This design comes from an exercise in tuning for a short achievable clock period and few clock cycles per item on the open sky130 flow, not from production work.
Where RTL was checked, it was by simulation tests only, not by an equivalence proof against the original.
Not every run is shown, and edits may drop behaviour that the tests do not exercise.
Only the layout flow was run in runs 2 and 6; the RTL was not checked for function there.
Power is estimated from default activity; no workload was simulated.

Run 1, met1 routing:
The bar under the picture is 100 µm long. Supply wires on this layer in gray.
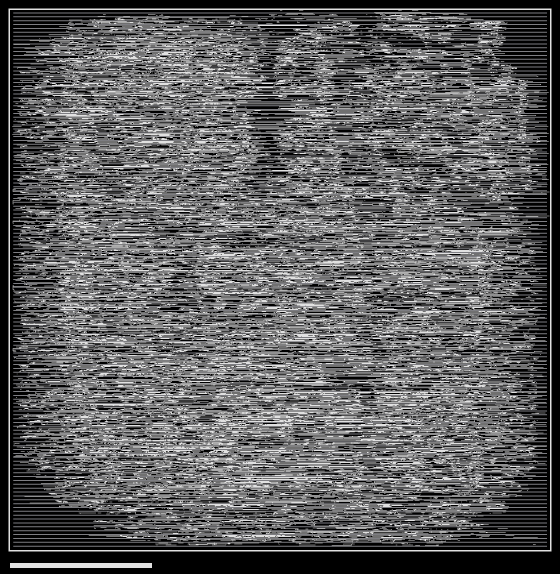
Run 1, metal 2:
The bar under the picture is 100 µm long.
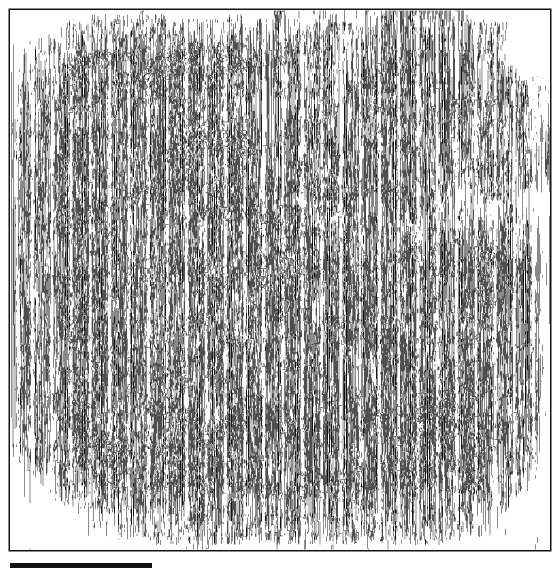
Run 1, met3 routing:
Cells faint in the background.
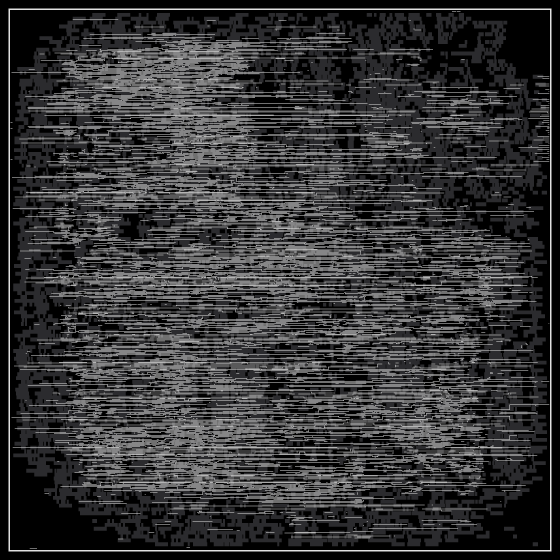
`flow/design.v`:
```
module adder (
    input wire [31:0] in1,
    input wire [31:0] in2,
    output wire [31:0] out
);
assign out = in1 + in2;
endmodule
module mux2x1 #(parameter n = 32)(
    input wire sel,
    input wire [n-1:0] in0, in1,
    output reg [n-1:0] out
);
always @* begin
    out = (sel) ? in1 : in0;
end
endmodule
module mux3x1 #(parameter n = 32)(
    input wire [1:0] sel,
    input wire [n-1:0] in0, in1, in2,
    output reg [n-1:0] out
);
always @* begin
    case (sel)
        2'b10: out = in2;
        2'b01: out = in1;
        default: out = in0;
    endcase
end
endmodule
module flip_flop #(parameter n = 32) (
    input wire clk,
    input wire rst,
    input wire [n-1:0] d,
    output reg [n-1:0] q
);
always @(posedge clk or posedge rst) begin
    if (rst) begin
        q <= 'b0;
    end
    else begin
        q <= d; 
    end
end
endmodule
module Sign_ext (
    input wire [31:7] in,
    input wire [1:0] opcode,
    output reg [31:0] out
);
always @* begin
    case(opcode)
        2'b00: out = {{20{in[31]}}, in[31:20]};  
        2'b01: out = {{20{in[31]}}, in[31:25], in[11:7]};  
        2'b10: out = {{20{in[31]}}, in[7], in[30:25], in[11:8], 1'b0};  
        2'b11: out = {{12{in[31]}}, in[19:12], in[20], in[30:21], 1'b0};  
        default: out = 32'h00000000;  
    endcase
end
endmodule
module Reg_file (
    input wire clk,
    input wire rst,
    input wire [4:0] Addr1,
    input wire [4:0] Addr2,
    input wire [4:0] Addr3,
    input wire [31:0] wd3,
    input wire we3,
    output reg [31:0] rd1,
    output reg [31:0] rd2
);
reg [31:0] temp [0:31];
integer i;
always @(posedge clk or posedge rst) begin
    if (rst) begin
        for (i = 0; i < 32; i = i + 1) begin
            temp[i] <= 32'h0;
        end
    end
    else begin
        if (we3) begin
            temp[Addr3] <= wd3;
        end
    end
end
always @* begin
    rd1 = (Addr1 == 5'b0) ? 32'h0 : temp[Addr1];
    rd2 = (Addr2 == 5'b0) ? 32'h0 : temp[Addr2];
end
endmodule
module Alu (
    input wire [1:0] ALUctrl,
    input wire [31:0] A, B,
    output reg [31:0] ALUout,
    output wire zero
);
assign zero = (ALUout == 32'b0) ? 1'b1 : 1'b0;
always @(*)
begin
    case(ALUctrl)
        2'b00: ALUout = A + B;
        2'b01: ALUout = A - B;
        2'b10: ALUout = A & B;
        2'b11: ALUout = A | B;
        default: ALUout = 32'b0;
    endcase
end
endmodule
module Alu_decoder (
    input wire [1:0] ALUop,
    input wire [2:0] funct3,
    input wire        funct7_5,
    input wire        op_5,
    output reg [1:0] ALUctrl
);
always @(*)
begin
    case(ALUop)
        2'b00:  
            ALUctrl = 2'b00;
        2'b01:  
            ALUctrl = 2'b01;
        2'b10:  
            case(funct3)
                3'b000: 
                    if ({op_5, funct7_5} == 3'b11)
                        ALUctrl = 2'b01;  
                    else
                        ALUctrl = 2'b00;  
                3'b111: 
                    ALUctrl = 2'b10;  
                3'b110: 
                    ALUctrl = 2'b11;  
                default: 
                    ALUctrl = 2'b00;
            endcase
        default: 
            ALUctrl = 2'b00; 
    endcase
end
endmodule
module main_decoder (
    input wire [6:0] op,
    output reg jump,
    output reg jalr,
    output reg branch,
    output reg [1:0] immsrc,
    output reg ALUsrc,
    output reg [1:0] ALUop,
    output reg [1:0] resultsrc,
    output reg regwr,
    output reg memwr
);
reg [2:0] instr_type;
always @* begin
    instr_type[2] = (op[6] == 1'b1 && op[5:3] == 3'b000) ? 1 : 0;  
    instr_type[1] = (op == 7'b1100011) ? 1 : 0;  
    instr_type[0] = (op == 7'b1101111) ? 1 : 0;  
end
always@(*)
begin
  case(op)
    7'b0000011 :  
    begin
      regwr     = 1'b1  ;
      immsrc    = 2'b00 ;
      ALUsrc    = 1'b1  ;
      memwr     = 1'b0  ;
      resultsrc = 2'b01 ;
      branch    = 1'b0  ; 
      ALUop     = 2'b00 ;
      jump      = 1'b0  ;
      jalr      = 1'b0  ;
    end
    7'b0100011 :  
    begin
      regwr     = 1'b0  ;
      immsrc    = 2'b01 ;
      ALUsrc    = 1'b1  ;
      memwr     = 1'b1  ;
      resultsrc = 2'b00 ;
      branch    = 1'b0  ; 
      ALUop     = 2'b00 ;
      jump      = 1'b0  ;
      jalr      = 1'b0  ;
    end
    7'b0110011 :  
    begin
      regwr     = 1'b1  ;
      immsrc    = 2'b00 ;
      ALUsrc    = 1'b0  ;
      memwr     = 1'b0  ;
      resultsrc = 2'b00 ;
      branch    = 1'b0  ; 
      ALUop     = 2'b10 ;
      jump      = 1'b0  ;
      jalr      = 1'b0  ;
    end
    7'b1100011 :  
    begin
      regwr     = 1'b0  ;
      immsrc    = 2'b10 ;
      ALUsrc    = 1'b0  ;
      memwr     = 1'b0  ;
      resultsrc = 2'b00 ;
      branch    = 1'b1  ; 
      ALUop     = 2'b01 ;
      jump      = 1'b0  ;
      jalr      = 1'b0  ;
    end
    7'b0010011 :  
    begin
      regwr     = 1'b1  ;
      immsrc    = 2'b00 ;
      ALUsrc    = 1'b1  ;
      memwr     = 1'b0  ;
      resultsrc = 2'b00 ;
      branch    = 1'b0  ; 
      ALUop     = 2'b10 ;
      jump      = 1'b0  ;
      jalr      = 1'b0  ;
    end
    7'b1101111 :  
    begin
      regwr     = 1'b1  ;
      immsrc    = 2'b11 ;
      ALUsrc    = 1'b0  ;
      memwr     = 1'b0  ;
      resultsrc = 2'b10 ;
      branch    = 1'b0  ; 
      ALUop     = 2'b00 ;
      jump      = 1'b1  ;
      jalr      = 1'b0  ;
    end
    7'b1100111 :  
    begin
      regwr     = 1'b1  ;
      immsrc    = 2'b00 ;
      ALUsrc    = 1'b1  ;
      memwr     = 1'b0  ;
      resultsrc = 2'b10 ;
      branch    = 1'b0  ; 
      ALUop     = 2'b00 ;
      jump      = 1'b0  ;
      jalr      = 1'b1  ;
    end
    default : 
    begin
      regwr     = 1'b0  ;
      immsrc    = 2'b00 ;
      ALUsrc    = 1'b0  ;
      memwr     = 1'b0  ;
      resultsrc = 2'b00 ;
      branch    = 1'b0  ; 
      ALUop     = 2'b00 ;
      jump      = 1'b0  ;
      jalr      = 1'b0  ;
    end
  endcase
end
endmodule
module control_unit(
    input wire [6:0] op,
    input wire [2:0] funct3,
    input wire funct7_5,
    input wire zero,
    output wire [1:0] PCsrc,
    output wire [1:0] immsrc,
    output wire ALUsrc,
    output wire [1:0] ALUctrl,
    output wire [1:0] resultsrc,
    output wire regwr,
    output wire memwr
);
wire [1:0] ALUop;
wire jump;
wire jalr;
wire branch;
wire zero_new;
assign zero_new = (funct3[0] && op == 7'b1100011) ? !zero : zero;
assign PCsrc = {jalr, ((zero_new & branch) | jump)};
main_decoder u_md (
    .op(op),
    .jump(jump),
    .jalr(jalr),
    .branch(branch),
    .immsrc(immsrc),
    .ALUsrc(ALUsrc),
    .ALUop(ALUop), 
    .resultsrc(resultsrc),
    .regwr(regwr),
    .memwr(memwr)
);
Alu_decoder u_ad (
    .ALUop(ALUop),
    .funct3(funct3),
    .funct7_5(funct7_5),
    .op_5(op[5]),
    .ALUctrl(ALUctrl)
);
endmodule
module datapath (
    input wire clk,
    input wire rst,
    input wire [31:0] instr,
    input wire [31:0] read_data,
    input wire [1:0] PCsrc,
    input wire [1:0] immsrc,
    input wire ALUsrc,
    input wire [1:0] ALUctrl,
    input wire [1:0] resultsrc,
    input wire regwr,
    output wire [31:0] PC,
    output wire zero,
    output wire [31:0] ALUout,
    output wire [31:0] write_data
);
wire [31:0] PCnext, PCplus4, PCtarget;
wire [31:0] result;
wire [31:0] SrcA, SrcB;
wire [31:0] immext;
flip_flop #(32) u_ff(
    .clk(clk),
    .rst(rst),
    .d(PCnext), 
    .q(PC)
);
mux3x1 #(32) u_pcmux (
    .sel(PCsrc),
    .in0(PCplus4),
    .in1(PCtarget),
    .in2({ALUout[31:1], 1'b0}),
    .out(PCnext)
);
Reg_file u_regf (
    .clk(clk),
    .rst(rst),
    .Addr1(instr[19:15]),
    .Addr2(instr[24:20]),
    .Addr3(instr[11:7]),
    .wd3(result), 
    .we3(regwr),
    .rd1(SrcA), 
    .rd2(write_data)
);
Sign_ext u_signext(
    .in(instr[31:7]),
    .opcode(immsrc),
    .out(immext)
);
mux2x1 #(32) u_alumux (
    .sel(ALUsrc),
    .in0(write_data),
    .in1(immext),
    .out(SrcB)
);
adder u_adderplus4 (
    .in1(PC), 
    .in2(32'd4),
    .out(PCplus4)
);
adder u_addertarget (
    .in1(PC), 
    .in2(immext),
    .out(PCtarget)
);
Alu u_ALU (
    .ALUctrl(ALUctrl),
    .A(SrcA),
    .B(SrcB),
    .ALUout(ALUout),
    .zero(zero)
);
mux3x1 #(32) u_resultmux (
    .sel(resultsrc),
    .in0(ALUout),
    .in1(read_data),
    .in2(PCplus4),
    .out(result)
);
endmodule
module top_RISCV #(
    parameter n = 10,
    parameter m = 32
)(
    input wire clk,
    input wire rst,
    output wire [n-1:0] addr,
    output wire [m-1:0] write_data,
    output wire memwr,
    input wire [31:0] read_data,
    output wire [31:0] PC,
    input wire [31:0] instr
);
wire [1:0] PCsrc;
wire [1:0] immsrc;
wire ALUsrc;
wire [1:0] ALUctrl;
wire [1:0] resultsrc;
wire regwr;
wire zero;
wire [31:0] ALUout;
datapath u_dp (
    .clk(clk),
    .rst(rst),
    .instr(instr),
    .read_data(read_data),
    .PC(PC),
    .PCsrc(PCsrc),
    .immsrc(immsrc),
    .ALUsrc(ALUsrc),
    .ALUctrl(ALUctrl),
    .resultsrc(resultsrc),
    .regwr(regwr),
    .zero(zero),
    .ALUout(ALUout),
    .write_data(write_data)
);
control_unit u_cu (
    .op(instr[6:0]),
    .funct3(instr[14:12]),
    .funct7_5(instr[30]),
    .zero(zero),
    .PCsrc(PCsrc),
    .immsrc(immsrc),
    .ALUsrc(ALUsrc),
    .ALUctrl(ALUctrl),
    .resultsrc(resultsrc),
    .regwr(regwr),
    .memwr(memwr)
);
assign addr = ALUout[9:0];
endmodule
```
`flow/run.sh`:
```
#!/bin/bash
# synth_recipe.tcl (not shown) runs the flow's synth.tcl, then flattens the netlist and writes it again
# the make line also repeats each setting of config.mk as NAME=value (left out here)
make -C /OpenROAD-flow-scripts/flow DESIGN_CONFIG=/design/flow/config.mk WORK_HOME=/design/flow/orfs CLKGATE_MAP_FILE= SYNTH_SCRIPT=/design/flow/synth_recipe.tcl finish
```
`flow/config.mk`:
```
export PLATFORM = sky130hd
export DESIGN_NAME = top_RISCV
export DESIGN_NICKNAME = top_RISCV
export VERILOG_FILES = /design/flow/design.v
export SDC_FILE = /design/flow/constraint.sdc
export NUM_CORES = 8
export LEC_CHECK = 0
export CAP_MARGIN = 20
export CORE_MARGIN = 2
export CORE_UTILIZATION = 40
export SETUP_SLACK_MARGIN = 5
export SLEW_MARGIN = 20
```
`flow/constraint.sdc`:
```
create_clock -name core_clock -period 10.0 [get_ports {clk}]
set_input_delay 2.0000 -clock core_clock [delete_from_list [all_inputs] [get_ports {clk}]]
set_output_delay 2.0000 -clock core_clock [all_outputs]
set_load 0.01 [all_outputs]
```
==> reports/metrics.yaml, run 1 <==
grt_max_degree: 167
hold_viol_final: 0
setup_slack_ns: 1.46
synth_area_per_cell_um2: 8.48
dp.cells: 8632
synth_mux_area_share_pct: 0.676
die_area_um2: 145000
largestClassByArea: "multi-input combinational cells"
wl_met1_mm: 137
synth-edff-count: 0
cp.required_ns: 10.69
maxUsedRoutingLayer: "met5"
finalWirelength_mm: 390
finalCritPeriodShare_pct: 85.4
worst_slew_pin_slew_ns: 1.33
clockBufferCount: 164
syn_inst: 6677
yosys-top-cells-area: "dfrtp_1, o21ai_0, nand2_1"
via_per_inst: 7.19
cts_tree: "yes"
cts_sinks: 1024
synth.top_cell.area_share_pct: 45.3
async_reset_ff_share_pct: 100
grt.overflow.total: 0
antennaDiodeCount: 34
rows: 138
wl_met3_mm: 63.4
grt_pass1_wl_mm: 515
leakagePower_nw: 36.2
status: "complete, no violations"
regArea_um2: 25600
met1_usage_pct: 62.8
final_common_cell: "nand2_1"
yosys.area.top_type: "dfrtp_1"
tns_ns: 0
ant_nets: 0
synth_cell_type_count: 91
route.vias.total: 67900
multi_input_area_share_pct: 41.9
p_per_area_nw_per_um2: 178
synthXorXnorAreaFrac_pct: 1.68
synth_flop_cell: "dfrtp_1"
route.detailed.drc: 0
antenna_found_initial: 35
final_util_pct: 57.8
met3_usage_pct: 24.6
fin_crit_ns: 8.54
largest_register: "u_dp.u_regf.temp"
gr-usage-all-layers_pct: 51.1
crit_slowest_cell: "or4bb_4"
multiInputGateArea_um2: 34100
grt_busiest_layer: "met2"
numPortBuffers: 140
synthAdderAreaFrac_pct: 2.00
gr-usage-met2_pct: 68.0
start_util_pct: 40.1
synth_top_family_by_area: "compound AO/OA/AOI/OAI gates"
die_w_um: 380
mostFrequentLayoutCells: "nand2_1, dfrtp_1, buf_4"
postLayoutCellArea_um2: 81500
synthesis.area_um2: 56600
cp_max_fo: 20
area_growth_pct: 44.1
synth_nets: 6817
first_pass_iters: 14
yosysWarnings: 9
clock_tree_area_fraction_pct: 5.19
core_area_um2: 141000
yosys-top-cells-count: "nand2_1, o21ai_0, dfrtp_1"
cts.clk_slew.worst_paths_ns: 0.06
seqAreaFraction_pct: 31.4
final_nets: 7549
buffer_area_share_pct: 18.2
cp_slowest_stage_delay_ns: 0.56
clock_skew_ns: 0.101
pin_count: 141
p_total_mw: 14.5
drive_gt1_share_pct: 31.6
drt_first_iter_violations: 12900
wl_met2_mm: 149
crit_top_cell: "buf_6"
maxCapViolations: 0
tapCellCount: 1890
startpoint: "instr[20]"
synth_compound_area_share_pct: 24.8
report.final.slew_viol_count: 0
clkLatencyLatePin_ns: 0.83
nNonClkInverters: 70
top_regs: "u_dp.u_regf.temp x992, u_dp.u_ff.q x32"
flops_and_latches: 1024
nonClockBufferCount: 1217
cts_buffers: 116
cts_buffer_depth: 3
place_hpwl_mm: 240
seq_area_frac_synth_pct: 45.3
setup_violations: 0
fmax_ghz: 0.117
nMultiInputCombCells: 4980
worstSetupPathType: "in -> reg"
rsz0062_at_grt: "true"
r2r-start: "u_dp.u_regf.temp[23][5]$_DFFE_PP0P_"
crit_path_start_kind: "input port"
yosysMostFrequentCell: "nand2_1"
pre_cts_slack_ns: 0.0459
fillers: 12400
synth-seq-cells: 1024
synthSimpleGateAreaFrac_pct: 20.9
hold_path.class: "reg -> reg"
hold_start: "u_dp.u_regf.temp[10][21]$_DFFE_PP0P_"
slew_headroom_pct: 11.6
whs_ns: 0.503
arrival_ns: 9.23
stdcell_count: 9433
placed_cell_area_um2: 63500
cts_root_buffer: "clkbuf_16"
place_congestion: 1.07
wl_per_cell_um: 41.4
h-tree-depth: 3
die_h_um: 380
largest_reg_flops: 992
worstSetupEndpointType: "flop"
grt_pass1_vias: 61200
ir_drop_v: 0.000204
Testbench counts for the RTL of run 1, summed over its fixed seeds: cycles 21,394, instrs 21,298.
Notes on 'met1 routing' above:
wire length on this layer	137 mm
nets with wire on the layer	7,142
longest straight run	92.5 µm

Notes on 'metal 2' above:
nets with wire on the layer	6,267
wire length on this layer	149 mm
main direction	vertical

Notes on 'met3 routing' above:
nets with wire on the layer	1,570
main direction	horizontal
longest straight run	231 µm
wire length on this layer	63.4 mm

## run 1: where the power goes
part	switching, mW	internal [mW]
clock	2.02	2.77
sequential	0.311	4.35
combinational	2.82	2.21
total	5.15	9.33
## run 1: critical path: cells and delay by family
kind            cells  cell delay (ns)
compound gates     13             2.77
buf+inv             7             1.17
fa+ha+maj           2             0.62
simple gates       10             2.23
xor+xnor            2             0.36
## run 1: final timing paths
kind | to | slack (ns) | cells after the start
min reg2reg | u_dp.u_regf.temp[10][21]$_DFFE_PP0P_ | 0.50 | 2
min in group asynchronous | u_dp.u_regf.temp[30][6]$_DFFE_PP0P_ | 1.72 | 3
min | u_dp.u_regf.temp[10][21]$_DFFE_PP0P_ | 0.50 | 2
max reg2reg | u_dp.u_ff.q[15]$_DFF_PP0_ | 2.55 | 31
max | u_dp.u_ff.q[15]$_DFF_PP0_ | 1.46 | 34
max in group asynchronous | u_dp.u_regf.temp[21][24]$_DFFE_PP0P_ | 6.76 | 4
## run 1: what timing repair did
action	CTS	global route
pin swaps	337	339
buffers inserted	294	148
resized for setup	1415	1048
endpoints found under the setup margin	1067	1038
hold buffers	0	0
cloned	68	38
--- run 2 (changed files replaced; the others as in run 1) ---
removed: flow/run.sh
==> flow/design.v <==
module adder #(parameter N = 32) (
    input  wire [N-1:0] a,
    input  wire [N-1:0] b,
    input  wire         ci,
    output wire [N-1:0] s
);
localparam L = (N > 1) ? $clog2(N) : 1;
wire [N-1:0] p = a ^ b;
wire [N-1:0] g = {a[N-1:1] & b[N-1:1], (a[0] & b[0]) | (p[0] & ci)};
genvar k;
generate
    for (k = 0; k < L; k = k + 1) begin : g_lvl
        wire [N-1:0] gi, pi, go, po;
        if (k == 0) begin : g_first
            assign gi = g;
            assign pi = p;
        end else begin : g_next
            assign gi = g_lvl[k-1].go;
            assign pi = g_lvl[k-1].po;
        end
        assign go = gi | (pi & {gi[N-1-(1<<k):0], {(1<<k){1'b0}}});
        assign po = pi & {pi[N-1-(1<<k):0], {(1<<k){1'b0}}};
    end
endgenerate
wire [N-1:0] c = {g_lvl[L-1].go[N-2:0], ci};
assign s = p ^ c;
endmodule
module rfread (
    input  wire [4:0]       sel,
    input  wire [31*32-1:0] regs,
    output wire [31:0]      q
);
wire [32*32-1:0] all = {regs, 32'd0};
assign q = all[sel*32 +: 32];
endmodule
module eqcmp #(parameter N = 32) (
    input  wire [N-1:0] a,
    input  wire [N-1:0] b,
    output wire         eq
);
assign eq = ~|(a ^ b);
endmodule
module addz #(parameter N = 32) (
    input  wire [N-1:0] a,
    input  wire [N-1:0] b,
    output wire         z
);
assign z = ~|((a ^ b) ^ {a[N-2:0] | b[N-2:0], 1'b0});
endmodule
module top_RISCV #(
    parameter n = 10,
    parameter m = 32
)(
    input wire clk,
    input wire rst,
    output wire [n-1:0] addr,
    output wire [m-1:0] write_data,
    output wire memwr,
    input wire [31:0] read_data,
    output wire [31:0] PC,
    input wire [31:0] instr
);
localparam [6:0] OP_R = 7'b0110011, OP_I = 7'b0010011, OP_L = 7'b0000011,
                 OP_S = 7'b0100011, OP_B = 7'b1100011, OP_J = 7'b1101111,
                 OP_JR = 7'b1100111;
reg  [7:0]  fidx;            
reg  [7:0]  pc_o;            
reg  [31:0] pc_x;            
reg         v_e;
reg  [31:0] a_e, b_e, sd_e, imm_e;
reg         fa_e, fb_e, fs_e;        
reg         wa_e, wb_e, ws_e;        
reg  [4:0]  rd_e;
reg         wen_e, sub_e, and_e, or_e, br_e, bne_e, jal_e, jalr_e, lw_e, sw_e, link_e, alu_e, add_e;
reg  [7:0]  pred_e;
reg  [31:0] npc;             
reg  [31:0] res_m;
reg  [4:0]  rd_m;
reg         wen_m, ld_m;
reg  [31:0] wb_w;            
reg  [9:0]  addr_r;
reg  [31:0] wdata_r;
reg         memwr_r;
reg  [7:0]  ras;             
reg  [31:0] rf [1:31];
assign PC         = {pc_x[31:10], pc_o, pc_x[1:0]};
assign addr       = addr_r;
assign write_data = wdata_r;
assign memwr      = memwr_r;
wire [31:0] mval = ld_m ? read_data : res_m;
wire [31:0] A  = fa_e ? res_m : wa_e ? wb_w : a_e;
wire [31:0] B  = fb_e ? res_m : wb_e ? wb_w : b_e;
wire [31:0] SD = fs_e ? mval  : ws_e ? wb_w : sd_e;
wire [31:0] sum, tgt;
wire [29:0] link_hi;
adder #(32) u_sum  (.a(A), .b(sub_e ? ~B : B), .ci(sub_e), .s(sum));
adder #(32) u_tgt  (.a(npc), .b(imm_e), .ci(1'b0), .s(tgt));
adder #(30) u_link (.a(npc[31:2]), .b(30'd0), .ci(1'b1), .s(link_hi));
wire [31:0] link = {link_hi, npc[1:0]};
wire [31:0] alu = and_e ? (A & B) : or_e ? (A | B) : sum;
wire [31:0] res_e = link_e ? link : alu;
wire eq;
eqcmp #(32) u_eq (.a(A), .b(B), .eq(eq));
wire taken = br_e & (eq ^ bne_e);
wire okT, okN, okR;
eqcmp #(8) u_okt (.a(tgt[9:2]),  .b(pred_e), .eq(okT));
eqcmp #(8) u_okn (.a(link[9:2]), .b(pred_e), .eq(okN));
eqcmp #(8) u_okr (.a(sum[9:2]),  .b(pred_e), .eq(okR));
wire misT = ~okT;
wire misN = ~okN;
wire misR = ~okR;
wire e_mis = v_e & (jalr_e ? misR : (jal_e | taken) ? misT : misN);
wire [31:0] e_next = jalr_e ? {sum[31:1], 1'b0} : (jal_e | taken) ? tgt : link;
wire [7:0]  e_idx  = jalr_e ? sum[9:2] : (jal_e | taken) ? tgt[9:2] : link[9:2];
wire        e_mis_t = v_e & (jalr_e ? misR : misT);    
wire        e_mis_n = v_e & (jalr_e ? misR : misN);    
wire add_z;
addz #(32) u_addz (.a(A), .b(B), .z(add_z));
wire ezero = sub_e ? eq : and_e ? ~|(A & B) : or_e ? ~|(A | B) : add_z;
wire [6:0] op  = instr[6:0];
wire [2:0] f3  = instr[14:12];
wire [4:0] rs1 = instr[19:15];
wire [4:0] rs2 = instr[24:20];
wire [4:0] rd  = instr[11:7];
wire is_r    = (op == OP_R);
wire is_i    = (op == OP_I);
wire is_lw   = (op == OP_L);
wire is_sw   = (op == OP_S);
wire is_br   = (op == OP_B);
wire is_jal  = (op == OP_J);
wire is_jalr = (op == OP_JR);
wire wen_d    = (is_r | is_i | is_lw | is_jal | is_jalr) & (rd != 5'd0);
wire useimm_d = is_i | is_lw | is_sw | is_jalr;
wire use1_d   = is_r | is_i | is_lw | is_sw | is_br | is_jalr;
wire use2_d   = is_r | is_br;
wire [31:0] imm_i = {{20{instr[31]}}, instr[31:20]};
wire [31:0] imm_s = {{20{instr[31]}}, instr[31:25], instr[11:7]};
wire [31:0] imm_b = {{20{instr[31]}}, instr[7], instr[30:25], instr[11:8], 1'b0};
wire [31:0] imm_j = {{12{instr[31]}}, instr[19:12], instr[20], instr[30:21], 1'b0};
wire [31*32-1:0] rfv;
wire [31:0] rf1, rf2;
rfread u_rf1 (.sel(rs1), .regs(rfv), .q(rf1));
rfread u_rf2 (.sel(rs2), .regs(rfv), .q(rf2));
wire e1 = v_e & wen_e & (rd_e == rs1);
wire e2 = v_e & wen_e & (rd_e == rs2);
wire m1 = wen_m & (rd_m == rs1);
wire m2 = wen_m & (rd_m == rs2);
wire stall = lw_e & ((e1 & use1_d) | (e2 & use2_d));
wire [7:0] seq   = fidx + 8'd1;
wire       h_d   = f3[0] ^ (rs1 == rs2);
wire       e_alu = v_e & alu_e & wen_e;
wire       br_ex = e_alu & (((rs2 == 5'd0) & (rd_e == rs1)) | ((rs1 == 5'd0) & (rd_e == rs2)));
wire       br_pt = br_ex ? (ezero ^ f3[0]) : h_d;
wire [9:0] jr_e, jr_m;
adder #(10) u_jre (.a(sum[9:0]), .b(imm_i[9:0]), .ci(1'b0), .s(jr_e));
adder #(10) u_jrm (.a(res_m[9:0]), .b(imm_i[9:0]), .ci(1'b0), .s(jr_m));
wire [7:0] jr_pt = e1 ? ((e_alu & add_e) ? jr_e[9:2] : seq) :
                   m1 ? (ld_m ? seq : jr_m[9:2]) :
                   (rs1 == 5'd1) ? ras : seq;
wire [7:0] jal_t, br_t;
adder #(8) u_jal (.a(fidx), .b(imm_j[9:2]), .ci(1'b0), .s(jal_t));
adder #(8) u_br  (.a(fidx), .b(imm_b[9:2]), .ci(1'b0), .s(br_t));
wire [7:0] f_t = is_jal ? jal_t : is_br ? br_t : is_jalr ? jr_pt : seq;
wire [7:0] f_n = is_jal ? jal_t : is_jalr ? jr_pt : seq;
wire [7:0] f_next = br_pt ? f_t : f_n;
wire [7:0] e_side   = e_mis ? e_idx : fidx;
wire [7:0] idx_next = (e_mis | stall) ? e_side : f_next;
always @(posedge clk or posedge rst) begin
    if (rst)
        fidx <= 8'd0;
    else
        fidx <= idx_next;
end
always @(posedge clk) begin
    if (rst)
        pc_o <= 8'd0;
    else
        pc_o <= idx_next;
end
always @(posedge clk) begin
    if (rst)
        pc_x <= 32'd0;
    else if (v_e)
        pc_x <= e_next;
end
always @(posedge clk or posedge rst) begin
    if (rst)
        v_e <= 1'b0;
    else
        v_e <= ~e_mis & ~stall;
end
always @(posedge clk) begin
    a_e    <= rf1;
    fa_e   <= e1;
    wa_e   <= ~e1 & m1;
    b_e    <= useimm_d ? (is_sw ? imm_s : imm_i) : rf2;
    fb_e   <= ~useimm_d & e2;
    wb_e   <= ~useimm_d & ~e2 & m2;
    sd_e   <= rf2;
    fs_e   <= e2;
    ws_e   <= ~e2 & m2;
    imm_e  <= is_jal ? imm_j : imm_b;
    rd_e   <= rd;
    wen_e  <= wen_d;
    sub_e  <= is_r & (f3 == 3'b000) & instr[30];
    and_e  <= (is_r | is_i) & (f3 == 3'b111);
    or_e   <= (is_r | is_i) & (f3 == 3'b110);
    add_e  <= ~(is_r & instr[30]) & (f3 == 3'b000);
    br_e   <= is_br;
    bne_e  <= f3[0];
    jal_e  <= is_jal;
    jalr_e <= is_jalr;
    lw_e   <= is_lw;
    sw_e   <= is_sw;
    link_e <= is_jal | is_jalr;
    alu_e  <= is_r | is_i;
    pred_e <= f_next;
end
always @(posedge clk or posedge rst) begin
    if (rst) begin
        npc     <= 32'd0;
        wen_m   <= 1'b0;
        memwr_r <= 1'b0;
    end else begin
        if (v_e)
            npc <= e_next;
        wen_m   <= v_e & wen_e;
        memwr_r <= v_e & sw_e;
    end
end
always @(posedge clk) begin
    res_m   <= res_e;
    rd_m    <= rd_e;
    ld_m    <= lw_e;
    addr_r  <= sum[9:0];
    wdata_r <= SD;
    wb_w    <= mval;
end
always @(posedge clk or posedge rst) begin
    if (rst)
        ras <= 8'd0;
    else if (v_e & link_e & (rd_e == 5'd1))
        ras <= link[9:2];
end
genvar gi;
generate
    for (gi = 1; gi < 32; gi = gi + 1) begin : g_rf
        always @(posedge clk or posedge rst) begin
            if (rst)
                rf[gi] <= 32'd0;
            else if (wen_m && rd_m == gi)
                rf[gi] <= mval;
        end
        assign rfv[(gi-1)*32 +: 32] = rf[gi];
    end
endgenerate
endmodule
==> flow/flow/run.sh <==
#!/bin/bash
# Layout flow: the standard ORFS flow (standard.sh) with three changes:
#  - synthesis maps the logic with abc using flow/abc_fast.script, which maps
#    every path for delay (the standard script recovers area on paths abc
#    thinks are short, which is most of the paths from the input ports);
#  - no full/half adder cells (ADDER_MAP_FILE empty): the adders, written as
#    prefix adders in the RTL, go to abc as plain logic;
#  - repair_timing aims at a tighter setup margin than the 5 ns that the
#    settings list allows, so it keeps working down to a ~3.5 ns period.
# Registers, constraints, floorplan, CTS and routing are standard.sh's.
# make's full output goes to flow_make.log here; ORFS keeps each step's log
# under orfs/logs/.
set -euo pipefail
WD=$(pwd)
MARGIN=${FLOW_SETUP_MARGIN:-6.5}
cat > flow_synth.tcl <<EOS
proc abc {args} {
  set i [lsearch -exact \$args -script]
  if {\$i >= 0} { lset args [expr {\$i + 1}] $WD/flow/abc_fast.script }
  yosys abc {*}\$args
}
source $WD/synth_recipe.tcl
EOS
grep -q 'SYNTH_SCRIPT=[^ ]*synth_recipe.tcl' standard.sh
grep -q '"${@:-finish}"' standard.sh
sed -e "s|SYNTH_SCRIPT=[^ ]*synth_recipe.tcl|SYNTH_SCRIPT=$WD/flow_synth.tcl|" \
    -e "s|\"\${@:-finish}\"|SETUP_SLACK_MARGIN=${MARGIN} ADDER_MAP_FILE= \"\${@:-finish}\"|" \
    standard.sh > flow_standard.sh
grep -q "SETUP_SLACK_MARGIN=${MARGIN} ADDER_MAP_FILE=" flow_standard.sh
grep -q "SYNTH_SCRIPT=$WD/flow_synth.tcl" flow_standard.sh
bash flow_standard.sh "$@" > flow_make.log 2>&1
==> flow/flow/abc_fast.script <==
strash
dch -f
map -D 10
buffer -c
topo
stime -c
upsize -c
dnsize -c
==> flow/standard.sh <==
#!/bin/bash
# synth_recipe.tcl (not shown) runs the flow's synth.tcl, then flattens the netlist and writes it again
# the make line also repeats each setting of config.mk as NAME=value (left out here)
make -C /OpenROAD-flow-scripts/flow DESIGN_CONFIG=/design/flow/config.mk WORK_HOME=/design/flow/orfs CLKGATE_MAP_FILE= SYNTH_SCRIPT=/design/flow/synth_recipe.tcl "${@:-finish}"
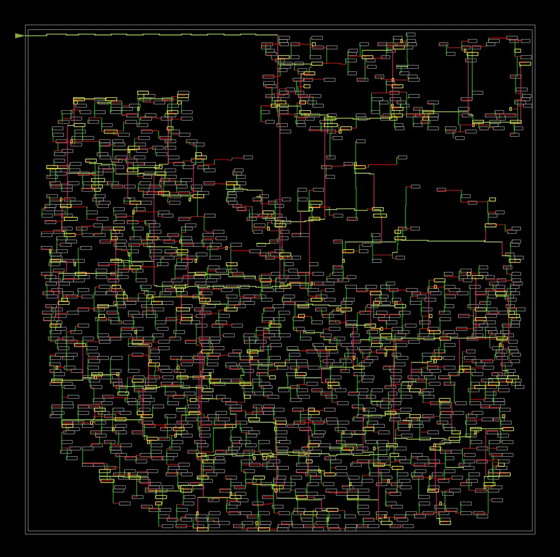
Run 2: clock routing
FFs & Latches: 1,335
Clk Latency, worst-skew pair: 0.86 ns
clock buffer count: 238
CTS Sinks: 1,335
Final Skew: 0.0703 ns

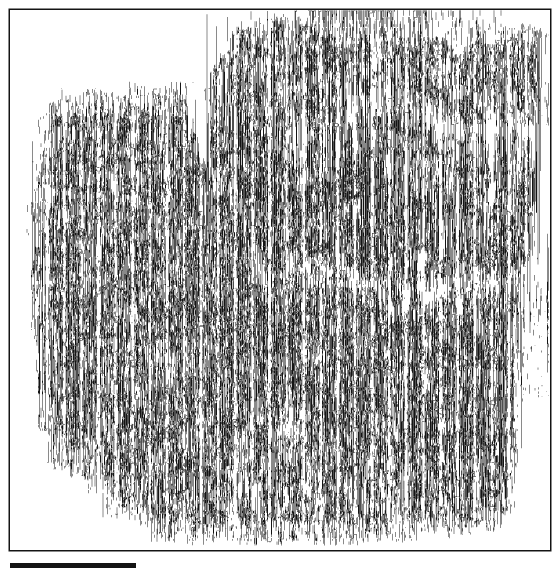
Run 2: metal 2
The bar under the picture is 100 µm long.
nets with wire on the layer	7,699
wire length on this layer	160 mm
share of all routed wire	41%

==> run 2 against run 1 <==
Critical path depth decreased by 16; sequential share of layout area increased by 4.4 points; final cell count up 29%; synthesized area rose by 27%; clock skew down 0.031 ns; routed wire length is 0.80% higher; total power increased by 23%; sequential cell count is 311 higher; highest routed layer unchanged; die area rose by 27%.
==> reports/metrics.yaml, run 2 <==
grt_max_degree: 104  # was 167
synthAdderAreaFrac_pct: 0  # was 2.00%
gr-usage-all-layers_pct: 40.4  # was 51.1%
grt.overflow.total: 0  # unchanged
die_w_um: 428  # was 380 µm
yosysMostFrequentCell: "o21ai_0"  # was nand2_1
stdcell_count: 12200  # was 9,433
synth_top_family_by_area: "compound AO/OA/AOI/OAI gates"  # unchanged
rsz0062_at_grt: "true"  # unchanged
cts_root_buffer: "clkbuf_16"  # unchanged
met3_usage_pct: 14.1  # was 24.6%
place_congestion: 1.00  # was 1.07
pin_count: 141  # unchanged
ir_drop_v: 0.000118  # was 0.000204 V
yosys-top-cells-count: "o21ai_0, nand2_1, dfrtp_1"  # was nand2_1, o21ai_0, dfrtp_1
synth_cell_type_count: 84  # was 91
path_buf_inv: 2  # was 7
via_per_inst: 6.63  # was 7.19
synth-edff-count: 0  # unchanged
gr-usage-met2_pct: 56.9  # was 68.0%
crit_end: "pc_o[4]$_SDFF_PP0_"  # was u_dp.u_ff.q[15]$_DFF_PP0_
path_depth: 18  # was 34
setup_violations: 0  # unchanged
mostFrequentLayoutCells: "o21ai_0, nand2_1, dfrtp_1"  # was nand2_1, dfrtp_1, buf_4
worstHoldPathCells: 0  # was 2
clk-power_mw: 5.79  # was 4.79 mW
hold_path.class: "reg -> reg"  # unchanged
synthesis.area_um2: 72000  # was 56,600 µm²
cp_cell_sequence: "bufbuf_16 -> nand2_1 -> nand3_1 -> nand4_1 -> nand2_1 -> nand4_1 -> nor4_4 -> nand3_4 -> a21boi_4 -> o21ai_4 -> and2_4 -> clkinv_8 -> o21ai_4 -> a21oi_4 -> nand2_4 -> nand2_2 -> o21bai_4 -> a21oi_2"
final_nets: 9714  # was 7,549
route.vias.total: 80600  # was 67,900
hold_end: "ld_m$_DFF_P_"  # was u_dp.u_regf.temp[10][21]$_DFFE_PP0P_
yosys.area.top_type: "dfrtp_1"  # unchanged
finalWirelength_mm: 393  # was 390 mm
leakagePower_nw: 40.6  # was 36.2 nW
cp_top_family: "simple AND/OR/NAND/NOR gates"  # was compound AO/OA/AOI/OAI gates
synth_mux_area_share_pct: 0  # was 0.676%
die_h_um: 428  # was 380 µm
synth_compound_area_share_pct: 28.2  # was 24.8%
yosysWarnings: 2  # was 9
area_growth_pct: 23.9  # was 44.1%
syn_inst: 9570  # was 6,677
cts_buffers: 152  # was 116
cts_buffer_depth: 3  # unchanged
antenna_found_initial: 28  # was 35
synthSimpleGateAreaFrac_pct: 18.7  # was 20.9%
worst_slew_pin_slew_ns: 1.29  # was 1.33 ns
wl_met3_mm: 57.4  # was 63.4 mm
fmax_ghz: 0.254  # was 0.117 GHz
fillers: 17000  # was 12,400
postCtsHoldBufs: 0  # unchanged
seqPwrFrac_pct: 36.9  # was 32.2%
synth.top_cell.area_share_pct: 36.2  # was 45.3%
cts_tree: "yes"  # unchanged
core_area_um2: 179000  # was 141,000 µm²
worstSetupEndpointType: "flop"  # unchanged
maxCapViolations: 0  # unchanged
regToRegEndpoint: "pc_o[4]$_SDFF_PP0_"  # was u_dp.u_ff.q[15]$_DFF_PP0_
rrSetupSlack_ns: 6.06  # was 2.55 ns
h-tree-depth: 4  # was 3
report.final.slew_viol_count: 0  # unchanged
die_area_um2: 183000  # was 145,000 µm²
synth_nets: 9636  # was 6,817
wl_met1_mm: 145  # was 137 mm
slew_headroom_pct: 12.9  # was 11.6%
cts_resized: 703  # was 1,415
status: "complete, no violations"  # unchanged
swShare_pct: 39.0  # was 35.5%
final_common_cell: "o21ai_0"  # was nand2_1
hold_viol_final: 0  # unchanged
wl_met2_mm: 160  # was 149 mm
route.detailed.drc: 0  # unchanged
largest_register: "rf"  # was u_dp.u_regf.temp
yosys-top-cells-area: "dfrtp_1, o21ai_0, nand2_1"  # unchanged
p_per_area_nw_per_um2: 199  # was 178 nW/µm²
cp_max_fo: 14  # was 20
drive_gt1_share_pct: 15.3  # was 31.6%
startpoint: "wa_e$_DFF_P_"  # was instr[20]
switching_power_mw: 6.91  # was 5.15 mW
synth-seq-cells: 1335  # was 1,024
grt_busiest_layer: "met2"  # unchanged
synthXorXnorAreaFrac_pct: 1.52  # was 1.68%
arrival_ns: 4.61  # was 9.23 ns
grt_pass1_wl_mm: 541  # was 515 mm
maxPowerGroup: "sequential cells"  # was combinational cells
ff2ff_path_depth: 18  # was 31
crit_path_start_kind: "flop"  # was input port
wl_per_cell_um: 32.4  # was 41.4 µm
pwr-share-comb_pct: 30.4  # was 34.7%
dp.cells: 11500  # was 8,632
finalCritPeriodShare_pct: 39.4  # was 85.4%
synth_area_per_cell_um2: 7.53  # was 8.48 µm²
synth_flop_cell: "dfrtp_1"  # unchanged
cp.required_ns: 10.67  # was 10.69 ns
grt_pass1_vias: 73400  # was 61,200
met1_usage_pct: 52.1  # was 62.8%
pwr-share-clk_pct: 32.6  # was 33.1%
hold_start: "lw_e$_DFF_P_"  # was u_dp.u_regf.temp[10][21]$_DFFE_PP0P_
seq_area_frac_synth_pct: 44.4  # was 45.3%
place_hpwl_mm: 214  # was 240 mm
first_pass_iters: 10  # was 14
pg_seq_mw: 6.56  # was 4.66 mW
internal-power_mw: 10.8  # was 9.33 mW
post_cts_buffers: 167  # was 294
drt_first_iter_violations: 14300  # was 12,900
cp_slowest_stage_delay_ns: 0.49  # was 0.56 ns
whs_ns: 0.350  # was 0.503 ns
cts.clk_slew.worst_paths_ns: 0.06  # about the same
maxUsedRoutingLayer: "met5"  # unchanged
rows: 155  # was 138
async_reset_ff_share_pct: 78.1  # was 100%
crit_slowest_cell: "nor4_4"  # was or4bb_4
r2r-start: "wa_e$_DFF_P_"  # was u_dp.u_regf.temp[23][5]$_DFFE_PP0P_
fin_crit_ns: 3.94  # was 8.54 ns
pg_comb_mw: 5.40  # was 5.02 mW
ant_nets: 0  # unchanged
start_util_pct: 40.3  # was 40.1%
numPortBuffers: 140  # unchanged
worstSetupPathType: "reg -> reg"  # was in -> reg
largest_reg_flops: 992  # unchanged
[run 2: cell count changes after synthesis, moves of 179 or more]
cell / delta
o21ai_0: +969
a22oi_1: -448
a21oi_1: +393
dfxtp_1: +292
nor2_1: +511
a221oi_1: +179
inv_1: +498
nand2_1: +697
and3_1: -225
[run 2: stage by stage]
stage	setup WS (ns)	area, µm²	TNS, ns	util (%)	total power [mW]
CTS	6.23	85800	0	48.0	17.1
floorplan	-6.66	72000	-6950.41	-	9.06
global placement	4.09	75200	0	42.1	11.0
global route	6.03	89200	0	49.9	18.2
finish	6.06	89200	0	50.0	17.7
detailed placement	4.07	75300	0	42.1	11.0
[run 2: final cells by class]
| type | count | area [µm²] | area share [%] |
|---|---|---|---|
| Multi-Input combinational cell | 6881 | 38200 | 42.8 |
| Sequential cell | 1335 | 32000 | 35.8 |
| Timing Repair Buffer | 685 | 8500 | 9.53 |
| Clock buffer | 238 | 4480 | 5.02 |
| Tap cell | 2355 | 2950 | 3.30 |
| Inverter | 586 | 2440 | 2.74 |
| Clock inverter | 45 | 583 | 0.654 |
| Timing Repair inverter | 7 | 67.6 | 0.0757 |
| Antenna cell | 21 | 52.6 | 0.0589 |
==> run 3: a larger rewrite; changed files in full <==
==> flow/design.v <==
module adder #(parameter N = 32) (
    input  wire [N-1:0] a,
    input  wire [N-1:0] b,
    input  wire         ci,
    output wire [N-1:0] s
);
localparam L = (N > 32) ? 6 : (N > 16) ? 5 : (N > 8) ? 4 : (N > 4) ? 3 : (N > 2) ? 2 : 1;
wire [N-1:0] p = a ^ b;
wire [N-1:0] g = {a[N-1:1] & b[N-1:1], (a[0] & b[0]) | (p[0] & ci)};
genvar k;
generate
    for (k = 0; k < L; k = k + 1) begin : g_lvl
        wire [N-1:0] gi, pi, go, po;
        if (k == 0) begin : g_first
            assign gi = g;
            assign pi = p;
        end else begin : g_next
            assign gi = g_lvl[k-1].go;
            assign pi = g_lvl[k-1].po;
        end
        assign go = gi | (pi & {gi[N-1-(1<<k):0], {(1<<k){1'b0}}});
        assign po = pi & {pi[N-1-(1<<k):0], {(1<<k){1'b0}}};
    end
endgenerate
wire [N-1:0] c = {g_lvl[L-1].go[N-2:0], ci};
assign s = p ^ c;
endmodule
module rfread (
    input  wire [4:0]       sel,
    input  wire [31*32-1:0] regs,
    output wire [31:0]      q
);
wire [32*32-1:0] all = {regs, 32'd0};
assign q = all[sel*32 +: 32];
endmodule
module eqcmp #(parameter N = 32) (
    input  wire [N-1:0] a,
    input  wire [N-1:0] b,
    output wire         eq
);
assign eq = ~|(a ^ b);
endmodule
module addz #(parameter N = 32) (
    input  wire [N-1:0] a,
    input  wire [N-1:0] b,
    output wire         z
);
assign z = ~|((a ^ b) ^ {a[N-2:0] | b[N-2:0], 1'b0});
endmodule
module aluz (
    input  wire [31:0] a,
    input  wire [31:0] b,
    input  wire        sub,
    input  wire        andop,
    input  wire        orop,
    output wire        z
);
wire za, ze;
addz  #(32) u_za (.a(a), .b(b), .z(za));
eqcmp #(32) u_ze (.a(a), .b(b), .eq(ze));
assign z = sub ? ze : andop ? ~|(a & b) : orop ? ~|(a | b) : za;
endmodule
module idxchk (
    input  wire [9:0] a,
    input  wire [9:0] b,
    input  wire [7:0] k,
    output wire       ok
);
wire [9:2] r  = a[9:2] ^ b[9:2] ^ k;
wire       c2 = (a[1] & b[1]) | ((a[1] ^ b[1]) & a[0] & b[0]);
wire [9:3] rk = ~(r[9:3] ^ ((a[8:2] & b[8:2]) | ((a[8:2] | b[8:2]) & r[8:2])));
assign ok = (r[2] == c2) & (&rk);
endmodule
module top_RISCV #(
    parameter n = 10,
    parameter m = 32
)(
    input wire clk,
    input wire rst,
    output wire [n-1:0] addr,
    output wire [m-1:0] write_data,
    output wire memwr,
    input wire [31:0] read_data,
    output wire [31:0] PC,
    input wire [31:0] instr
);
localparam [6:0] OP_R = 7'b0110011, OP_I = 7'b0010011, OP_L = 7'b0000011,
                 OP_S = 7'b0100011, OP_B = 7'b1100011, OP_J = 7'b1101111,
                 OP_JR = 7'b1100111;
reg  [7:0]  fidx;            
reg  [7:0]  pc_o;            
reg  [31:0] pc_x;            
reg         v_e;
reg  [31:0] a_e, b_e, sd_e, imm_e;
reg         fa_e, fb_e, fs_e;        
reg         wa_e, wb_e, ws_e;        
reg         q_ab, q_mb, q_wb, q_am, q_aw, q_mw, q_same;   
reg  [4:0]  rd_e;
reg         nbf_e;                   
reg         wen_e, sub_e, and_e, or_e, br_e, bne_e, jal_e, jalr_e, lw_e, sw_e, link_e, alu_e, add_e;
reg  [7:0]  pred_e;
reg  [31:0] npc;             
reg  [31:0] res_m;
reg  [4:0]  rd_m;
reg         wen_m, ld_m;
reg  [31:0] wb_w;            
reg  [9:0]  addr_r;
reg  [31:0] wdata_r;
reg         memwr_r;
reg  [7:0]  ras;             
reg  [31:0] rf [1:31];
assign PC         = {pc_x[31:10], pc_o, pc_x[1:0]};
assign addr       = addr_r;
assign write_data = wdata_r;
assign memwr      = memwr_r;
wire [31:0] mval = ld_m ? read_data : res_m;
wire [31:0] A  = fa_e ? res_m : wa_e ? wb_w : a_e;
wire [31:0] B  = fb_e ? res_m : wb_e ? wb_w : b_e;
wire [31:0] SD = fs_e ? mval  : ws_e ? wb_w : sd_e;
wire [31:0] sum, tgt;
wire [29:0] link_hi;
adder #(32) u_sum  (.a(A), .b(sub_e ? ~B : B), .ci(sub_e), .s(sum));
adder #(32) u_tgt  (.a(npc), .b(imm_e), .ci(1'b0), .s(tgt));
adder #(30) u_link (.a(npc[31:2]), .b(30'd0), .ci(1'b1), .s(link_hi));
wire [31:0] link = {link_hi, npc[1:0]};
wire [31:0] alu = and_e ? (A & B) : or_e ? (A | B) : sum;
wire [31:0] res_e = link_e ? link : alu;
wire eq_ab, eq_mb, eq_wb, eq_am, eq_aw, eq_mw;
eqcmp #(32) u_eqab (.a(a_e),   .b(b_e),   .eq(eq_ab));
eqcmp #(32) u_eqmb (.a(res_m), .b(b_e),   .eq(eq_mb));
eqcmp #(32) u_eqwb (.a(wb_w),  .b(b_e),   .eq(eq_wb));
eqcmp #(32) u_eqam (.a(a_e),   .b(res_m), .eq(eq_am));
eqcmp #(32) u_eqaw (.a(a_e),   .b(wb_w),  .eq(eq_aw));
eqcmp #(32) u_eqmw (.a(res_m), .b(wb_w),  .eq(eq_mw));
wire eq = (q_ab & eq_ab) | (q_mb & eq_mb) | (q_wb & eq_wb) |
          (q_am & eq_am) | (q_aw & eq_aw) | (q_mw & eq_mw) | q_same;
wire taken = br_e & (eq ^ bne_e);
wire okT, okN, okR;
eqcmp #(8) u_okt (.a(tgt[9:2]),  .b(pred_e), .eq(okT));
eqcmp #(8) u_okn (.a(link[9:2]), .b(pred_e), .eq(okN));
wire okR_a, okR_m, okR_w;
idxchk u_okra (.a(a_e[9:0]),   .b(b_e[9:0]), .k(pred_e), .ok(okR_a));
idxchk u_okrm (.a(res_m[9:0]), .b(b_e[9:0]), .k(pred_e), .ok(okR_m));
idxchk u_okrw (.a(wb_w[9:0]),  .b(b_e[9:0]), .k(pred_e), .ok(okR_w));
assign okR = fa_e ? okR_m : wa_e ? okR_w : okR_a;
wire misT = ~okT;
wire misN = ~okN;
wire misR = ~okR;
wire e_mis = v_e & (jalr_e ? misR : (jal_e | taken) ? misT : misN);
wire [31:0] e_next = jalr_e ? {sum[31:1], 1'b0} : (jal_e | taken) ? tgt : link;
wire [7:0]  e_idx  = jalr_e ? sum[9:2] : (jal_e | taken) ? tgt[9:2] : link[9:2];
wire z_a, z_m, z_w;
aluz u_za (.a(a_e),   .b(b_e), .sub(sub_e), .andop(and_e), .orop(or_e), .z(z_a));
aluz u_zm (.a(res_m), .b(b_e), .sub(sub_e), .andop(and_e), .orop(or_e), .z(z_m));
aluz u_zw (.a(wb_w),  .b(b_e), .sub(sub_e), .andop(and_e), .orop(or_e), .z(z_w));
wire ezero = fa_e ? z_m : wa_e ? z_w : z_a;
wire [6:0] op  = instr[6:0];
wire [2:0] f3  = instr[14:12];
wire [4:0] rs1 = instr[19:15];
wire [4:0] rs2 = instr[24:20];
wire [4:0] rd  = instr[11:7];
wire is_r    =  op[5] &  op[4];
wire is_i    = ~op[5] &  op[4];
wire is_lw   = ~op[5] & ~op[4];
wire is_sw   = ~op[6] &  op[5] & ~op[4];
wire is_br   =  op[6] & ~op[2];
wire is_jal  =  op[3];
wire is_jalr =  op[2] & ~op[3];
wire wen_d    = (is_r | is_i | is_lw | is_jal | is_jalr) & (rd != 5'd0);
wire useimm_d = is_i | is_lw | is_sw | is_jalr;
wire use1_d   = is_r | is_i | is_lw | is_sw | is_br | is_jalr;
wire use2_d   = is_r | is_br;
wire [31:0] imm_i = {{20{instr[31]}}, instr[31:20]};
wire [31:0] imm_s = {{20{instr[31]}}, instr[31:25], instr[11:7]};
wire [31:0] imm_b = {{20{instr[31]}}, instr[7], instr[30:25], instr[11:8], 1'b0};
wire [31:0] imm_j = {{12{instr[31]}}, instr[19:12], instr[20], instr[30:21], 1'b0};
wire [31*32-1:0] rfv;
wire [31:0] rf1, rf2;
rfread u_rf1 (.sel(rs1), .regs(rfv), .q(rf1));
rfread u_rf2 (.sel(rs2), .regs(rfv), .q(rf2));
wire e1 = v_e & wen_e & (rd_e == rs1);
wire e2 = v_e & wen_e & (rd_e == rs2);
wire m1 = wen_m & (rd_m == rs1);
wire m2 = wen_m & (rd_m == rs2);
wire stall = lw_e & ((e1 & use1_d) | (e2 & use2_d));
wire [7:0] seq   = fidx + 8'd1;
wire       h_d   = f3[0] ^ (rs1 == rs2);
wire       e_alu = v_e & alu_e & wen_e & nbf_e;
wire       br_ex = e_alu & (((rs2 == 5'd0) & (rd_e == rs1)) | ((rs1 == 5'd0) & (rd_e == rs2)));
wire       br_pt = br_ex ? (ezero ^ f3[0]) : h_d;
wire [9:0] jp_a, jp_m, jp_w, jr_a, jr_mm, jr_w, jr_e, jr_m;
adder #(10) u_jpa (.a(a_e[9:0]),   .b(b_e[9:0]), .ci(1'b0), .s(jp_a));
adder #(10) u_jpm (.a(res_m[9:0]), .b(b_e[9:0]), .ci(1'b0), .s(jp_m));
adder #(10) u_jpw (.a(wb_w[9:0]),  .b(b_e[9:0]), .ci(1'b0), .s(jp_w));
adder #(10) u_jra (.a(jp_a), .b(imm_i[9:0]), .ci(1'b0), .s(jr_a));
adder #(10) u_jrx (.a(jp_m), .b(imm_i[9:0]), .ci(1'b0), .s(jr_mm));
adder #(10) u_jrw (.a(jp_w), .b(imm_i[9:0]), .ci(1'b0), .s(jr_w));
assign jr_e = fa_e ? jr_mm : wa_e ? jr_w : jr_a;
adder #(10) u_jrm (.a(res_m[9:0]), .b(imm_i[9:0]), .ci(1'b0), .s(jr_m));
wire [7:0] jal_t, br_t;
adder #(8) u_jal (.a(fidx), .b(imm_j[9:2]), .ci(1'b0), .s(jal_t));
adder #(8) u_br  (.a(fidx), .b(imm_b[9:2]), .ci(1'b0), .s(br_t));
wire nf    = ~e_mis & ~stall;            
wire j_e   = e1 & e_alu & add_e;
wire j_m   = ~e1 & m1 & ~ld_m;
wire j_r   = ~e1 & ~m1 & (rs1 == 5'd1);
wire s_jal = nf & is_jal;
wire s_br  = nf & is_br & br_pt;
wire s_jre = nf & is_jalr & j_e;
wire s_jrm = nf & is_jalr & j_m;
wire s_ras = nf & is_jalr & j_r;
wire s_seq = nf & ~is_jal & ~(is_br & br_pt) & ~(is_jalr & (j_e | j_m | j_r));
wire s_hld = ~e_mis & stall;
wire [7:0] idx_next = ({8{e_mis}} & e_idx)     | ({8{s_hld}} & fidx) |
                      ({8{s_jal}} & jal_t)     | ({8{s_br}}  & br_t) |
                      ({8{s_jre}} & jr_e[9:2]) | ({8{s_jrm}} & jr_m[9:2]) |
                      ({8{s_ras}} & ras)       | ({8{s_seq}} & seq);
always @(posedge clk or posedge rst) begin
    if (rst)
        fidx <= 8'd0;
    else
        fidx <= idx_next;
end
always @(posedge clk) begin
    if (rst)
        pc_o <= 8'd0;
    else
        pc_o <= idx_next;
end
always @(posedge clk) begin
    if (rst)
        pc_x <= 32'd0;
    else if (v_e)
        pc_x <= e_next;
end
always @(posedge clk or posedge rst) begin
    if (rst)
        v_e <= 1'b0;
    else
        v_e <= ~e_mis & ~stall;
end
always @(posedge clk) begin
    q_ab   <= ~e1 & ~m1 & ~(~useimm_d & (e2 | m2));
    q_mb   <=  e1 & ~(~useimm_d & (e2 | m2));
    q_wb   <= ~e1 &  m1 & ~(~useimm_d & (e2 | m2));
    q_am   <= ~e1 & ~m1 & ~useimm_d & e2;
    q_aw   <= ~e1 & ~m1 & ~useimm_d & ~e2 & m2;
    q_mw   <= (e1 & ~useimm_d & ~e2 & m2) | (~e1 & m1 & ~useimm_d & e2);
    q_same <= (e1 & ~useimm_d & e2) | (~e1 & m1 & ~useimm_d & ~e2 & m2);
    a_e    <= rf1;
    fa_e   <= e1;
    wa_e   <= ~e1 & m1;
    b_e    <= useimm_d ? (is_sw ? imm_s : imm_i) : rf2;
    fb_e   <= ~useimm_d & e2;
    nbf_e  <= useimm_d | (~e2 & ~m2);
    wb_e   <= ~useimm_d & ~e2 & m2;
    sd_e   <= rf2;
    fs_e   <= e2;
    ws_e   <= ~e2 & m2;
    imm_e  <= is_jal ? imm_j : imm_b;
    rd_e   <= rd;
    wen_e  <= wen_d;
    sub_e  <= is_r & (f3 == 3'b000) & instr[30];
    and_e  <= (is_r | is_i) & (f3 == 3'b111);
    or_e   <= (is_r | is_i) & (f3 == 3'b110);
    add_e  <= ~(is_r & instr[30]) & (f3 == 3'b000);
    br_e   <= is_br;
    bne_e  <= f3[0];
    jal_e  <= is_jal;
    jalr_e <= is_jalr;
    lw_e   <= is_lw;
    sw_e   <= is_sw;
    link_e <= is_jal | is_jalr;
    alu_e  <= is_r | is_i;
    pred_e <= idx_next;
end
always @(posedge clk or posedge rst) begin
    if (rst) begin
        npc     <= 32'd0;
        wen_m   <= 1'b0;
        memwr_r <= 1'b0;
    end else begin
        if (v_e)
            npc <= e_next;
        wen_m   <= v_e & wen_e;
        memwr_r <= v_e & sw_e;
    end
end
always @(posedge clk) begin
    res_m   <= res_e;
    rd_m    <= rd_e;
    ld_m    <= lw_e;
    addr_r  <= sum[9:0];
    wdata_r <= SD;
    wb_w    <= mval;
end
always @(posedge clk or posedge rst) begin
    if (rst)
        ras <= 8'd0;
    else if (v_e & link_e & (rd_e == 5'd1))
        ras <= link[9:2];
end
genvar gi;
generate
    for (gi = 1; gi < 32; gi = gi + 1) begin : g_rf
        always @(posedge clk or posedge rst) begin
            if (rst)
                rf[gi] <= 32'd0;
            else if (wen_m && rd_m == gi)
                rf[gi] <= mval;
        end
        assign rfv[(gi-1)*32 +: 32] = rf[gi];
    end
endgenerate
endmodule
==> flow/flow/run.sh <==
#!/bin/bash
# Layout flow: the standard ORFS flow (standard.sh) with these changes:
#  - synthesis maps the logic with abc using flow/abc_fast.script, which maps
#    every path for delay (the standard script recovers area on paths abc
#    thinks are short, which is most of the paths from the input ports),
#    without the slow 4-high-stack gates listed in flow/abc_dont_use.txt;
#  - no full/half adder cells (ADDER_MAP_FILE empty): the adders, written as
#    prefix adders in the RTL, go to abc as plain logic;
#  - repair_timing aims at a tighter setup margin than the 5 ns that the
#    settings list allows, so it keeps working down to a ~3.5 ns period;
#  - the port buffers are buf_4 cells (buffer_ports otherwise picks a
#    clock-delay buffer, which repair may only swap for other delay cells).
# Registers, constraints, floorplan, CTS and routing are standard.sh's.
# make's full output goes to flow_make.log here; ORFS keeps each step's log
# under orfs/logs/.
set -euo pipefail
WD=$(pwd)
MARGIN=${FLOW_SETUP_MARGIN:-6.5}
sed "s|@WD@|$WD|g" flow/synth_wrap.tcl > flow_synth.tcl
grep -q 'SYNTH_SCRIPT=[^ ]*synth_recipe.tcl' standard.sh
grep -q '"${@:-finish}"' standard.sh
sed -e "s|SYNTH_SCRIPT=[^ ]*synth_recipe.tcl|SYNTH_SCRIPT=$WD/flow_synth.tcl|" \
    -e "s|\"\${@:-finish}\"|SETUP_SLACK_MARGIN=${MARGIN} ADDER_MAP_FILE= BUFFER_PORTS_ARGS=\"-buffer_cell sky130_fd_sc_hd__buf_4\" \"\${@:-finish}\"|" \
    standard.sh > flow_standard.sh
grep -q "SETUP_SLACK_MARGIN=${MARGIN} ADDER_MAP_FILE=" flow_standard.sh
grep -q "SYNTH_SCRIPT=$WD/flow_synth.tcl" flow_standard.sh
bash flow_standard.sh "$@" > flow_make.log 2>&1
==> flow/flow/abc_dont_use.txt <==
sky130_fd_sc_hd__a2111o_1
sky130_fd_sc_hd__a2111o_2
sky130_fd_sc_hd__a2111o_4
sky130_fd_sc_hd__a2111oi_0
sky130_fd_sc_hd__a2111oi_1
sky130_fd_sc_hd__a2111oi_2
sky130_fd_sc_hd__a2111oi_4
sky130_fd_sc_hd__a41o_1
sky130_fd_sc_hd__a41o_2
sky130_fd_sc_hd__a41o_4
sky130_fd_sc_hd__a41oi_1
sky130_fd_sc_hd__a41oi_2
sky130_fd_sc_hd__a41oi_4
sky130_fd_sc_hd__nor4_1
sky130_fd_sc_hd__nor4_2
sky130_fd_sc_hd__nor4_4
sky130_fd_sc_hd__nor4b_1
sky130_fd_sc_hd__nor4b_2
sky130_fd_sc_hd__nor4b_4
sky130_fd_sc_hd__nor4bb_1
sky130_fd_sc_hd__nor4bb_2
sky130_fd_sc_hd__nor4bb_4
sky130_fd_sc_hd__o2111a_1
sky130_fd_sc_hd__o2111a_2
sky130_fd_sc_hd__o2111a_4
sky130_fd_sc_hd__o2111ai_1
sky130_fd_sc_hd__o2111ai_2
sky130_fd_sc_hd__o2111ai_4
sky130_fd_sc_hd__o41a_1
sky130_fd_sc_hd__o41a_2
sky130_fd_sc_hd__o41a_4
sky130_fd_sc_hd__o41ai_1
sky130_fd_sc_hd__o41ai_2
sky130_fd_sc_hd__o41ai_4
sky130_fd_sc_hd__or4_1
sky130_fd_sc_hd__or4_2
sky130_fd_sc_hd__or4_4
sky130_fd_sc_hd__or4b_1
sky130_fd_sc_hd__or4b_2
sky130_fd_sc_hd__or4b_4
sky130_fd_sc_hd__or4bb_1
sky130_fd_sc_hd__or4bb_2
sky130_fd_sc_hd__or4bb_4
==> flow/flow/synth_wrap.tcl <==
# Synthesis wrapper: synth_recipe.tcl (the standard synthesis) with its abc
# call given flow/abc_fast.script and the cells in flow/abc_dont_use.txt
# kept out of the mapping. @WD@ is replaced by the work folder.
proc abc {args} {
  set i [lsearch -exact $args -script]
  if {$i >= 0} { lset args [expr {$i + 1}] @WD@/flow/abc_fast.script }
  set f [open @WD@/flow/abc_dont_use.txt]
  foreach c [split [string trim [read $f]]] {
    if {$c ne ""} { lappend args -dont_use $c }
  }
  close $f
  yosys abc {*}$args
}
source @WD@/synth_recipe.tcl
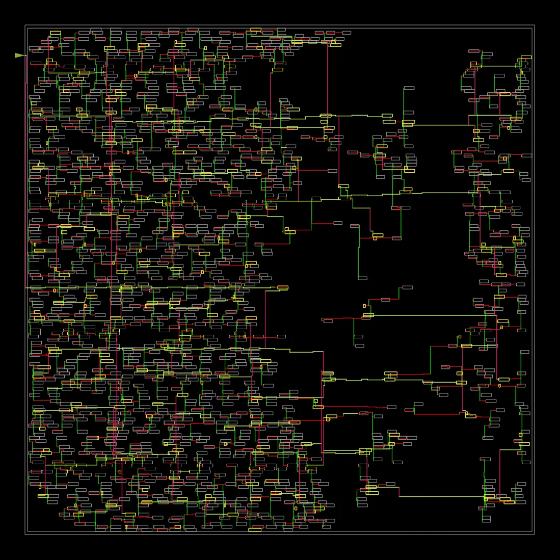
Run 3: clock routing
Final Skew: 0.0608 ns
clock buffer count: 229
FFs & Latches: 1,343
Clock net power: 6.35 mW
total CTS buffers: 160

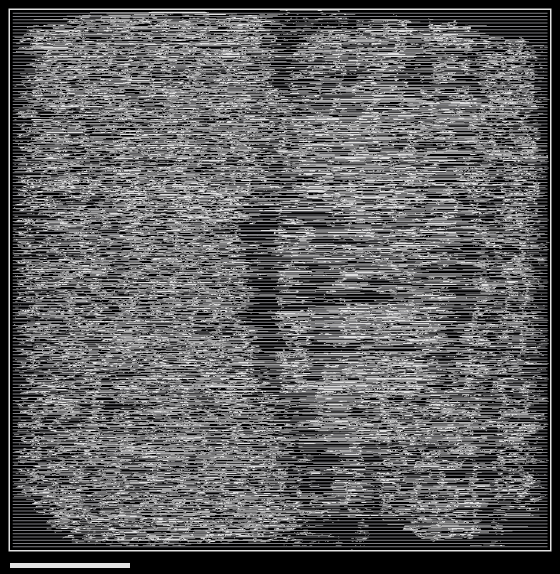
Run 3: met1 routing
The bar under the picture is 100 µm long. Supply wires on this layer in gray.
nets with wire on the layer	10,578
main direction	horizontal
longest straight run	129 µm

==> run 3 against run 2 <==
Sequential power up 57%; first-iteration DRC count down 3.4%; via count up 13%; combinational power up 130%; register-to-register slack better by 0.18 ns; die area up 11%; total power up 64%; critical path depth down 3; critical path type is now in -> reg; largest power group is now combinational cells.
==> reports/metrics.yaml, run 3 <==
cts_resized: 661  # was 703
mostFrequentLayoutCells: "nand2_1, o21ai_0, dfrtp_1"  # was o21ai_0, nand2_1, dfrtp_1
largest_reg_flops: 992  # unchanged
ir_drop_v: 0.000184  # was 0.000118 V
stdcell_count: 13900  # was 12,200
grt_max_degree: 161  # was 104
finalCritPeriodShare_pct: 37.8  # was 39.4%
setup_slack_ns: 6.22  # was 6.06 ns
grt_pass1_vias: 84600  # was 73,400
nMultiInputCombCells: 8228  # was 6,881
r2r-start: "wb_w[30]$_DFF_P_"  # was wa_e$_DFF_P_
maxCapViolations: 0  # unchanged
synthesis.area_um2: 80100  # was 72,000 µm²
first_pass_iters: 9  # was 10
crit_top_cell: "nand4_1"
ff2ff_path_depth: 16  # was 18
clock_tree_area_fraction_pct: 5.89  # was 5.68%
route.vias.total: 91100  # was 80,600
dp.cells: 13300  # was 11,500
setup_violations: 0  # unchanged
yosys-top-cells-count: "nand2_1, o21ai_0, dfrtp_1"  # was o21ai_0, nand2_1, dfrtp_1
seq_area_frac_synth_pct: 40.1  # was 44.4%
synth_cell_type_count: 74  # was 84
fin_crit_ns: 3.78  # was 3.94 ns
h-tree-depth: 4  # unchanged
die_h_um: 452  # was 428 µm
multiInputGateArea_um2: 44600  # was 38,200 µm²
whs_ns: 0.379  # was 0.350 ns
numPortBuffers: 138  # was 140
met1_usage_pct: 52.7  # was 52.1%
yosysWarnings: 2  # unchanged
synth_nets: 11200  # was 9,636
cts_tree: "yes"  # unchanged
place_hpwl_mm: 293  # was 214 mm
leakagePower_nw: 42.4  # was 40.6 nW
antenna_found_initial: 28  # unchanged
rows: 164  # was 155
grt_busiest_layer: "met2"  # unchanged
worst_slew_pin_slew_ns: 1.27  # was 1.29 ns
cts_root_buffer: "clkbuf_16"  # unchanged
synth_flop_cell: "dfrtp_1"  # unchanged
synth-seq-cells: 1343  # was 1,335
pin_count: 141  # unchanged
hold_viol_final: 0  # unchanged
drt_first_iter_violations: 13800  # was 14,300
largest_register: "rf"  # unchanged
final_common_cell: "nand2_1"  # was o21ai_0
synth.top_cell.area_share_pct: 32.6  # was 36.2%
final_nets: 11100  # was 9,714
regToRegEndpoint: "pred_e[0]$_DFF_P_"  # was pc_o[4]$_SDFF_PP0_
area_growth_pct: 19.8  # was 23.9%
drive_gt1_share_pct: 14.4  # was 15.3%
async_reset_ff_share_pct: 77.7  # was 78.1%
antennaDiodeCount: 22  # was 21
cts.clk_slew.worst_paths_ns: 0.06  # about the same
worstHoldPathCells: 0  # unchanged
gr-usage-all-layers_pct: 44.8  # was 40.4%
cp_cell_sequence: "buf_16 -> buf_16 -> nor2_4 -> buf_12 -> nand4_1 -> a21oi_4 -> buf_6 -> buf_6 -> nand2_4 -> a31oi_4 -> o21bai_4 -> buf_12 -> nand4_1 -> nand4_1 -> or2_1"  # was bufbuf_16 -> nand2_1 -> nand3_1 -> nand4_1 -> nand2_1 -> nand4_1 -> nor4_4 -> nand3_4 -> a21boi_4 -> o21ai_4 -> and2_4 -> clkinv_8 -> o21ai_4 -> a21oi_4 -> nand2_4 -> nand2_2 -> o21bai_4 -> a21oi_2
pre_cts_slack_ns: 4.06  # was 4.07 ns
rsz0062_at_grt: "true"  # unchanged
wl_met2_mm: 205  # was 160 mm
multi_input_area_share_pct: 46.5  # was 42.8%
tapCellCount: 2656  # was 2,355
met3_usage_pct: 11.3  # was 14.1%
wl_per_cell_um: 34.3  # was 32.4 µm
wl_met3_mm: 52.7  # was 57.4 mm
grt.overflow.total: 0  # unchanged
p_per_area_nw_per_um2: 303  # was 199 nW/µm²
maxUsedRoutingLayer: "met5"  # unchanged
status: "complete, no violations"  # unchanged
crit_slowest_cell: "a21oi_4"  # was nor4_4
fillers: 19800  # was 17,000
synth_area_per_cell_um2: 7.18  # was 7.53 µm²
placed_cell_area_um2: 83300  # was 75,300 µm²
nonClockBufferCount: 607  # was 685
final_util_pct: 48.1  # was 50.0%
Testbench counts for the RTL of run 3, summed over its fixed seeds: cycles 22,015, instrs 21,298.
-- run 3: cell count changes in the layout (fill, tap and decap cells not counted), moves of 45 or more --
cell             change
nand2_1            +370
dlygate4sd2_1       -60
buf_4               +99
clkdlybuf4s50_1     -45
nor2_1             +200
nand4_1            +193
clkinvlp_4          +54
nand3_1            +248
o21ai_0            +102
inv_1               +66
dfxtp_1             -72
a22oi_1             +98
-- run 3: where the power goes --
group	internal (mW)	switching, mW
Clock	3.71	2.64
Sequential	7.95	2.37
Combinational	4.08	8.32
Total	15.7	13.3
-- run 3: cells by family (layout without fill, tap and decap cells) --
| group | after synthesis | after routing | share of synthesized area (%) |
|---|---|---|---|
| muxes | 1 | 1 | 0.0140 |
| other | 0 | 22 | 0 |
| DFF | 1343 | 1343 | 40.1 |
| buffers and inverters | 1594 | 1627 | 7.77 |
| and+or+nand+nor | 4257 | 4257 | 22.4 |
| AOI/OAI and AO/OA | 3795 | 3798 | 27.5 |
| xor gates and xnor gates | 172 | 172 | 2.29 |
-- run 3: critical path, delay by kind of cell --
kind | cells | cell delay (ns)
AOI/OAI and AO/OA | 3 | 0.65
buffers and inverters | 6 | 0.91
and+or+nand+nor | 6 | 0.90
==> inputs of run 4 (changes only) <==
--- a/flow/design.v
+++ b/flow/design.v
@@ -100,3 +100,2 @@
 reg         wen_e, sub_e, and_e, or_e, br_e, bne_e, jal_e, jalr_e, lw_e, sw_e, link_e, alu_e, add_e;
-reg  [7:0]  pred_e;
 reg  [31:0] npc;             
@@ -136,10 +135,14 @@
           (q_am & eq_am) | (q_aw & eq_aw) | (q_mw & eq_mw) | q_same;
+wire tk = jal_e | (br_e & ((q_ab & (eq_ab ^ bne_e)) | (q_mb & (eq_mb ^ bne_e)) |
+                           (q_wb & (eq_wb ^ bne_e)) | (q_am & (eq_am ^ bne_e)) |
+                           (q_aw & (eq_aw ^ bne_e)) | (q_mw & (eq_mw ^ bne_e)) |
+                           (q_same & ~bne_e)));
 wire taken = br_e & (eq ^ bne_e);
 wire okT, okN, okR;
-eqcmp #(8) u_okt (.a(tgt[9:2]),  .b(pred_e), .eq(okT));
-eqcmp #(8) u_okn (.a(link[9:2]), .b(pred_e), .eq(okN));
+idxchk u_okt (.a(npc[9:0]), .b(imm_e[9:0]), .k(fidx), .ok(okT));
+eqcmp #(8) u_okn (.a(link[9:2]), .b(fidx), .eq(okN));
 wire okR_a, okR_m, okR_w;
-idxchk u_okra (.a(a_e[9:0]),   .b(b_e[9:0]), .k(pred_e), .ok(okR_a));
-idxchk u_okrm (.a(res_m[9:0]), .b(b_e[9:0]), .k(pred_e), .ok(okR_m));
-idxchk u_okrw (.a(wb_w[9:0]),  .b(b_e[9:0]), .k(pred_e), .ok(okR_w));
+idxchk u_okra (.a(a_e[9:0]),   .b(b_e[9:0]), .k(fidx), .ok(okR_a));
+idxchk u_okrm (.a(res_m[9:0]), .b(b_e[9:0]), .k(fidx), .ok(okR_m));
+idxchk u_okrw (.a(wb_w[9:0]),  .b(b_e[9:0]), .k(fidx), .ok(okR_w));
 assign okR = fa_e ? okR_m : wa_e ? okR_w : okR_a;
@@ -148,5 +151,13 @@
 wire misR = ~okR;
-wire e_mis = v_e & (jalr_e ? misR : (jal_e | taken) ? misT : misN);
-wire [31:0] e_next = jalr_e ? {sum[31:1], 1'b0} : (jal_e | taken) ? tgt : link;
-wire [7:0]  e_idx  = jalr_e ? sum[9:2] : (jal_e | taken) ? tgt[9:2] : link[9:2];
+wire mT = v_e & ~jalr_e & misT;
+wire mN = v_e & ~jalr_e & misN;
+wire mR = v_e &  jalr_e & misR;
+wire e_mis = mR | (tk ? mT : mN);
+wire [31:0] e_next = jalr_e ? {sum[31:1], 1'b0} : tk ? tgt : link;
+wire [9:0] jp_a, jp_m, jp_w;
+adder #(10) u_jpa (.a(a_e[9:0]),   .b(b_e[9:0]), .ci(1'b0), .s(jp_a));
+adder #(10) u_jpm (.a(res_m[9:0]), .b(b_e[9:0]), .ci(1'b0), .s(jp_m));
+adder #(10) u_jpw (.a(wb_w[9:0]),  .b(b_e[9:0]), .ci(1'b0), .s(jp_w));
+wire [7:0]  jt_idx = fa_e ? jp_m[9:2] : wa_e ? jp_w[9:2] : jp_a[9:2];
+wire [7:0]  e_idx  = jalr_e ? jt_idx : tk ? tgt[9:2] : link[9:2];
 wire z_a, z_m, z_w;
@@ -170,3 +181,2 @@
 wire useimm_d = is_i | is_lw | is_sw | is_jalr;
-wire use1_d   = is_r | is_i | is_lw | is_sw | is_br | is_jalr;
 wire use2_d   = is_r | is_br;
@@ -184,3 +194,3 @@
 wire m2 = wen_m & (rd_m == rs2);
-wire stall = lw_e & ((e1 & use1_d) | (e2 & use2_d));
+wire stall = lw_e & ((e1 & ~is_jal) | (e2 & use2_d));
 wire [7:0] seq   = fidx + 8'd1;
@@ -190,6 +200,3 @@
 wire       br_pt = br_ex ? (ezero ^ f3[0]) : h_d;
-wire [9:0] jp_a, jp_m, jp_w, jr_a, jr_mm, jr_w, jr_e, jr_m;
-adder #(10) u_jpa (.a(a_e[9:0]),   .b(b_e[9:0]), .ci(1'b0), .s(jp_a));
-adder #(10) u_jpm (.a(res_m[9:0]), .b(b_e[9:0]), .ci(1'b0), .s(jp_m));
-adder #(10) u_jpw (.a(wb_w[9:0]),  .b(b_e[9:0]), .ci(1'b0), .s(jp_w));
+wire [9:0] jr_a, jr_mm, jr_w, jr_e;
 adder #(10) u_jra (.a(jp_a), .b(imm_i[9:0]), .ci(1'b0), .s(jr_a));
@@ -198,3 +205,2 @@
 assign jr_e = fa_e ? jr_mm : wa_e ? jr_w : jr_a;
-adder #(10) u_jrm (.a(res_m[9:0]), .b(imm_i[9:0]), .ci(1'b0), .s(jr_m));
 wire [7:0] jal_t, br_t;
@@ -202,17 +208,13 @@
 adder #(8) u_br  (.a(fidx), .b(imm_b[9:2]), .ci(1'b0), .s(br_t));
-wire nf    = ~e_mis & ~stall;            
 wire j_e   = e1 & e_alu & add_e;
-wire j_m   = ~e1 & m1 & ~ld_m;
-wire j_r   = ~e1 & ~m1 & (rs1 == 5'd1);
-wire s_jal = nf & is_jal;
-wire s_br  = nf & is_br & br_pt;
-wire s_jre = nf & is_jalr & j_e;
-wire s_jrm = nf & is_jalr & j_m;
-wire s_ras = nf & is_jalr & j_r;
-wire s_seq = nf & ~is_jal & ~(is_br & br_pt) & ~(is_jalr & (j_e | j_m | j_r));
-wire s_hld = ~e_mis & stall;
-wire [7:0] idx_next = ({8{e_mis}} & e_idx)     | ({8{s_hld}} & fidx) |
-                      ({8{s_jal}} & jal_t)     | ({8{s_br}}  & br_t) |
-                      ({8{s_jre}} & jr_e[9:2]) | ({8{s_jrm}} & jr_m[9:2]) |
-                      ({8{s_ras}} & ras)       | ({8{s_seq}} & seq);
+wire j_r   = ~j_e & (rs1 == 5'd1);
+wire s_jal = is_jal;
+wire s_br  = is_br & br_pt;
+wire s_jre = is_jalr & j_e;
+wire s_ras = is_jalr & j_r;
+wire s_seq = ~(s_jal | s_br | s_jre | s_ras);
+wire [7:0] g_idx    = ({8{s_jal}} & jal_t)     | ({8{s_br}}  & br_t) |
+                      ({8{s_jre}} & jr_e[9:2]) | ({8{s_ras}} & ras)  |
+                      ({8{s_seq}} & seq);
+wire [7:0] idx_next = e_mis ? e_idx : stall ? fidx : g_idx;
 always @(posedge clk or posedge rst) begin
@@ -274,3 +276,2 @@
     alu_e  <= is_r | is_i;
-    pred_e <= idx_next;
 end
--- a/flow/flow/run.sh
+++ b/flow/flow/run.sh
@@ -17,3 +17,3 @@
 WD=$(pwd)
-MARGIN=${FLOW_SETUP_MARGIN:-6.5}
+MARGIN=${FLOW_SETUP_MARGIN:-6.8}
 sed "s|@WD@|$WD|g" flow/synth_wrap.tcl > flow_synth.tcl
--- a/flow/config.mk
+++ b/flow/config.mk
@@ -9,3 +9,3 @@
 export CORE_MARGIN = 2
-export CORE_UTILIZATION = 40
+export CORE_UTILIZATION = 65
 export SETUP_SLACK_MARGIN = 5
==> run 4 against run 3 <==
The run now fails in 5_1_grt; synthesized cell count is 1.1% higher; synthesized area is 0.11% higher.
==> reports/metrics.yaml, run 4 <==
syn_inst: 11300  # was 11,200
synthesis.area_um2: 80200  # was 80,100 µm²
status: "stopped before the end"  # was complete, no violations
yosysMostFrequentCell: "nand2_1"  # unchanged
die_h_um: 355  # was 452 µm
seq_area_frac_synth_pct: 39.8  # was 40.1%
cts_root_buffer: "clkbuf_16"  # unchanged
synth_top_family_by_area: "compound AO/OA/AOI/OAI gates"  # unchanged
yosysWarnings: 2  # unchanged
error: "[ERROR GRT-0232] Routing congestion too high. Check the congestion heatmap in the GUI."
place_hpwl_mm: 225  # was 293 mm
grt_max_degree: 200
synth-seq-cells: 1335  # was 1,343
grt.overflow.total: 2
cts_sinks: 1335  # was 1,343
synthXorXnorAreaFrac_pct: 2.65  # was 2.29%
synth_mux_area_share_pct: 0  # was 0.0141%
cts_buffer_depth: 3  # unchanged
yosys-top-cells-count: "nand2_1, o21ai_0, nor2_1"  # was nand2_1, o21ai_0, dfrtp_1
met3_usage_pct: 55.7
h-tree-depth: 4  # unchanged
gr-usage-all-layers_pct: 73.2
met1_usage_pct: 75.7
place_congestion: 1.12  # about the same
pin_count: 141  # unchanged
postCtsHoldBufs: 0  # unchanged
cts_buffers: 143  # was 160
die_w_um: 355  # was 452 µm
grt_busiest_layer: "met2"
synth-edff-count: 0  # unchanged
synth_nets: 11300  # was 11,200
gr-usage-met2_pct: 89.7
haltStage: "5_1_grt"
pre_cts_slack_ns: 4.36  # was 4.06 ns
synth.top_cell.area_share_pct: 32.5  # was 32.6%
yosys-top-cells-area: "dfrtp_1, o21ai_0, nand2_1"  # unchanged
synth_flop_cell: "dfrtp_1"  # unchanged
yosys.area.top_type: "dfrtp_1"  # unchanged
synth_cell_type_count: 76  # was 74
synth_compound_area_share_pct: 27.4  # was 27.5%
synthAdderAreaFrac_pct: 0  # unchanged
synthSimpleGateAreaFrac_pct: 22.8  # was 22.4%
synth_area_per_cell_um2: 7.11  # was 7.18 µm²
rows: 128  # was 164
start_util_pct: 65.7  # was 40.2%
numPortBuffers: 138  # unchanged
async_reset_ff_share_pct: 78.1  # was 77.7%
Testbench counts for the RTL of run 4, summed over its fixed seeds: cycles 22,015, instrs 21,298.
==> run 4: kinds of logic after synthesis <==
| family | after synthesis |
|---|---|
| flip-flops | 1335 |
| XOR/XNOR | 217 |
| AO/OA/AOI/OAI | 3785 |
| buffers and inverters | 1491 |
| AND/OR/NAND/NOR | 4454 |
==> run 4: what timing repair did <==
action | CTS
gates resized for setup | 805
cloned | 68
pin swaps | 83
setup endpoints to repair | 919
buffers inserted | 125
==> run 4: worst min-delay path by stage <==
stage / to / cells past startpoint / slack, ns / start
CTS: ld_m$_DFF_P_ / 0 / 0.36 / lw_e$_DFF_P_
floorplan: ld_m$_DFF_P_ / 0 / 0.33 / lw_e$_DFF_P_
detailed placement: ld_m$_DFF_P_ / 0 / 0.34 / lw_e$_DFF_P_
global placement: ld_m$_DFF_P_ / 0 / 0.33 / lw_e$_DFF_P_
==> run 4: per-stage QoR <==
step           cells  TNS [ns]  hold WS, ns  power [mW]  area (µm²)
2_1_floorplan  11300  -6950.41        0.331        16.2       80200
3_3_place_gp   12300         0        0.333        19.4       81300
3_5_place_dp   12300         0        0.335        19.9       81300
4_1_cts        12700         0        0.361        26.2       91900
==> inputs of run 5 (changes only) <==
--- a/flow/flow/run.sh
+++ b/flow/flow/run.sh
@@ -17,3 +17,3 @@
 WD=$(pwd)
-MARGIN=${FLOW_SETUP_MARGIN:-6.8}
+MARGIN=${FLOW_SETUP_MARGIN:-6.5}
 sed "s|@WD@|$WD|g" flow/synth_wrap.tcl > flow_synth.tcl
--- a/flow/config.mk
+++ b/flow/config.mk
@@ -9,3 +9,3 @@
 export CORE_MARGIN = 2
-export CORE_UTILIZATION = 65
+export CORE_UTILIZATION = 40
 export SETUP_SLACK_MARGIN = 5
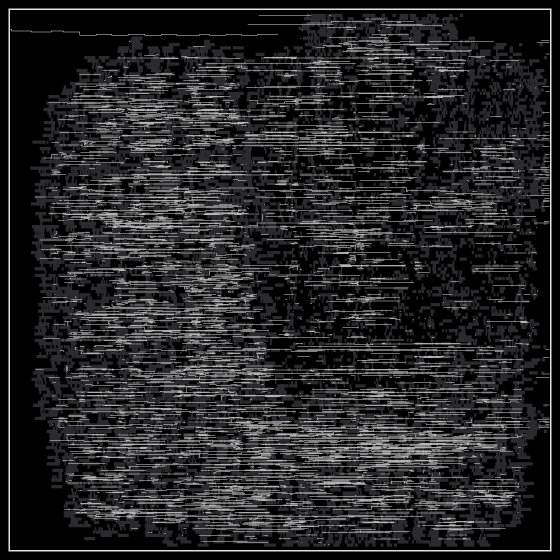
Run 5: met3 routing
Cells faint in the background.
nets with wire on the layer	1,345
longest straight run	181 µm
share of all routed wire	12%
wire length on this layer	48.0 mm
main direction	horizontal

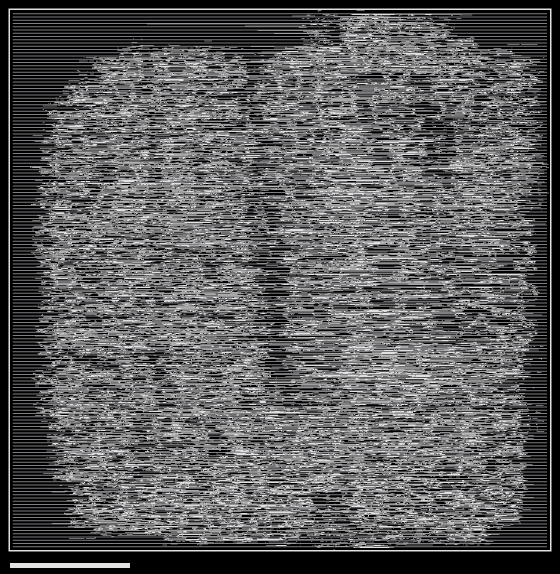
Run 5: met1 routing
The bar under the picture is 100 µm long. Supply wires on this layer in gray.
wire length on this layer	156 mm
nets with wire on the layer	10,497
share of all routed wire	38%
longest straight run	153 µm
main direction	horizontal

==> run 5 against run 4 <==
The run now finishes clean; synthesized area is the same; synthesized cell count is the same.
==> reports/metrics.yaml, run 5 <==
grt_max_degree: 170
numPortBuffers: 138  # unchanged
drive_gt1_share_pct: 11.4
flops_and_latches: 1335
nonClockBufferCount: 449
yosysWarnings: 2  # unchanged
route.vias.total: 88900
final_util_pct: 46.5
dp.cells: 13400  # was 12,300
synth-seq-cells: 1335  # unchanged
worst_slew_pin_slew_ns: 1.26
grt_busiest_layer: "met2"
arrival_ns: 4.38
cp_max_fo: 8
synth_nets: 11300  # unchanged
syn_inst: 11300  # unchanged
fin_crit_ns: 3.67
synth-edff-count: 0  # unchanged
largestClassByArea: "multi-input combinational cells"
hold_path.class: "reg -> reg"
slew_headroom_pct: 16.3
synth.top_cell.area_share_pct: 32.5  # unchanged
synthSimpleGateAreaFrac_pct: 22.8  # unchanged
postCtsHoldBufs: 0  # unchanged
synth_compound_area_share_pct: 27.4  # unchanged
clock_tree_area_fraction_pct: 5.69
cts_tree: "yes"
crit_path_start_kind: "input port"
synthAdderAreaFrac_pct: 0  # unchanged
seqAreaFraction_pct: 34.6
leakagePower_nw: 41.0
stdcell_count: 13800
cts_sinks: 1335  # unchanged
antennaDiodeCount: 16
yosys-top-cells-count: "nand2_1, o21ai_0, nor2_1"  # unchanged
cts_buffer_depth: 3  # unchanged
seq_area_frac_synth_pct: 39.8  # unchanged
via_per_inst: 6.44
wl_met2_mm: 176
met1_usage_pct: 49.7
synth_top_family_by_area: "compound AO/OA/AOI/OAI gates"  # unchanged
hold_viol_final: 0
clockBufferCount: 239
wl_met3_mm: 48.0
tapCellCount: 2656
status: "complete, no violations"  # was stopped before the end
regArea_um2: 32100
synthXorXnorAreaFrac_pct: 2.65  # unchanged
first_pass_iters: 9
tns_ns: 0
maxCapViolations: 0
wl_met1_mm: 156
mostFrequentLayoutCells: "nand2_1, o21ai_0, nor2_1"
ant_nets: 0
cp_slowest_stage_delay_ns: 0.28
cp_cell_sequence: "buf_16 -> clkinv_16 -> buf_16 -> nor3_4 -> o21a_1 -> nand4_1 -> a31oi_4 -> a21oi_2 -> o21ai_2 -> o311ai_4 -> nand3_2 -> nand2_1 -> a31oi_1 -> nand2_1 -> nand2_2 -> a21oi_1"
die_area_um2: 204000
yosys.area.top_type: "dfrtp_1"  # unchanged
drt_first_iter_violations: 13400
start_util_pct: 40.2  # was 65.7%
nNonClkInverters: 613
yosys-top-cells-area: "dfrtp_1, o21ai_0, nand2_1"  # unchanged
synth_area_per_cell_um2: 7.11  # unchanged
gr-usage-all-layers_pct: 38.8
place_congestion: 1.03  # was 1.12
met3_usage_pct: 9.35
rsz0062_at_grt: "true"
grt_pass1_vias: 81800
fmax_ghz: 0.273
multi_input_area_share_pct: 47.7
crit_slowest_cell: "nor3_4"
synth_cell_type_count: 76  # unchanged
setup_violations: 0
final_nets: 11100
clock_skew_ns: 0.0490
largest_register: "rf"
p_per_area_nw_per_um2: 290
buffer_area_share_pct: 5.65
pre_cts_slack_ns: 4.00  # was 4.36 ns
async_reset_ff_share_pct: 78.1  # unchanged
cts_buffers: 155  # was 143
cts.clk_slew.worst_paths_ns: 0.06
p_total_mw: 26.8
report.final.slew_viol_count: 0
cp.required_ns: 10.71
postLayoutCellArea_um2: 92700
worstSetupPathType: "in -> reg"
run 5: cell counts after synthesis:
No cell type changed its count.
run 5: critical path, delay by kind of cell:
family                 cells  cell delay, ns
AOI/OAI and AO/OA          7            0.98
and+or+nand+nor            6            0.85
buffers and inverters      3            0.48
run 5: power breakdown:
group / switching, mW / internal, mW
Sequential: 2.43 / 7.84
Clock: 2.52 / 3.47
Combinational: 6.98 / 3.60
Total: 11.9 / 14.9
run 5: worst paths after layout:
kind / from / endpoint / slack (ns) / cells past startpoint
max: instr[20] / pc_o[3]$_SDFF_PP0_ / 6.33 / 16
min: lw_e$_DFF_P_ / ld_m$_DFF_P_ / 0.38 / 0
max reg2reg: res_m[5]$_DFF_P_ / pc_o[6]$_SDFF_PP0_ / 6.47 / 16
min reg2reg: lw_e$_DFF_P_ / ld_m$_DFF_P_ / 0.38 / 0
max in group asynchronous: rst / rf[27][12]$_DFFE_PP0P_ / 6.68 / 4
min in group asynchronous: rst / wen_m$_DFF_PP0_ / 1.76 / 3
run 5: what timing repair did:
action                     4_1_cts  5_1_grt
buffers inserted                58       49
gates cloned                    41       10
pin swaps                       46       64
gates resized for setup        393      221
setup endpoints to repair      216      500
==> inputs of run 6 (changes only) <==
--- a/flow/design.v
+++ b/flow/design.v
@@ -198,3 +198,3 @@
 wire       e_alu = v_e & alu_e & wen_e & nbf_e;
-wire       br_ex = e_alu & (((rs2 == 5'd0) & (rd_e == rs1)) | ((rs1 == 5'd0) & (rd_e == rs2)));
+wire       br_ex = e_alu & (rs2 == 5'd0) & (rd_e == rs1);
 wire       br_pt = br_ex ? (ezero ^ f3[0]) : h_d;
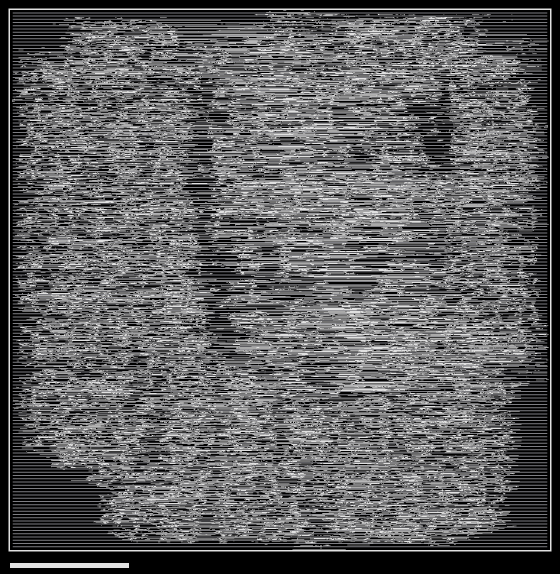
Run 6: met1 routing
The bar under the picture is 100 µm long. Supply wires on this layer in gray.
share of all routed wire	40%
nets with wire on the layer	10,608

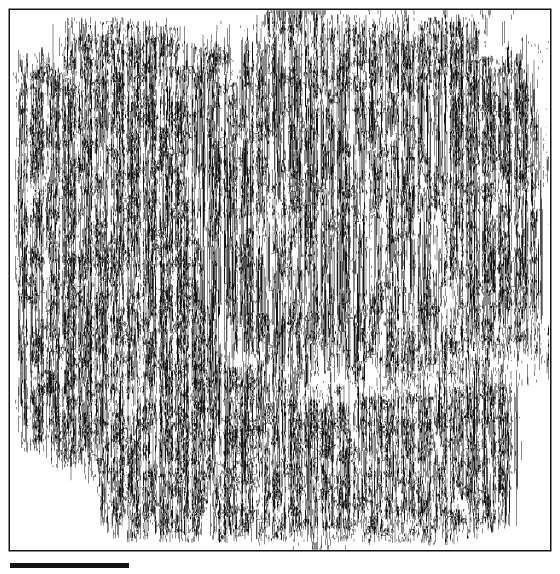
Run 6: metal 2
The bar under the picture is 100 µm long.
main direction	vertical
share of all routed wire	43%
nets with wire on the layer	8,849
wire length on this layer	179 mm

==> run 6 against run 5 <==
Sequential power hardly changed; global-route usage rose by 0.088 points; via count increased by 0.84%; register-to-register slack lost 0.26 ns; critical endpoint is now pc_o[5]$_SDFF_PP0_; core utilization fell by 0.13 points; largest power group unchanged; total power increased by 2.5%; first-iteration DRC count decreased by 0.25%; clock skew is 0.014 ns higher; non-clock buffer count down 35; maximum frequency down 3.2%; final area grew 0.85%.
==> reports/metrics.yaml, run 6 <==
report.final.slew_viol_count: 0  # unchanged
worstHoldPathCells: 0  # unchanged
cts_buffer_depth: 3  # unchanged
grt_max_degree: 187  # was 170
slew_headroom_pct: 15.2  # was 16.3%
wl_met2_mm: 179  # was 176 mm
seqPwrFrac_pct: 36.9  # was 38.3%
pin_count: 141  # unchanged
synth_mux_area_share_pct: 0  # unchanged
via_per_inst: 6.41  # was 6.44
final_nets: 11200  # was 11,100
die_area_um2: 206000  # was 204,000 µm²
p_total_mw: 27.5  # was 26.8 mW
maxUsedRoutingLayer: "met5"  # unchanged
h-tree-depth: 4  # unchanged
synth_top_family_by_area: "compound AO/OA/AOI/OAI gates"  # unchanged
yosysMostFrequentCell: "o21ai_0"  # was nand2_1
synth_cell_type_count: 86  # was 76
regArea_um2: 32100  # about the same
synthAdderAreaFrac_pct: 0  # unchanged
die_w_um: 454  # was 452 µm
yosys.area.top_type: "dfrtp_1"  # unchanged
synth-seq-cells: 1335  # unchanged
synth_nets: 11600  # was 11,300
hold_viol_final: 0  # unchanged
rows: 165  # was 164
hold_path.class: "reg -> reg"  # unchanged
clock_skew_ns: 0.0635  # was 0.0490 ns
start_util_pct: 40.1  # was 40.2%
worstSetupEndpointType: "flop"  # unchanged
cts_sinks: 1335  # unchanged
cp_cell_sequence: "clkinvlp_4 -> nand2_2 -> nand4_1 -> nor3_4 -> nand4_1 -> nor2_4 -> a21boi_1 -> o21ai_1 -> nand4_1 -> o21ai_4 -> buf_12 -> buf_4 -> nand2_4 -> nand2_2 -> nand2_1 -> a21oi_4 -> o21ai_1 -> a21oi_1"  # was buf_16 -> clkinv_16 -> buf_16 -> nor3_4 -> o21a_1 -> nand4_1 -> a31oi_4 -> a21oi_2 -> o21ai_2 -> o311ai_4 -> nand3_2 -> nand2_1 -> a31oi_1 -> nand2_1 -> nand2_2 -> a21oi_1
synth_flop_cell: "dfrtp_1"  # unchanged
cts_tree: "yes"  # unchanged
clock_tree_area_fraction_pct: 5.72  # was 5.69%
antennaDiodeCount: 10  # was 16
finalCritPeriodShare_pct: 37.9  # was 36.7%
worstSetupPathType: "reg -> reg"  # was in -> reg
switching_power_mw: 12.4  # was 11.9 mW
largest_register: "rf"  # unchanged
largestClassByArea: "multi-input combinational cells"  # unchanged
stdcell_count: 14000  # was 13,800
fin_crit_ns: 3.79  # was 3.67 ns
arrival_ns: 4.54  # was 4.38 ns
internal-power_mw: 15.1  # was 14.9 mW
rsz0062_at_grt: "true"  # unchanged
grt.overflow.total: 0  # unchanged
cp_slowest_stage_delay_ns: 0.44  # was 0.28 ns
clkLatencyLatePin_ns: 0.86  # about the same
seqAreaFraction_pct: 34.4  # was 34.6%
pwr-share-clk_pct: 22.0  # was 22.3%
pwr-share-comb_pct: 41.1  # was 39.4%
final_util_pct: 46.4  # was 46.5%
die_h_um: 454  # was 452 µm
grt_pass1_wl_mm: 587  # was 584 mm
antenna_found_initial: 18  # was 17
yosysWarnings: 2  # unchanged
flops_and_latches: 1335  # unchanged
path_buf_inv: 3  # unchanged
multiInputGateArea_um2: 45200  # was 44,200 µm²
wl_met1_mm: 165  # was 156 mm
synthXorXnorAreaFrac_pct: 2.52  # was 2.65%
ff2ff_path_depth: 18  # was 16
crit_slowest_cell: "nand4_1"  # was nor3_4
cts_resized: 358  # was 393
gr-usage-all-layers_pct: 38.9  # was 38.8%
fillers: 20200  # was 19,900
cp_max_fo: 8  # unchanged
swShare_pct: 45.0  # was 44.5%
rrSetupSlack_ns: 6.21  # was 6.47 ns
cts_buffers: 158  # was 155
area_growth_pct: 15.4  # was 15.5%
synthSimpleGateAreaFrac_pct: 22.2  # was 22.8%
dp.cells: 13600  # was 13,400
wl_per_cell_um: 29.9  # about the same
synth_area_per_cell_um2: 7.04  # was 7.11 µm²
cp.required_ns: 10.76  # was 10.71 ns
regToRegEndpoint: "pc_o[5]$_SDFF_PP0_"  # was pc_o[6]$_SDFF_PP0_
p_per_area_nw_per_um2: 294  # was 290 nW/µm²
largest_reg_flops: 992  # unchanged
drive_gt1_share_pct: 11.6  # was 11.4%
postLayoutCellArea_um2: 93500  # was 92,700 µm²
finalWirelength_mm: 418  # was 413 mm
pre_cts_slack_ns: 4.43  # was 4.00 ns
setup_slack_ns: 6.21  # was 6.33 ns
cts_root_buffer: "clkbuf_16"  # unchanged
nNonClkInverters: 645  # was 613
hold_end: "ld_m$_DFF_P_"  # unchanged
worst_slew_pin_slew_ns: 1.26  # about the same
maxCapViolations: 0  # unchanged
setup_violations: 0  # unchanged
crit_top_cell: "nand4_1"
synth.top_cell.area_share_pct: 32.2  # was 32.5%
hold_start: "lw_e$_DFF_P_"  # unchanged
final_common_cell: "o21ai_0"  # was nand2_1
status: "complete, no violations"  # unchanged
fmax_ghz: 0.264  # was 0.273 GHz
numPortBuffers: 138  # unchanged
clockBufferCount: 234  # was 239
place_congestion: 1.05  # was 1.03
route.vias.total: 89700  # was 88,900
syn_inst: 11500  # was 11,300
synth-edff-count: 0  # unchanged
crit_path_start_kind: "flop"  # was input port
cp_top_family: "simple AND/OR/NAND/NOR gates"  # was compound AO/OA/AOI/OAI gates
buffer_area_share_pct: 5.20  # was 5.65%
tns_ns: 0  # unchanged
startpoint: "res_m[17]$_DFF_P_"  # was instr[20]
async_reset_ff_share_pct: 78.1  # unchanged
place_hpwl_mm: 259  # was 249 mm
synthesis.area_um2: 81000  # was 80,200 µm²
route.detailed.drc: 0  # unchanged
tapCellCount: 2672  # was 2,656
whs_ns: 0.382  # was 0.380 ns
nMultiInputCombCells: 8618  # was 8,461
multi_input_area_share_pct: 48.3  # was 47.7%
synth_compound_area_share_pct: 28.3  # was 27.4%
ir_drop_v: 0.000189  # was 0.000193 V
mostFrequentLayoutCells: "o21ai_0, nand2_1, nor2_1"  # was nand2_1, o21ai_0, nor2_1
seq_area_frac_synth_pct: 39.4  # was 39.8%
core_area_um2: 202000  # was 199,000 µm²
post_cts_buffers: 50  # was 58
drt_first_iter_violations: 13400  # about the same
nonClockBufferCount: 414  # was 449
yosys-top-cells-area: "dfrtp_1, o21ai_0, nand2_1"  # unchanged
postCtsHoldBufs: 0  # unchanged
yosys-top-cells-count: "o21ai_0, nand2_1, nor2_1"  # was nand2_1, o21ai_0, nor2_1
cts.clk_slew.worst_paths_ns: 0.06  # about the same
grt_pass1_vias: 82400  # was 81,800
placed_cell_area_um2: 83700  # was 82,900 µm²
r2r-start: "res_m[17]$_DFF_P_"  # was res_m[5]$_DFF_P_
ant_nets: 0  # unchanged
leakagePower_nw: 41.1  # was 41.0 nW
wl_met3_mm: 45.9  # was 48.0 mm
first_pass_iters: 9  # unchanged
-- run 6: cell types whose count changed in the layout (fill, tap and decap cells not counted), moves of 41 or more --
cell,change
nor2_1,+107
a221oi_1,-71
o22ai_1,+116
inv_1,+41
nand2_1,-57
nand3_1,-103
o21ai_0,+111
-- run 6: how the worst max path moves through the flow --
stage                                    end  cells after the start  slack (ns)
after global routing      pc_o[0]$_SDFF_PP0_                     16        6.26
after floorplan            fidx[0]$_DFF_PP0_                      3       -6.63
final                     pc_o[5]$_SDFF_PP0_                     18        6.21
after detailed placement  pc_o[5]$_SDFF_PP0_                     17        4.43
after global placement    pc_o[5]$_SDFF_PP0_                     17        4.42
after CTS                 pc_o[2]$_SDFF_PP0_                     13        6.46
-- run 6: power by group through the flow --
stage	Clock (mW)	Sequential, mW	Combinational [mW]
after floorplan	0	9.25	7.13
after global placement	0	9.95	10.2
after detailed placement	0	10.0	10.3
after CTS	6.08	10.0	10.7
after global routing	6.30	10.4	12.3
final	6.04	10.2	11.3
-- run 6: routing by layer --
layer | up-vias | GRT usage, %
met4 | 12 | 22.4
met3 | 1278 | 7.72
met5 | - | 0
met1 | 43300 | 52.1
li1 | 38900 | -
met2 | 6078 | 58.3
==> inputs of run 7 (changes only) <==
--- a/flow/design.v
+++ b/flow/design.v
@@ -91,3 +91,3 @@
 reg  [7:0]  pc_o;            
-reg  [31:0] pc_x;            
+reg  [31:0] pc_xn;           
 reg         v_e;
@@ -110,3 +110,3 @@
 reg  [31:0] rf [1:31];
-assign PC         = {pc_x[31:10], pc_o, pc_x[1:0]};
+assign PC         = {~pc_xn[31:10], pc_o, ~pc_xn[1:0]};
 assign addr       = addr_r;
@@ -231,7 +231,7 @@
 end
-always @(posedge clk) begin
+always @(posedge clk or posedge rst) begin
     if (rst)
-        pc_x <= 32'd0;
+        pc_xn <= 32'hffffffff;
     else if (v_e)
-        pc_x <= e_next;
+        pc_xn <= ~e_next;
 end
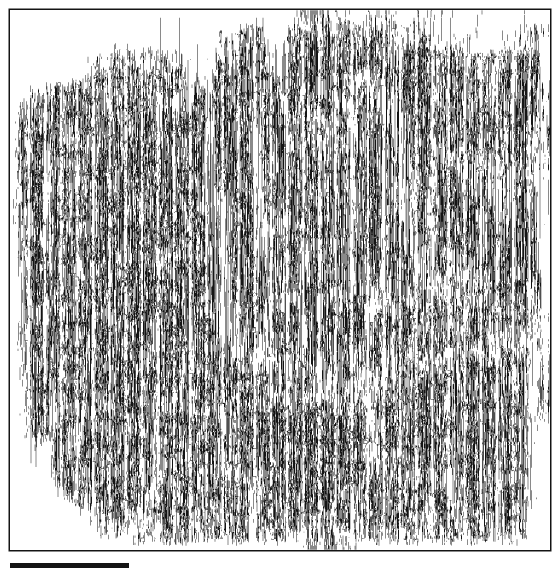
Run 7: metal 2
The bar under the picture is 100 µm long.
wire length on this layer	177 mm
nets with wire on the layer	8,779
longest straight run	144 µm

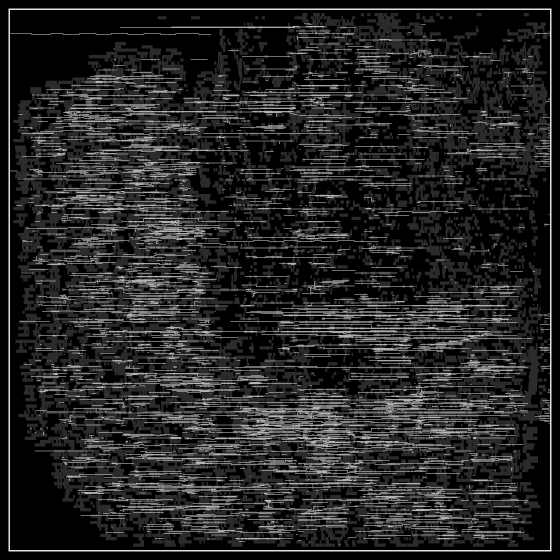
Run 7: met3 routing
Cells faint in the background.
main direction	horizontal
nets with wire on the layer	1,275
share of all routed wire	11%

==> run 7 against run 6 <==
Total power shrank 2.5%; sequential cell count is the same; sequential power is essentially flat; largest cell class unchanged; combinational power shrank 6%; maximum frequency grew 4.4%; highest routed layer unchanged; still clean; clock power shrank 1%; global-route usage shrank 1.1 points; die area is essentially flat; critical path depth shrank 6; clock skew shrank 0.019 ns; core utilization is essentially flat; routed wire length shrank 2.0%.
==> reports/metrics.yaml, run 7 <==
gr-usage-all-layers_pct: 37.8  # was 38.9%
mostFrequentLayoutCells: "o21ai_0, nand2_1, nor2_1"  # unchanged
clkLatencyLatePin_ns: 0.86  # about the same
die_area_um2: 206000  # about the same
grt_max_degree: 184  # was 187
startpoint: "instr[20]"  # was res_m[17]$_DFF_P_
final_util_pct: 46.3  # was 46.4%
cts_buffer_depth: 3  # unchanged
synth_nets: 11500  # was 11,600
hold_path.class: "reg -> reg"  # unchanged
final_nets: 11300  # was 11,200
regToRegEndpoint: "pc_o[5]$_SDFF_PP0_"  # unchanged
path_buf_inv: 4  # was 3
ant_nets: 0  # unchanged
worstSetupEndpointType: "flop"  # unchanged
arrival_ns: 4.38  # was 4.54 ns
placed_cell_area_um2: 83700  # about the same
p_per_area_nw_per_um2: 287  # was 294 nW/µm²
cp.required_ns: 10.75  # was 10.76 ns
synth_compound_area_share_pct: 27.7  # was 28.3%
regArea_um2: 32300  # was 32,100 µm²
synth_mux_area_share_pct: 0  # unchanged
ir_drop_v: 0.000189  # about the same
synth_cell_type_count: 83  # was 86
route.detailed.drc: 0  # unchanged
nonClockBufferCount: 452  # was 414
die_w_um: 454  # about the same
status: "complete, no violations"  # unchanged
rrSetupSlack_ns: 6.46  # was 6.21 ns
yosysWarnings: 2  # unchanged
antenna_found_initial: 22  # was 18
async_reset_ff_share_pct: 79.9  # was 78.1%
slew_headroom_pct: 18.7  # was 15.2%
flops_and_latches: 1335  # unchanged
p_total_mw: 26.8  # was 27.5 mW
clock_skew_ns: 0.0444  # was 0.0635 ns
path_depth: 12  # was 18
numPortBuffers: 138  # unchanged
worstHoldPathCells: 0  # unchanged
hold_start: "lw_e$_DFF_P_"  # unchanged
grt.overflow.total: 0  # unchanged
setup_violations: 0  # unchanged
dp.cells: 13500  # was 13,600
worstSetupPathType: "in -> reg"  # was reg -> reg
start_util_pct: 40.1  # about the same
pre_cts_slack_ns: 4.13  # was 4.43 ns
largest_register: "rf"  # unchanged
h-tree-depth: 4  # unchanged
setup_slack_ns: 6.37  # was 6.21 ns
place_congestion: 1.02  # was 1.05
synthXorXnorAreaFrac_pct: 2.44  # was 2.52%
clockBufferCount: 237  # was 234
syn_inst: 11500  # about the same
yosysMostFrequentCell: "o21ai_0"  # unchanged
whs_ns: 0.402  # was 0.382 ns
via_per_inst: 6.33  # was 6.41
yosys-top-cells-count: "o21ai_0, nand2_1, nor2_1"  # unchanged
fmax_ghz: 0.276  # was 0.264 GHz
finalWirelength_mm: 410  # was 418 mm
synthAdderAreaFrac_pct: 0.0139  # was 0%
grt_pass1_vias: 81400  # was 82,400
synthSimpleGateAreaFrac_pct: 22.6  # was 22.2%
die_h_um: 454  # about the same
seq_area_frac_synth_pct: 39.6  # was 39.4%
synth_top_family_by_area: "compound AO/OA/AOI/OAI gates"  # unchanged
first_pass_iters: 7  # was 9
nNonClkInverters: 661  # was 645
multiInputGateArea_um2: 44400  # was 45,200 µm²
synth_flop_cell: "dfrtp_1"  # unchanged
cts.clk_slew.worst_paths_ns: 0.07  # was 0.06 ns
multi_input_area_share_pct: 47.6  # was 48.3%
r2r-start: "res_m[8]$_DFF_P_"  # was res_m[17]$_DFF_P_
Testbench counts for the RTL of run 7, summed over its fixed seeds: cycles 22,016, instrs 21,298.
-- run 7: cell types whose count changed after synthesis, moves of 22 or more --
cell,previous run,this run
nor2_1,1463,1485
o21ai_0,2338,2381
nand2_1,2257,2180
dfxtp_1,292,268
buf_2,83,58
dfstp_2,0,24
o21ai_1,81,47
a21oi_1,459,418
nor2_2,18,42
a32oi_1,65,39
nand3_1,278,329
-- run 7: per-layer routing --
metal | part of all wire [%] | vias up | track usage [%]
met5 | 0.026 | - | 0
met2 | 43 | 5933 | 56.7
met1 | 39 | 42800 | 50.7
li1 | - | 38800 | -
met3 | 11 | 1212 | 6.85
met4 | 6.6 | 16 | 22.4
-- run 7: repair_timing --
| action | in CTS | in global routing |
|---|---|---|
| setup endpoints to repair | 237 | 355 |
| gates resized for setup | 381 | 249 |
| pin swaps | 35 | 58 |
| buffers inserted | 69 | 44 |
| cloned | 30 | 15 |
| hold buffers | 0 | 0 |
-- run 7: power breakdown --
part	total [mW]	leakage, nW	internal (mW)	switching, mW
combinational	10.6	24.4	3.64	6.99
sequential	10.2	14.4	7.90	2.32
clock	5.97	2.63	3.42	2.55
total	26.8	41.4	15.0	11.9
==> inputs of run 8 (changes only) <==
--- a/flow/flow/run.sh
+++ b/flow/flow/run.sh
@@ -17,3 +17,3 @@
 WD=$(pwd)
-MARGIN=${FLOW_SETUP_MARGIN:-6.5}
+MARGIN=${FLOW_SETUP_MARGIN:-7.0}
 sed "s|@WD@|$WD|g" flow/synth_wrap.tcl > flow_synth.tcl
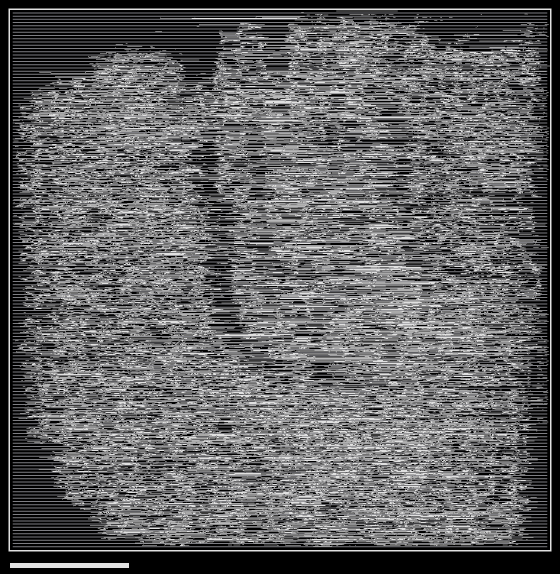
Run 8: met1 routing
The bar under the picture is 100 µm long. Supply wires on this layer in gray.
main direction	horizontal
share of all routed wire	36%

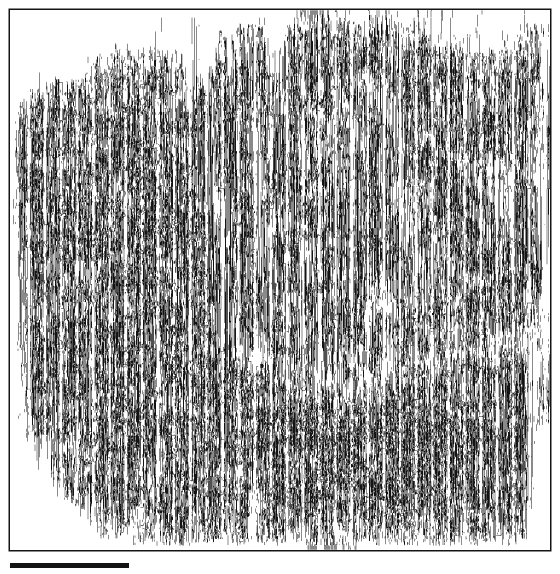
Run 8: metal 2
The bar under the picture is 100 µm long.
main direction	vertical
share of all routed wire	40%
longest straight run	135 µm
wire length on this layer	194 mm

==> run 8 against run 7 <==
Combinational power is 21% higher; highest routed layer unchanged; worst hold slack worse by 0.0032 ns; register-to-register slack worse by 0.03 ns; die area stayed put; worst setup slack better by 0.054 ns; synthesized cell count stayed put; via count is 9.7% higher; still clean on timing, DRC and antenna; routed wire length is 18% higher; synthesized area stayed put; maximum frequency is 1.5% higher; clock skew is 0.011 ns higher.
==> reports/metrics.yaml, run 8 <==
met3_usage_pct: 13.3  # was 6.85%
largest_reg_flops: 992  # unchanged
fillers: 18400  # was 20,200
gr-usage-all-layers_pct: 43.3  # was 37.8%
maxUsedRoutingLayer: "met5"  # unchanged
route.vias.total: 97300  # was 88,700
drt_first_iter_violations: 16600  # was 13,400
fin_crit_ns: 3.57  # was 3.63 ns
grt_max_degree: 152  # was 184
pwr-share-comb_pct: 43.8  # was 39.6%
hold_viol_final: 0  # unchanged
pwr-share-clk_pct: 20.6  # was 22.3%
cp_top_family: "flip-flops"  # was buffers and inverters
ant_nets: 0  # unchanged
nMultiInputCombCells: 8589  # was 8,582
final_nets: 11900  # was 11,300
synth_cell_type_count: 83  # unchanged
maxCapViolations: 0  # unchanged
finalWirelength_mm: 485  # was 410 mm
worst_slew_pin_slew_ns: 1.28  # was 1.22 ns
cts_buffers: 157  # unchanged
post_cts_buffers: 393  # was 69
swShare_pct: 45.2  # was 44.2%
die_w_um: 454  # unchanged
antennaDiodeCount: 52  # was 25
tapCellCount: 2672  # unchanged
yosysMostFrequentCell: "o21ai_0"  # unchanged
cts_buffer_depth: 3  # unchanged
postCtsHoldBufs: 0  # unchanged
rows: 165  # unchanged
place_congestion: 1.02  # unchanged
path_depth: 2  # was 12
seqAreaFraction_pct: 29.7  # was 34.6%
cp_max_fo: 2  # was 61
wl_per_cell_um: 33.0  # was 29.2 µm
setup_violations: 0  # unchanged
cp_slowest_stage_delay_ns: 0.53  # was 0.35 ns
synthesis.area_um2: 81000  # unchanged
cts_sinks: 1335  # unchanged
multiInputGateArea_um2: 49500  # was 44,400 µm²
nonClockBufferCount: 1100  # was 452
yosysWarnings: 2  # unchanged
crit_path_start_kind: "flop"  # was input port
crit_end: "PC[15]"  # was b_e[21]$_DFF_P_
cp_cell_sequence: "inv_2 -> buf_6"  # was buf_16 -> inv_16 -> buf_16 -> buf_8 -> o21ai_0 -> o22ai_1 -> nor2_1 -> o21ai_0 -> nor2_1 -> a31oi_2 -> nand2_1 -> nand2_1
drive_gt1_share_pct: 24.1  # was 12.4%
cts_root_buffer: "clkbuf_16"  # unchanged
first_pass_iters: 17  # was 7
buffer_area_share_pct: 14.3  # was 5.66%
cts_resized: 1733  # was 381
worstSetupPathType: "reg -> out"  # was in -> reg
startpoint: "pc_xn[15]$_DFFE_PP1P_"  # was instr[20]
synth-seq-cells: 1335  # unchanged
ir_drop_v: 0.000200  # was 0.000189 V
place_hpwl_mm: 252  # unchanged
leakagePower_nw: 47.8  # was 41.4 nW
flops_and_latches: 1335  # unchanged
via_per_inst: 6.62  # was 6.33
rrSetupSlack_ns: 6.43  # was 6.46 ns
path_buf_inv: 2  # was 4
grt_pass1_wl_mm: 645  # was 573 mm
synth_nets: 11500  # unchanged
core_area_um2: 202000  # unchanged
grt_busiest_layer: "met2"  # unchanged
seq_area_frac_synth_pct: 39.6  # unchanged
p_per_area_nw_per_um2: 268  # was 287 nW/µm²
stdcell_count: 14700  # was 14,000
cts_tree: "yes"  # unchanged
rsz0062_at_grt: "true"  # unchanged
hold_start: "lw_e$_DFF_P_"  # unchanged
synth_flop_cell: "dfrtp_1"  # unchanged
wl_met3_mm: 69.3  # was 44.6 mm
met1_usage_pct: 54.7  # was 50.7%
mostFrequentLayoutCells: "o21ai_0, nand2_1, nor2_1"  # unchanged
numPortBuffers: 138  # unchanged
cp.required_ns: 8.00  # was 10.75 ns
worstHoldPathCells: 0  # unchanged
report.final.slew_viol_count: 0  # unchanged
regToRegEndpoint: "fidx[3]$_DFF_PP0_"  # was pc_o[5]$_SDFF_PP0_
multi_input_area_share_pct: 45.3  # was 47.6%
whs_ns: 0.399  # was 0.402 ns
dp.cells: 13500  # unchanged
ff2ff_path_depth: 15  # was 13
clock_tree_area_fraction_pct: 4.89  # was 5.71%
synth-edff-count: 0  # unchanged
internal-power_mw: 16.1  # was 15.0 mW
synth_area_per_cell_um2: 7.07  # unchanged
die_area_um2: 206000  # unchanged
finalCritPeriodShare_pct: 35.7  # was 36.3%
start_util_pct: 40.1  # unchanged
worstSetupEndpointType: "output pin"  # was flop
clkLatencyLatePin_ns: 0.89  # was 0.86 ns
grt_pass1_vias: 87800  # was 81,400
arrival_ns: 1.57  # was 4.38 ns
yosys-top-cells-area: "dfrtp_1, o21ai_0, nand2_1"  # unchanged
hold_path.class: "reg -> reg"  # unchanged
route.detailed.drc: 0  # unchanged
die_h_um: 454  # unchanged
status: "complete, no violations"  # unchanged
clockBufferCount: 237  # unchanged
wl_met2_mm: 194  # was 177 mm
r2r-start: "a_e[16]$_DFF_P_"  # was res_m[8]$_DFF_P_
regArea_um2: 32500  # was 32,300 µm²
fmax_ghz: 0.280  # was 0.276 GHz
nNonClkInverters: 666  # was 661
antenna_found_initial: 35  # was 22
grt.overflow.total: 0  # unchanged
gr-usage-met2_pct: 62.3  # was 56.7%
syn_inst: 11500  # unchanged
yosys.area.top_type: "dfrtp_1"  # unchanged
async_reset_ff_share_pct: 79.9  # unchanged
wl_met1_mm: 174  # was 161 mm
pin_count: 141  # unchanged
yosys-top-cells-count: "o21ai_0, nand2_1, nor2_1"  # unchanged
final_common_cell: "o21ai_0"  # unchanged
crit_slowest_cell: "dfstp_2"  # was o21ai_0
largest_register: "rf"  # unchanged
-- run 8: metrics by stage --
step                      worst slack (ns)  setup TNS (ns)  utilization [%]  instance area, µm²  total power, mW
after floorplan                      -6.85        -7205.14                -               81000             16.2
final                                 6.43               0             54.1              109000             29.3
after global routing                  6.41               0             54.1              109000             30.6
after detailed placement              4.13               0             41.5               83700             19.9
after global placement                4.14               0             41.5               83700             19.7
after CTS                             6.41               0             50.8              102000             27.6
-- run 8: power groups by stage --
stage / combinational, mW / sequential (mW) / clock [mW]
6_report: 12.8 / 10.4 / 6.04
2_1_floorplan: 6.89 / 9.30 / 0
3_3_place_gp: 9.73 / 10.0 / 0
5_1_grt: 13.7 / 10.6 / 6.25
4_1_cts: 11.4 / 10.1 / 6.02
3_5_place_dp: 9.86 / 10.1 / 0
-- run 8: cells by family (layout without fill, tap and decap cells) --
logic type      after synthesis  after routing  share of synthesized area [%]
simple gates               4458           4467                           22.6
buf+inv                    1545           2058                           7.56
other cells                   0             52                              0
flops                      1335           1335                           39.6
compound gates             3917           3917                           27.7
xor+xnor                    204            204                           2.44
fa+ha+maj                     1              1                         0.0139
==> inputs of run 9 (changes only) <==
--- a/flow/flow/run.sh
+++ b/flow/flow/run.sh
@@ -17,3 +17,3 @@
 WD=$(pwd)
-MARGIN=${FLOW_SETUP_MARGIN:-7.0}
+MARGIN=${FLOW_SETUP_MARGIN:-6.8}
 sed "s|@WD@|$WD|g" flow/synth_wrap.tcl > flow_synth.tcl
--- a/flow/config.mk
+++ b/flow/config.mk
@@ -9,3 +9,3 @@
 export CORE_MARGIN = 2
-export CORE_UTILIZATION = 40
+export CORE_UTILIZATION = 45
 export SETUP_SLACK_MARGIN = 5
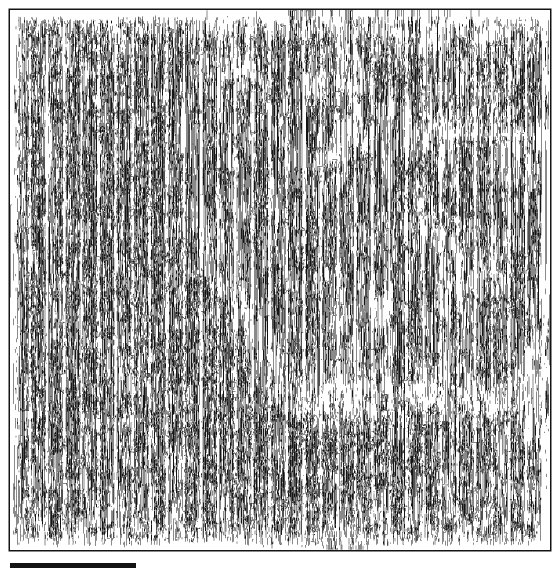
Run 9: metal 2
The bar under the picture is 100 µm long.
main direction	vertical
share of all routed wire	42%
longest straight run	125 µm
nets with wire on the layer	9,066

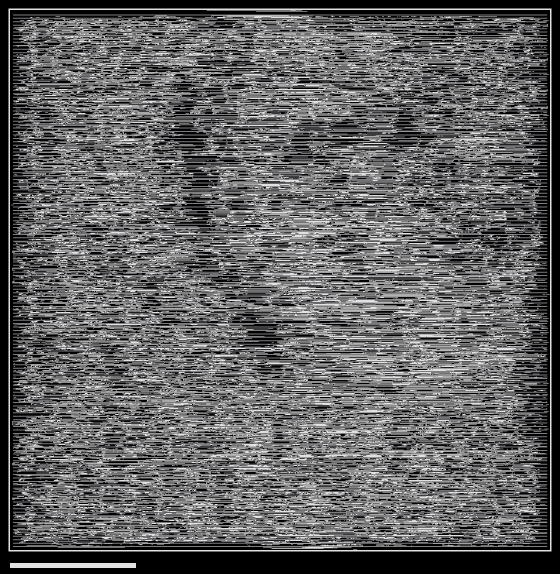
Run 9: met1 routing
The bar under the picture is 100 µm long. Supply wires on this layer in gray.
main direction	horizontal
longest straight run	161 µm
nets with wire on the layer	10,877
wire length on this layer	164 mm
share of all routed wire	38%

==> run 9 against run 8 <==
Still clean on timing, DRC and antenna; worst hold slack lost 0.032 ns; critical path depth increased by 14; register-to-register slack lost 0.29 ns; combinational power fell by 12%; global-route usage increased by 0.52 points; routed wire length fell by 11%; first-iteration DRC count is 12% lower; worst setup slack worse by 0.29 ns; die area fell by 11%; clock-buffer cell count up 3; clock power decreased by 1%.
==> reports/metrics.yaml, run 9 <==
status: "complete, no violations"  # unchanged
p_per_area_nw_per_um2: 281  # was 268 nW/µm²
dp.cells: 13200  # was 13,500
yosysMostFrequentCell: "o21ai_0"  # unchanged
grt_max_degree: 154  # was 152
finalCritPeriodShare_pct: 38.6  # was 35.7%
pg_seq_mw: 10.3  # was 10.4 mW
yosys.area.top_type: "dfrtp_1"  # unchanged
nMultiInputCombCells: 8583  # was 8,589
core_area_um2: 179000  # was 202,000 µm²
hold_start: "lw_e$_DFF_P_"  # unchanged
maxCapViolations: 0  # unchanged
cp_max_fo: 6  # was 2
internal-power_mw: 15.3  # was 16.1 mW
synth_nets: 11500  # unchanged
worstSetupEndpointType: "flop"  # was output pin
synth_cell_type_count: 83  # unchanged
postCtsHoldBufs: 0  # unchanged
drive_gt1_share_pct: 15.9  # was 24.1%
synth-seq-cells: 1335  # unchanged
synthesis.area_um2: 81000  # unchanged
regArea_um2: 32400  # was 32,500 µm²
placed_cell_area_um2: 83300  # was 83,700 µm²
postLayoutCellArea_um2: 98000  # was 109,000 µm²
clk-power_mw: 5.96  # was 6.04 mW
hold_end: "ld_m$_DFF_P_"  # unchanged
final_common_cell: "o21ai_0"  # unchanged
synth-edff-count: 0  # unchanged
first_pass_iters: 10  # was 17
hold_path.class: "reg -> reg"  # unchanged
met3_usage_pct: 10.0  # was 13.3%
grt_pass1_wl_mm: 592  # was 645 mm
setup_slack_ns: 6.14  # was 6.43 ns
clkLatencyLatePin_ns: 0.87  # was 0.89 ns
largest_register: "rf"  # unchanged
grt_pass1_vias: 82700  # was 87,800
buffer_area_share_pct: 8.77  # was 14.3%
seq_area_frac_synth_pct: 39.6  # unchanged
wl_met2_mm: 181  # was 194 mm
die_w_um: 428  # was 454 µm
fin_crit_ns: 3.86  # was 3.57 ns
die_area_um2: 183000  # was 206,000 µm²
pre_cts_slack_ns: 4.11  # was 4.13 ns
synth.top_cell.area_share_pct: 32.2  # unchanged
mostFrequentLayoutCells: "o21ai_0, nand2_1, nor2_1"  # unchanged
antennaDiodeCount: 21  # was 52
seqAreaFraction_pct: 33.0  # was 29.7%
cts_tree: "yes"  # unchanged
startpoint: "a_e[17]$_DFF_P_"  # was pc_xn[15]$_DFFE_PP1P_
hold_viol_final: 0  # unchanged
worstSetupPathType: "reg -> reg"  # was reg -> out
largest_reg_flops: 992  # unchanged
numPortBuffers: 138  # unchanged
clock_skew_ns: 0.0450  # was 0.0557 ns
route.detailed.drc: 0  # unchanged
drt_first_iter_violations: 14600  # was 16,600
yosys-top-cells-count: "o21ai_0, nand2_1, nor2_1"  # unchanged
whs_ns: 0.367  # was 0.399 ns
area_growth_pct: 21.1  # was 34.8%
maxPowerGroup: "combinational cells"  # unchanged
leakagePower_nw: 43.5  # was 47.8 nW
place_congestion: 1.03  # was 1.02
met1_usage_pct: 57.4  # was 54.7%
clock_tree_area_fraction_pct: 5.41  # was 4.89%
clockBufferCount: 240  # was 237
nNonClkInverters: 663  # was 666
final_util_pct: 54.9  # was 54.1%
pin_count: 141  # unchanged
crit_end: "pc_o[3]$_SDFF_PP0_"  # was PC[15]
syn_inst: 11500  # unchanged
final_nets: 11400  # was 11,900
route.vias.total: 91400  # was 97,300
cts_sinks: 1335  # unchanged
tns_ns: 0  # unchanged
async_reset_ff_share_pct: 79.9  # unchanged
synth_flop_cell: "dfrtp_1"  # unchanged
pwr-share-clk_pct: 21.6  # was 20.6%
multiInputGateArea_um2: 46000  # was 49,500 µm²
ant_nets: 0  # unchanged
flops_and_latches: 1335  # unchanged
die_h_um: 428  # was 454 µm
cts_root_buffer: "clkbuf_16"  # unchanged
setup_violations: 0  # unchanged
worstHoldPathCells: 0  # unchanged
cp.required_ns: 10.71  # was 8.00 ns
stdcell_count: 13900  # was 14,700
crit_path_start_kind: "flop"  # unchanged
regToRegEndpoint: "pc_o[3]$_SDFF_PP0_"  # was fidx[3]$_DFF_PP0_
arrival_ns: 4.58  # was 1.57 ns
ff2ff_path_depth: 16  # was 15
report.final.slew_viol_count: 0  # unchanged
cts_buffer_depth: 3  # unchanged
switching_power_mw: 12.2  # was 13.2 mW
seqPwrFrac_pct: 37.3  # was 35.6%
finalWirelength_mm: 433  # was 485 mm
wl_met1_mm: 164  # was 174 mm
wl_met3_mm: 54.1  # was 69.3 mm
rsz0062_at_grt: "true"  # unchanged
cts_buffers: 155  # was 157
maxUsedRoutingLayer: "met5"  # unchanged
tapCellCount: 2355  # was 2,672
h-tree-depth: 4  # unchanged
p_total_mw: 27.6  # was 29.3 mW
antenna_found_initial: 32  # was 35
synth_area_per_cell_um2: 7.07  # unchanged
cts.clk_slew.worst_paths_ns: 0.06  # was 0.07 ns
worst_slew_pin_slew_ns: 1.31  # was 1.28 ns
ir_drop_v: 0.000197  # was 0.000200 V
place_hpwl_mm: 257  # was 252 mm
gr-usage-all-layers_pct: 43.8  # was 43.3%
grt_busiest_layer: "met2"  # unchanged
slew_headroom_pct: 12.4  # was 14.4%
largestClassByArea: "multi-input combinational cells"  # unchanged
rows: 155  # was 165
swShare_pct: 44.3  # was 45.2%
pg_comb_mw: 11.3  # was 12.8 mW
yosysWarnings: 2  # unchanged
nonClockBufferCount: 628  # was 1,100
multi_input_area_share_pct: 47.0  # was 45.3%
start_util_pct: 45.3  # was 40.1%
gr-usage-met2_pct: 64.7  # was 62.3%
pwr-share-comb_pct: 41.1  # was 43.8%
r2r-start: "a_e[17]$_DFF_P_"  # was a_e[16]$_DFF_P_
wl_per_cell_um: 31.2  # was 33.0 µm
via_per_inst: 6.58  # was 6.62
rrSetupSlack_ns: 6.14  # was 6.43 ns
-- run 9: cell types whose count changed in the layout (fill, tap and decap cells not counted), sizes merged, moves of 6 or more --
cell / previous run / this run
buf: 1009 / 560
diode: 52 / 21
bufbuf: 42 / 28
clkinvlp: 20 / 13
clkbuf: 286 / 280
-- run 9: what timing repair did --
action,in CTS,in global routing
pin swaps,144,153
setup buffers,125,111
gates resized for setup,893,384
cloned,56,46
endpoints found under the setup margin,517,761
-- run 9: critical path: stages, from the launching register on --
cell and delay (ns):
dfxtp_2 0.54, xor2_1 0.17, nor3_4 0.29, nand4_1 0.47, nor2_2 0.36, a21boi_1 0.10, o21ai_1 0.08, nand4_1 0.33
o21ai_4 0.27, buf_12 0.16, nand2_8 0.08, o211ai_4 0.30, nand2_4 0.13, buf_12 0.15, buf_8 0.12, nand2_4 0.06
a21oi_1 0.07
-- run 9: logic make-up (layout without fill, tap and decap cells) --
logic type                 after synthesis  count (layout)  share of synthesized area, %
AOI/OAI and AO/OA                     3917            3917                          27.7
xor gates and xnor gates               204             204                          2.44
adders and majority gates                1               1                        0.0139
buffers and inverters                 1545            1582                          7.56
DFF                                   1335            1335                          39.6
other                                    0              21                             0
and+or+nand+nor                       4458            4461                          22.6
==> inputs of run 10 (changes only) <==
--- a/flow/config.mk
+++ b/flow/config.mk
@@ -9,3 +9,4 @@
 export CORE_MARGIN = 2
-export CORE_UTILIZATION = 45
+export CORE_UTILIZATION = 40
+export GPL_ROUTABILITY_DRIVEN = 0
 export SETUP_SLACK_MARGIN = 5
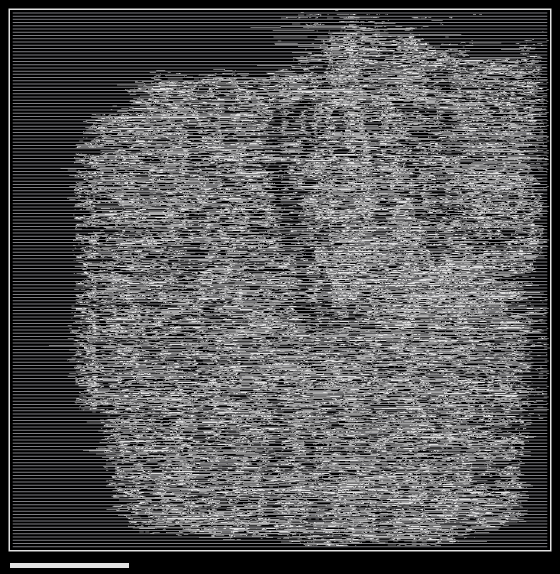
Run 10: met1 routing
The bar under the picture is 100 µm long. Supply wires on this layer in gray.
share of all routed wire	35%
wire length on this layer	144 mm
longest straight run	112 µm

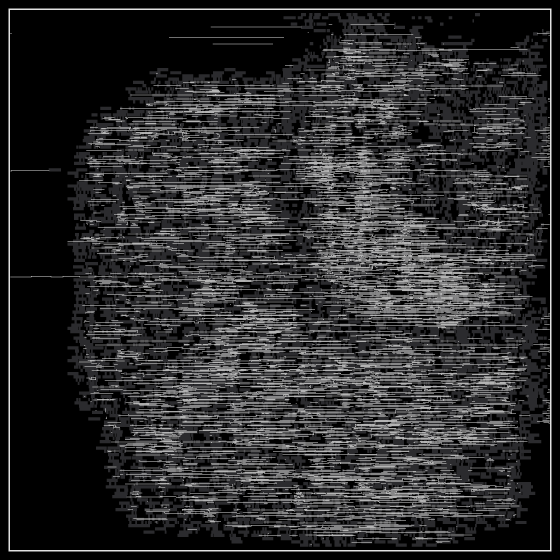
Run 10: met3 routing
Cells faint in the background.
wire length on this layer	60.9 mm
nets with wire on the layer	1,763
main direction	horizontal

==> run 10 against run 9 <==
Still clean on timing, DRC and antenna; critical path depth is 2 higher; clock power is 3% higher; sequential share of layout area is 0.48 points lower; maximum frequency is 6.3% higher; sequential cell count stayed put; worst hold slack better by 0.016 ns; routed wire length is 5.1% lower; die area is 12% higher; largest power group unchanged.
==> reports/metrics.yaml, run 10 <==
status: "complete, no violations"  # unchanged
synth_top_family_by_area: "compound AO/OA/AOI/OAI gates"  # unchanged
path_buf_inv: 4  # was 3
synth-seq-cells: 1335  # unchanged
cts_resized: 815  # was 893
clock_skew_ns: 0.0660  # was 0.0450 ns
hold_start: "lw_e$_DFF_P_"  # unchanged
h-tree-depth: 4  # unchanged
numPortBuffers: 138  # unchanged
yosys.area.top_type: "dfrtp_1"  # unchanged
worst_slew_pin_slew_ns: 1.32  # was 1.31 ns
r2r-start: "b_e[6]$_DFF_P_"  # was a_e[17]$_DFF_P_
p_per_area_nw_per_um2: 278  # was 281 nW/µm²
yosys-top-cells-area: "dfrtp_1, o21ai_0, nand2_1"  # unchanged
regArea_um2: 32400  # about the same
startpoint: "b_e[6]$_DFF_P_"  # was a_e[17]$_DFF_P_
internal-power_mw: 15.6  # was 15.3 mW
post_cts_buffers: 142  # was 125
antenna_found_initial: 27  # was 32
gr-usage-all-layers_pct: 36.7  # was 43.8%
cts.clk_slew.worst_paths_ns: 0.06  # about the same
crit_path_start_kind: "flop"  # unchanged
grt_pass1_vias: 83500  # was 82,700
rrSetupSlack_ns: 6.37  # was 6.14 ns
cts_buffers: 153  # was 155
worstSetupPathType: "reg -> reg"  # unchanged
multiInputGateArea_um2: 46400  # was 46,000 µm²
slew_headroom_pct: 11.4  # was 12.4%
grt_pass1_wl_mm: 563  # was 592 mm
synth_nets: 11500  # unchanged
async_reset_ff_share_pct: 79.9  # unchanged
regToRegEndpoint: "pc_o[7]$_SDFF_PP0_"  # was pc_o[3]$_SDFF_PP0_
report.final.slew_viol_count: 0  # unchanged
dp.cells: 13500  # was 13,200
finalCritPeriodShare_pct: 36.3  # was 38.6%
clk-power_mw: 6.11  # was 5.96 mW
setup_violations: 0  # unchanged
final_nets: 11500  # was 11,400
largest_reg_flops: 992  # unchanged
switching_power_mw: 12.1  # was 12.2 mW
yosysMostFrequentCell: "o21ai_0"  # unchanged
setup_slack_ns: 6.37  # was 6.14 ns
path_depth: 18  # was 16
synth_flop_cell: "dfrtp_1"  # unchanged
die_area_um2: 206000  # was 183,000 µm²
synth_compound_area_share_pct: 27.7  # unchanged
synthesis.area_um2: 81000  # unchanged
ant_nets: 0  # unchanged
stdcell_count: 14200  # was 13,900
wl_per_cell_um: 28.9  # was 31.2 µm
route.vias.total: 92500  # was 91,400
crit_top_cell: "nand2_4"
seqPwrFrac_pct: 37.3  # about the same
synth.top_cell.area_share_pct: 32.2  # unchanged
postCtsHoldBufs: 0  # unchanged
postLayoutCellArea_um2: 99600  # was 98,000 µm²
syn_inst: 11500  # unchanged
swShare_pct: 43.8  # was 44.3%
arrival_ns: 4.34  # was 4.58 ns
route.detailed.drc: 0  # unchanged
area_growth_pct: 23.0  # was 21.1%
synthXorXnorAreaFrac_pct: 2.44  # unchanged
pin_count: 141  # unchanged
drt_first_iter_violations: 16700  # was 14,600
hold_path.class: "reg -> reg"  # unchanged
mostFrequentLayoutCells: "o21ai_0, nand2_1, nor2_1"  # unchanged
synth_area_per_cell_um2: 7.07  # unchanged
cp_top_family: "simple AND/OR/NAND/NOR gates"  # unchanged
cts_root_buffer: "clkbuf_16"  # unchanged
rsz0062_at_grt: "true"  # unchanged
leakagePower_nw: 43.8  # was 43.5 nW
tns_ns: 0  # unchanged
die_w_um: 454  # was 428 µm
synth-edff-count: 0  # unchanged
synth_cell_type_count: 83  # unchanged
placed_cell_area_um2: 83500  # was 83,300 µm²
grt_max_degree: 149  # was 154
grt.overflow.total: 0  # unchanged
start_util_pct: 40.1  # was 45.3%
maxPowerGroup: "combinational cells"  # unchanged
finalWirelength_mm: 411  # was 433 mm
cts_buffer_depth: 3  # unchanged
pg_comb_mw: 11.3  # about the same
fillers: 19100  # was 16,800
core_area_um2: 202000  # was 179,000 µm²
cp_cell_sequence: "inv_2 -> nand2_2 -> nand2_4 -> nand4_1 -> nor2_1 -> nand4_1 -> buf_4 -> xor2_1 -> nand2_1 -> nand3_2 -> o21ai_4 -> buf_6 -> nand2_8 -> o211ai_4 -> nand2_4 -> buf_12 -> nand2_4 -> a21oi_2"  # was xor2_1 -> nor3_4 -> nand4_1 -> nor2_2 -> a21boi_1 -> o21ai_1 -> nand4_1 -> o21ai_4 -> buf_12 -> nand2_8 -> o211ai_4 -> nand2_4 -> buf_12 -> buf_8 -> nand2_4 -> a21oi_1
yosys-top-cells-count: "o21ai_0, nand2_1, nor2_1"  # unchanged
pwr-share-clk_pct: 22.0  # was 21.6%
maxCapViolations: 0  # unchanged
drive_gt1_share_pct: 17.0  # was 15.9%
worstHoldPathCells: 0  # unchanged
fin_crit_ns: 3.63  # was 3.86 ns
crit_slowest_cell: "nand4_1"  # was dfxtp_2
ir_drop_v: 0.000218  # was 0.000197 V
place_hpwl_mm: 225  # was 257 mm
largest_register: "rf"  # unchanged
pre_cts_slack_ns: 4.22  # was 4.11 ns
yosysWarnings: 2  # unchanged
cp.required_ns: 10.71  # about the same
rows: 165  # was 155
die_h_um: 454  # was 428 µm
final_common_cell: "o21ai_0"  # unchanged
pg_seq_mw: 10.3  # about the same
synthAdderAreaFrac_pct: 0.0139  # unchanged
cts_tree: "yes"  # unchanged
ff2ff_path_depth: 18  # was 16
hold_viol_final: 0  # unchanged
crit_end: "pc_o[7]$_SDFF_PP0_"  # was pc_o[3]$_SDFF_PP0_
hold_end: "ld_m$_DFF_P_"  # unchanged
whs_ns: 0.383  # was 0.367 ns
cp_slowest_stage_delay_ns: 0.42  # was 0.54 ns
synthSimpleGateAreaFrac_pct: 22.6  # unchanged
run 10: cell type report:
| type | count | area share (%) |
|---|---|---|
| Timing Repair Buffer | 650 | 9.23 |
| Antenna cell | 31 | 0.0779 |
| Sequential cell | 1335 | 32.5 |
| Multi-Input combinational cell | 8585 | 46.6 |
| Timing Repair inverter | 11 | 0.136 |
| Inverter | 655 | 2.68 |
| Clock buffer | 234 | 4.65 |
| Tap cell | 2672 | 3.36 |
| Clock inverter | 50 | 0.777 |
run 10: worst register-to-register path, delay by kind of cell, from the launching register on:
family	cells	cell delay [ns]
flops	1	0.40
simple gates	10	1.58
compound gates	3	0.64
buf+inv	4	0.72
xor+xnor	1	0.15
run 10: per-stage QoR:
step / util [%] / power, mW
after floorplan: - / 16.2
after global placement: 41.4 / 19.3
after detailed placement: 41.4 / 19.5
after CTS: 47.0 / 26.4
after global routing: 49.4 / 29.1
final: 49.4 / 27.7
run 10: layer usage:
layer | track usage (%) | routed length, µm | up-vias
met2 | 53.4 | 169000 | 7623
met4 | 26.6 | 37100 | 20
met3 | 11.4 | 60900 | 2018
met1 | 45.7 | 144000 | 43600
li1 | - | - | 39300
met5 | 0.163 | 143 | -

Re-timed with assumed drivers on the ports (clkbuf_16 on the clock, buf_2 on other inputs), run 10 has 6.227 ns of setup slack against 6.367 ns with ideal ports, and 5.296 ns once port delays also move by the mid clock arrival of 0.931 ns.
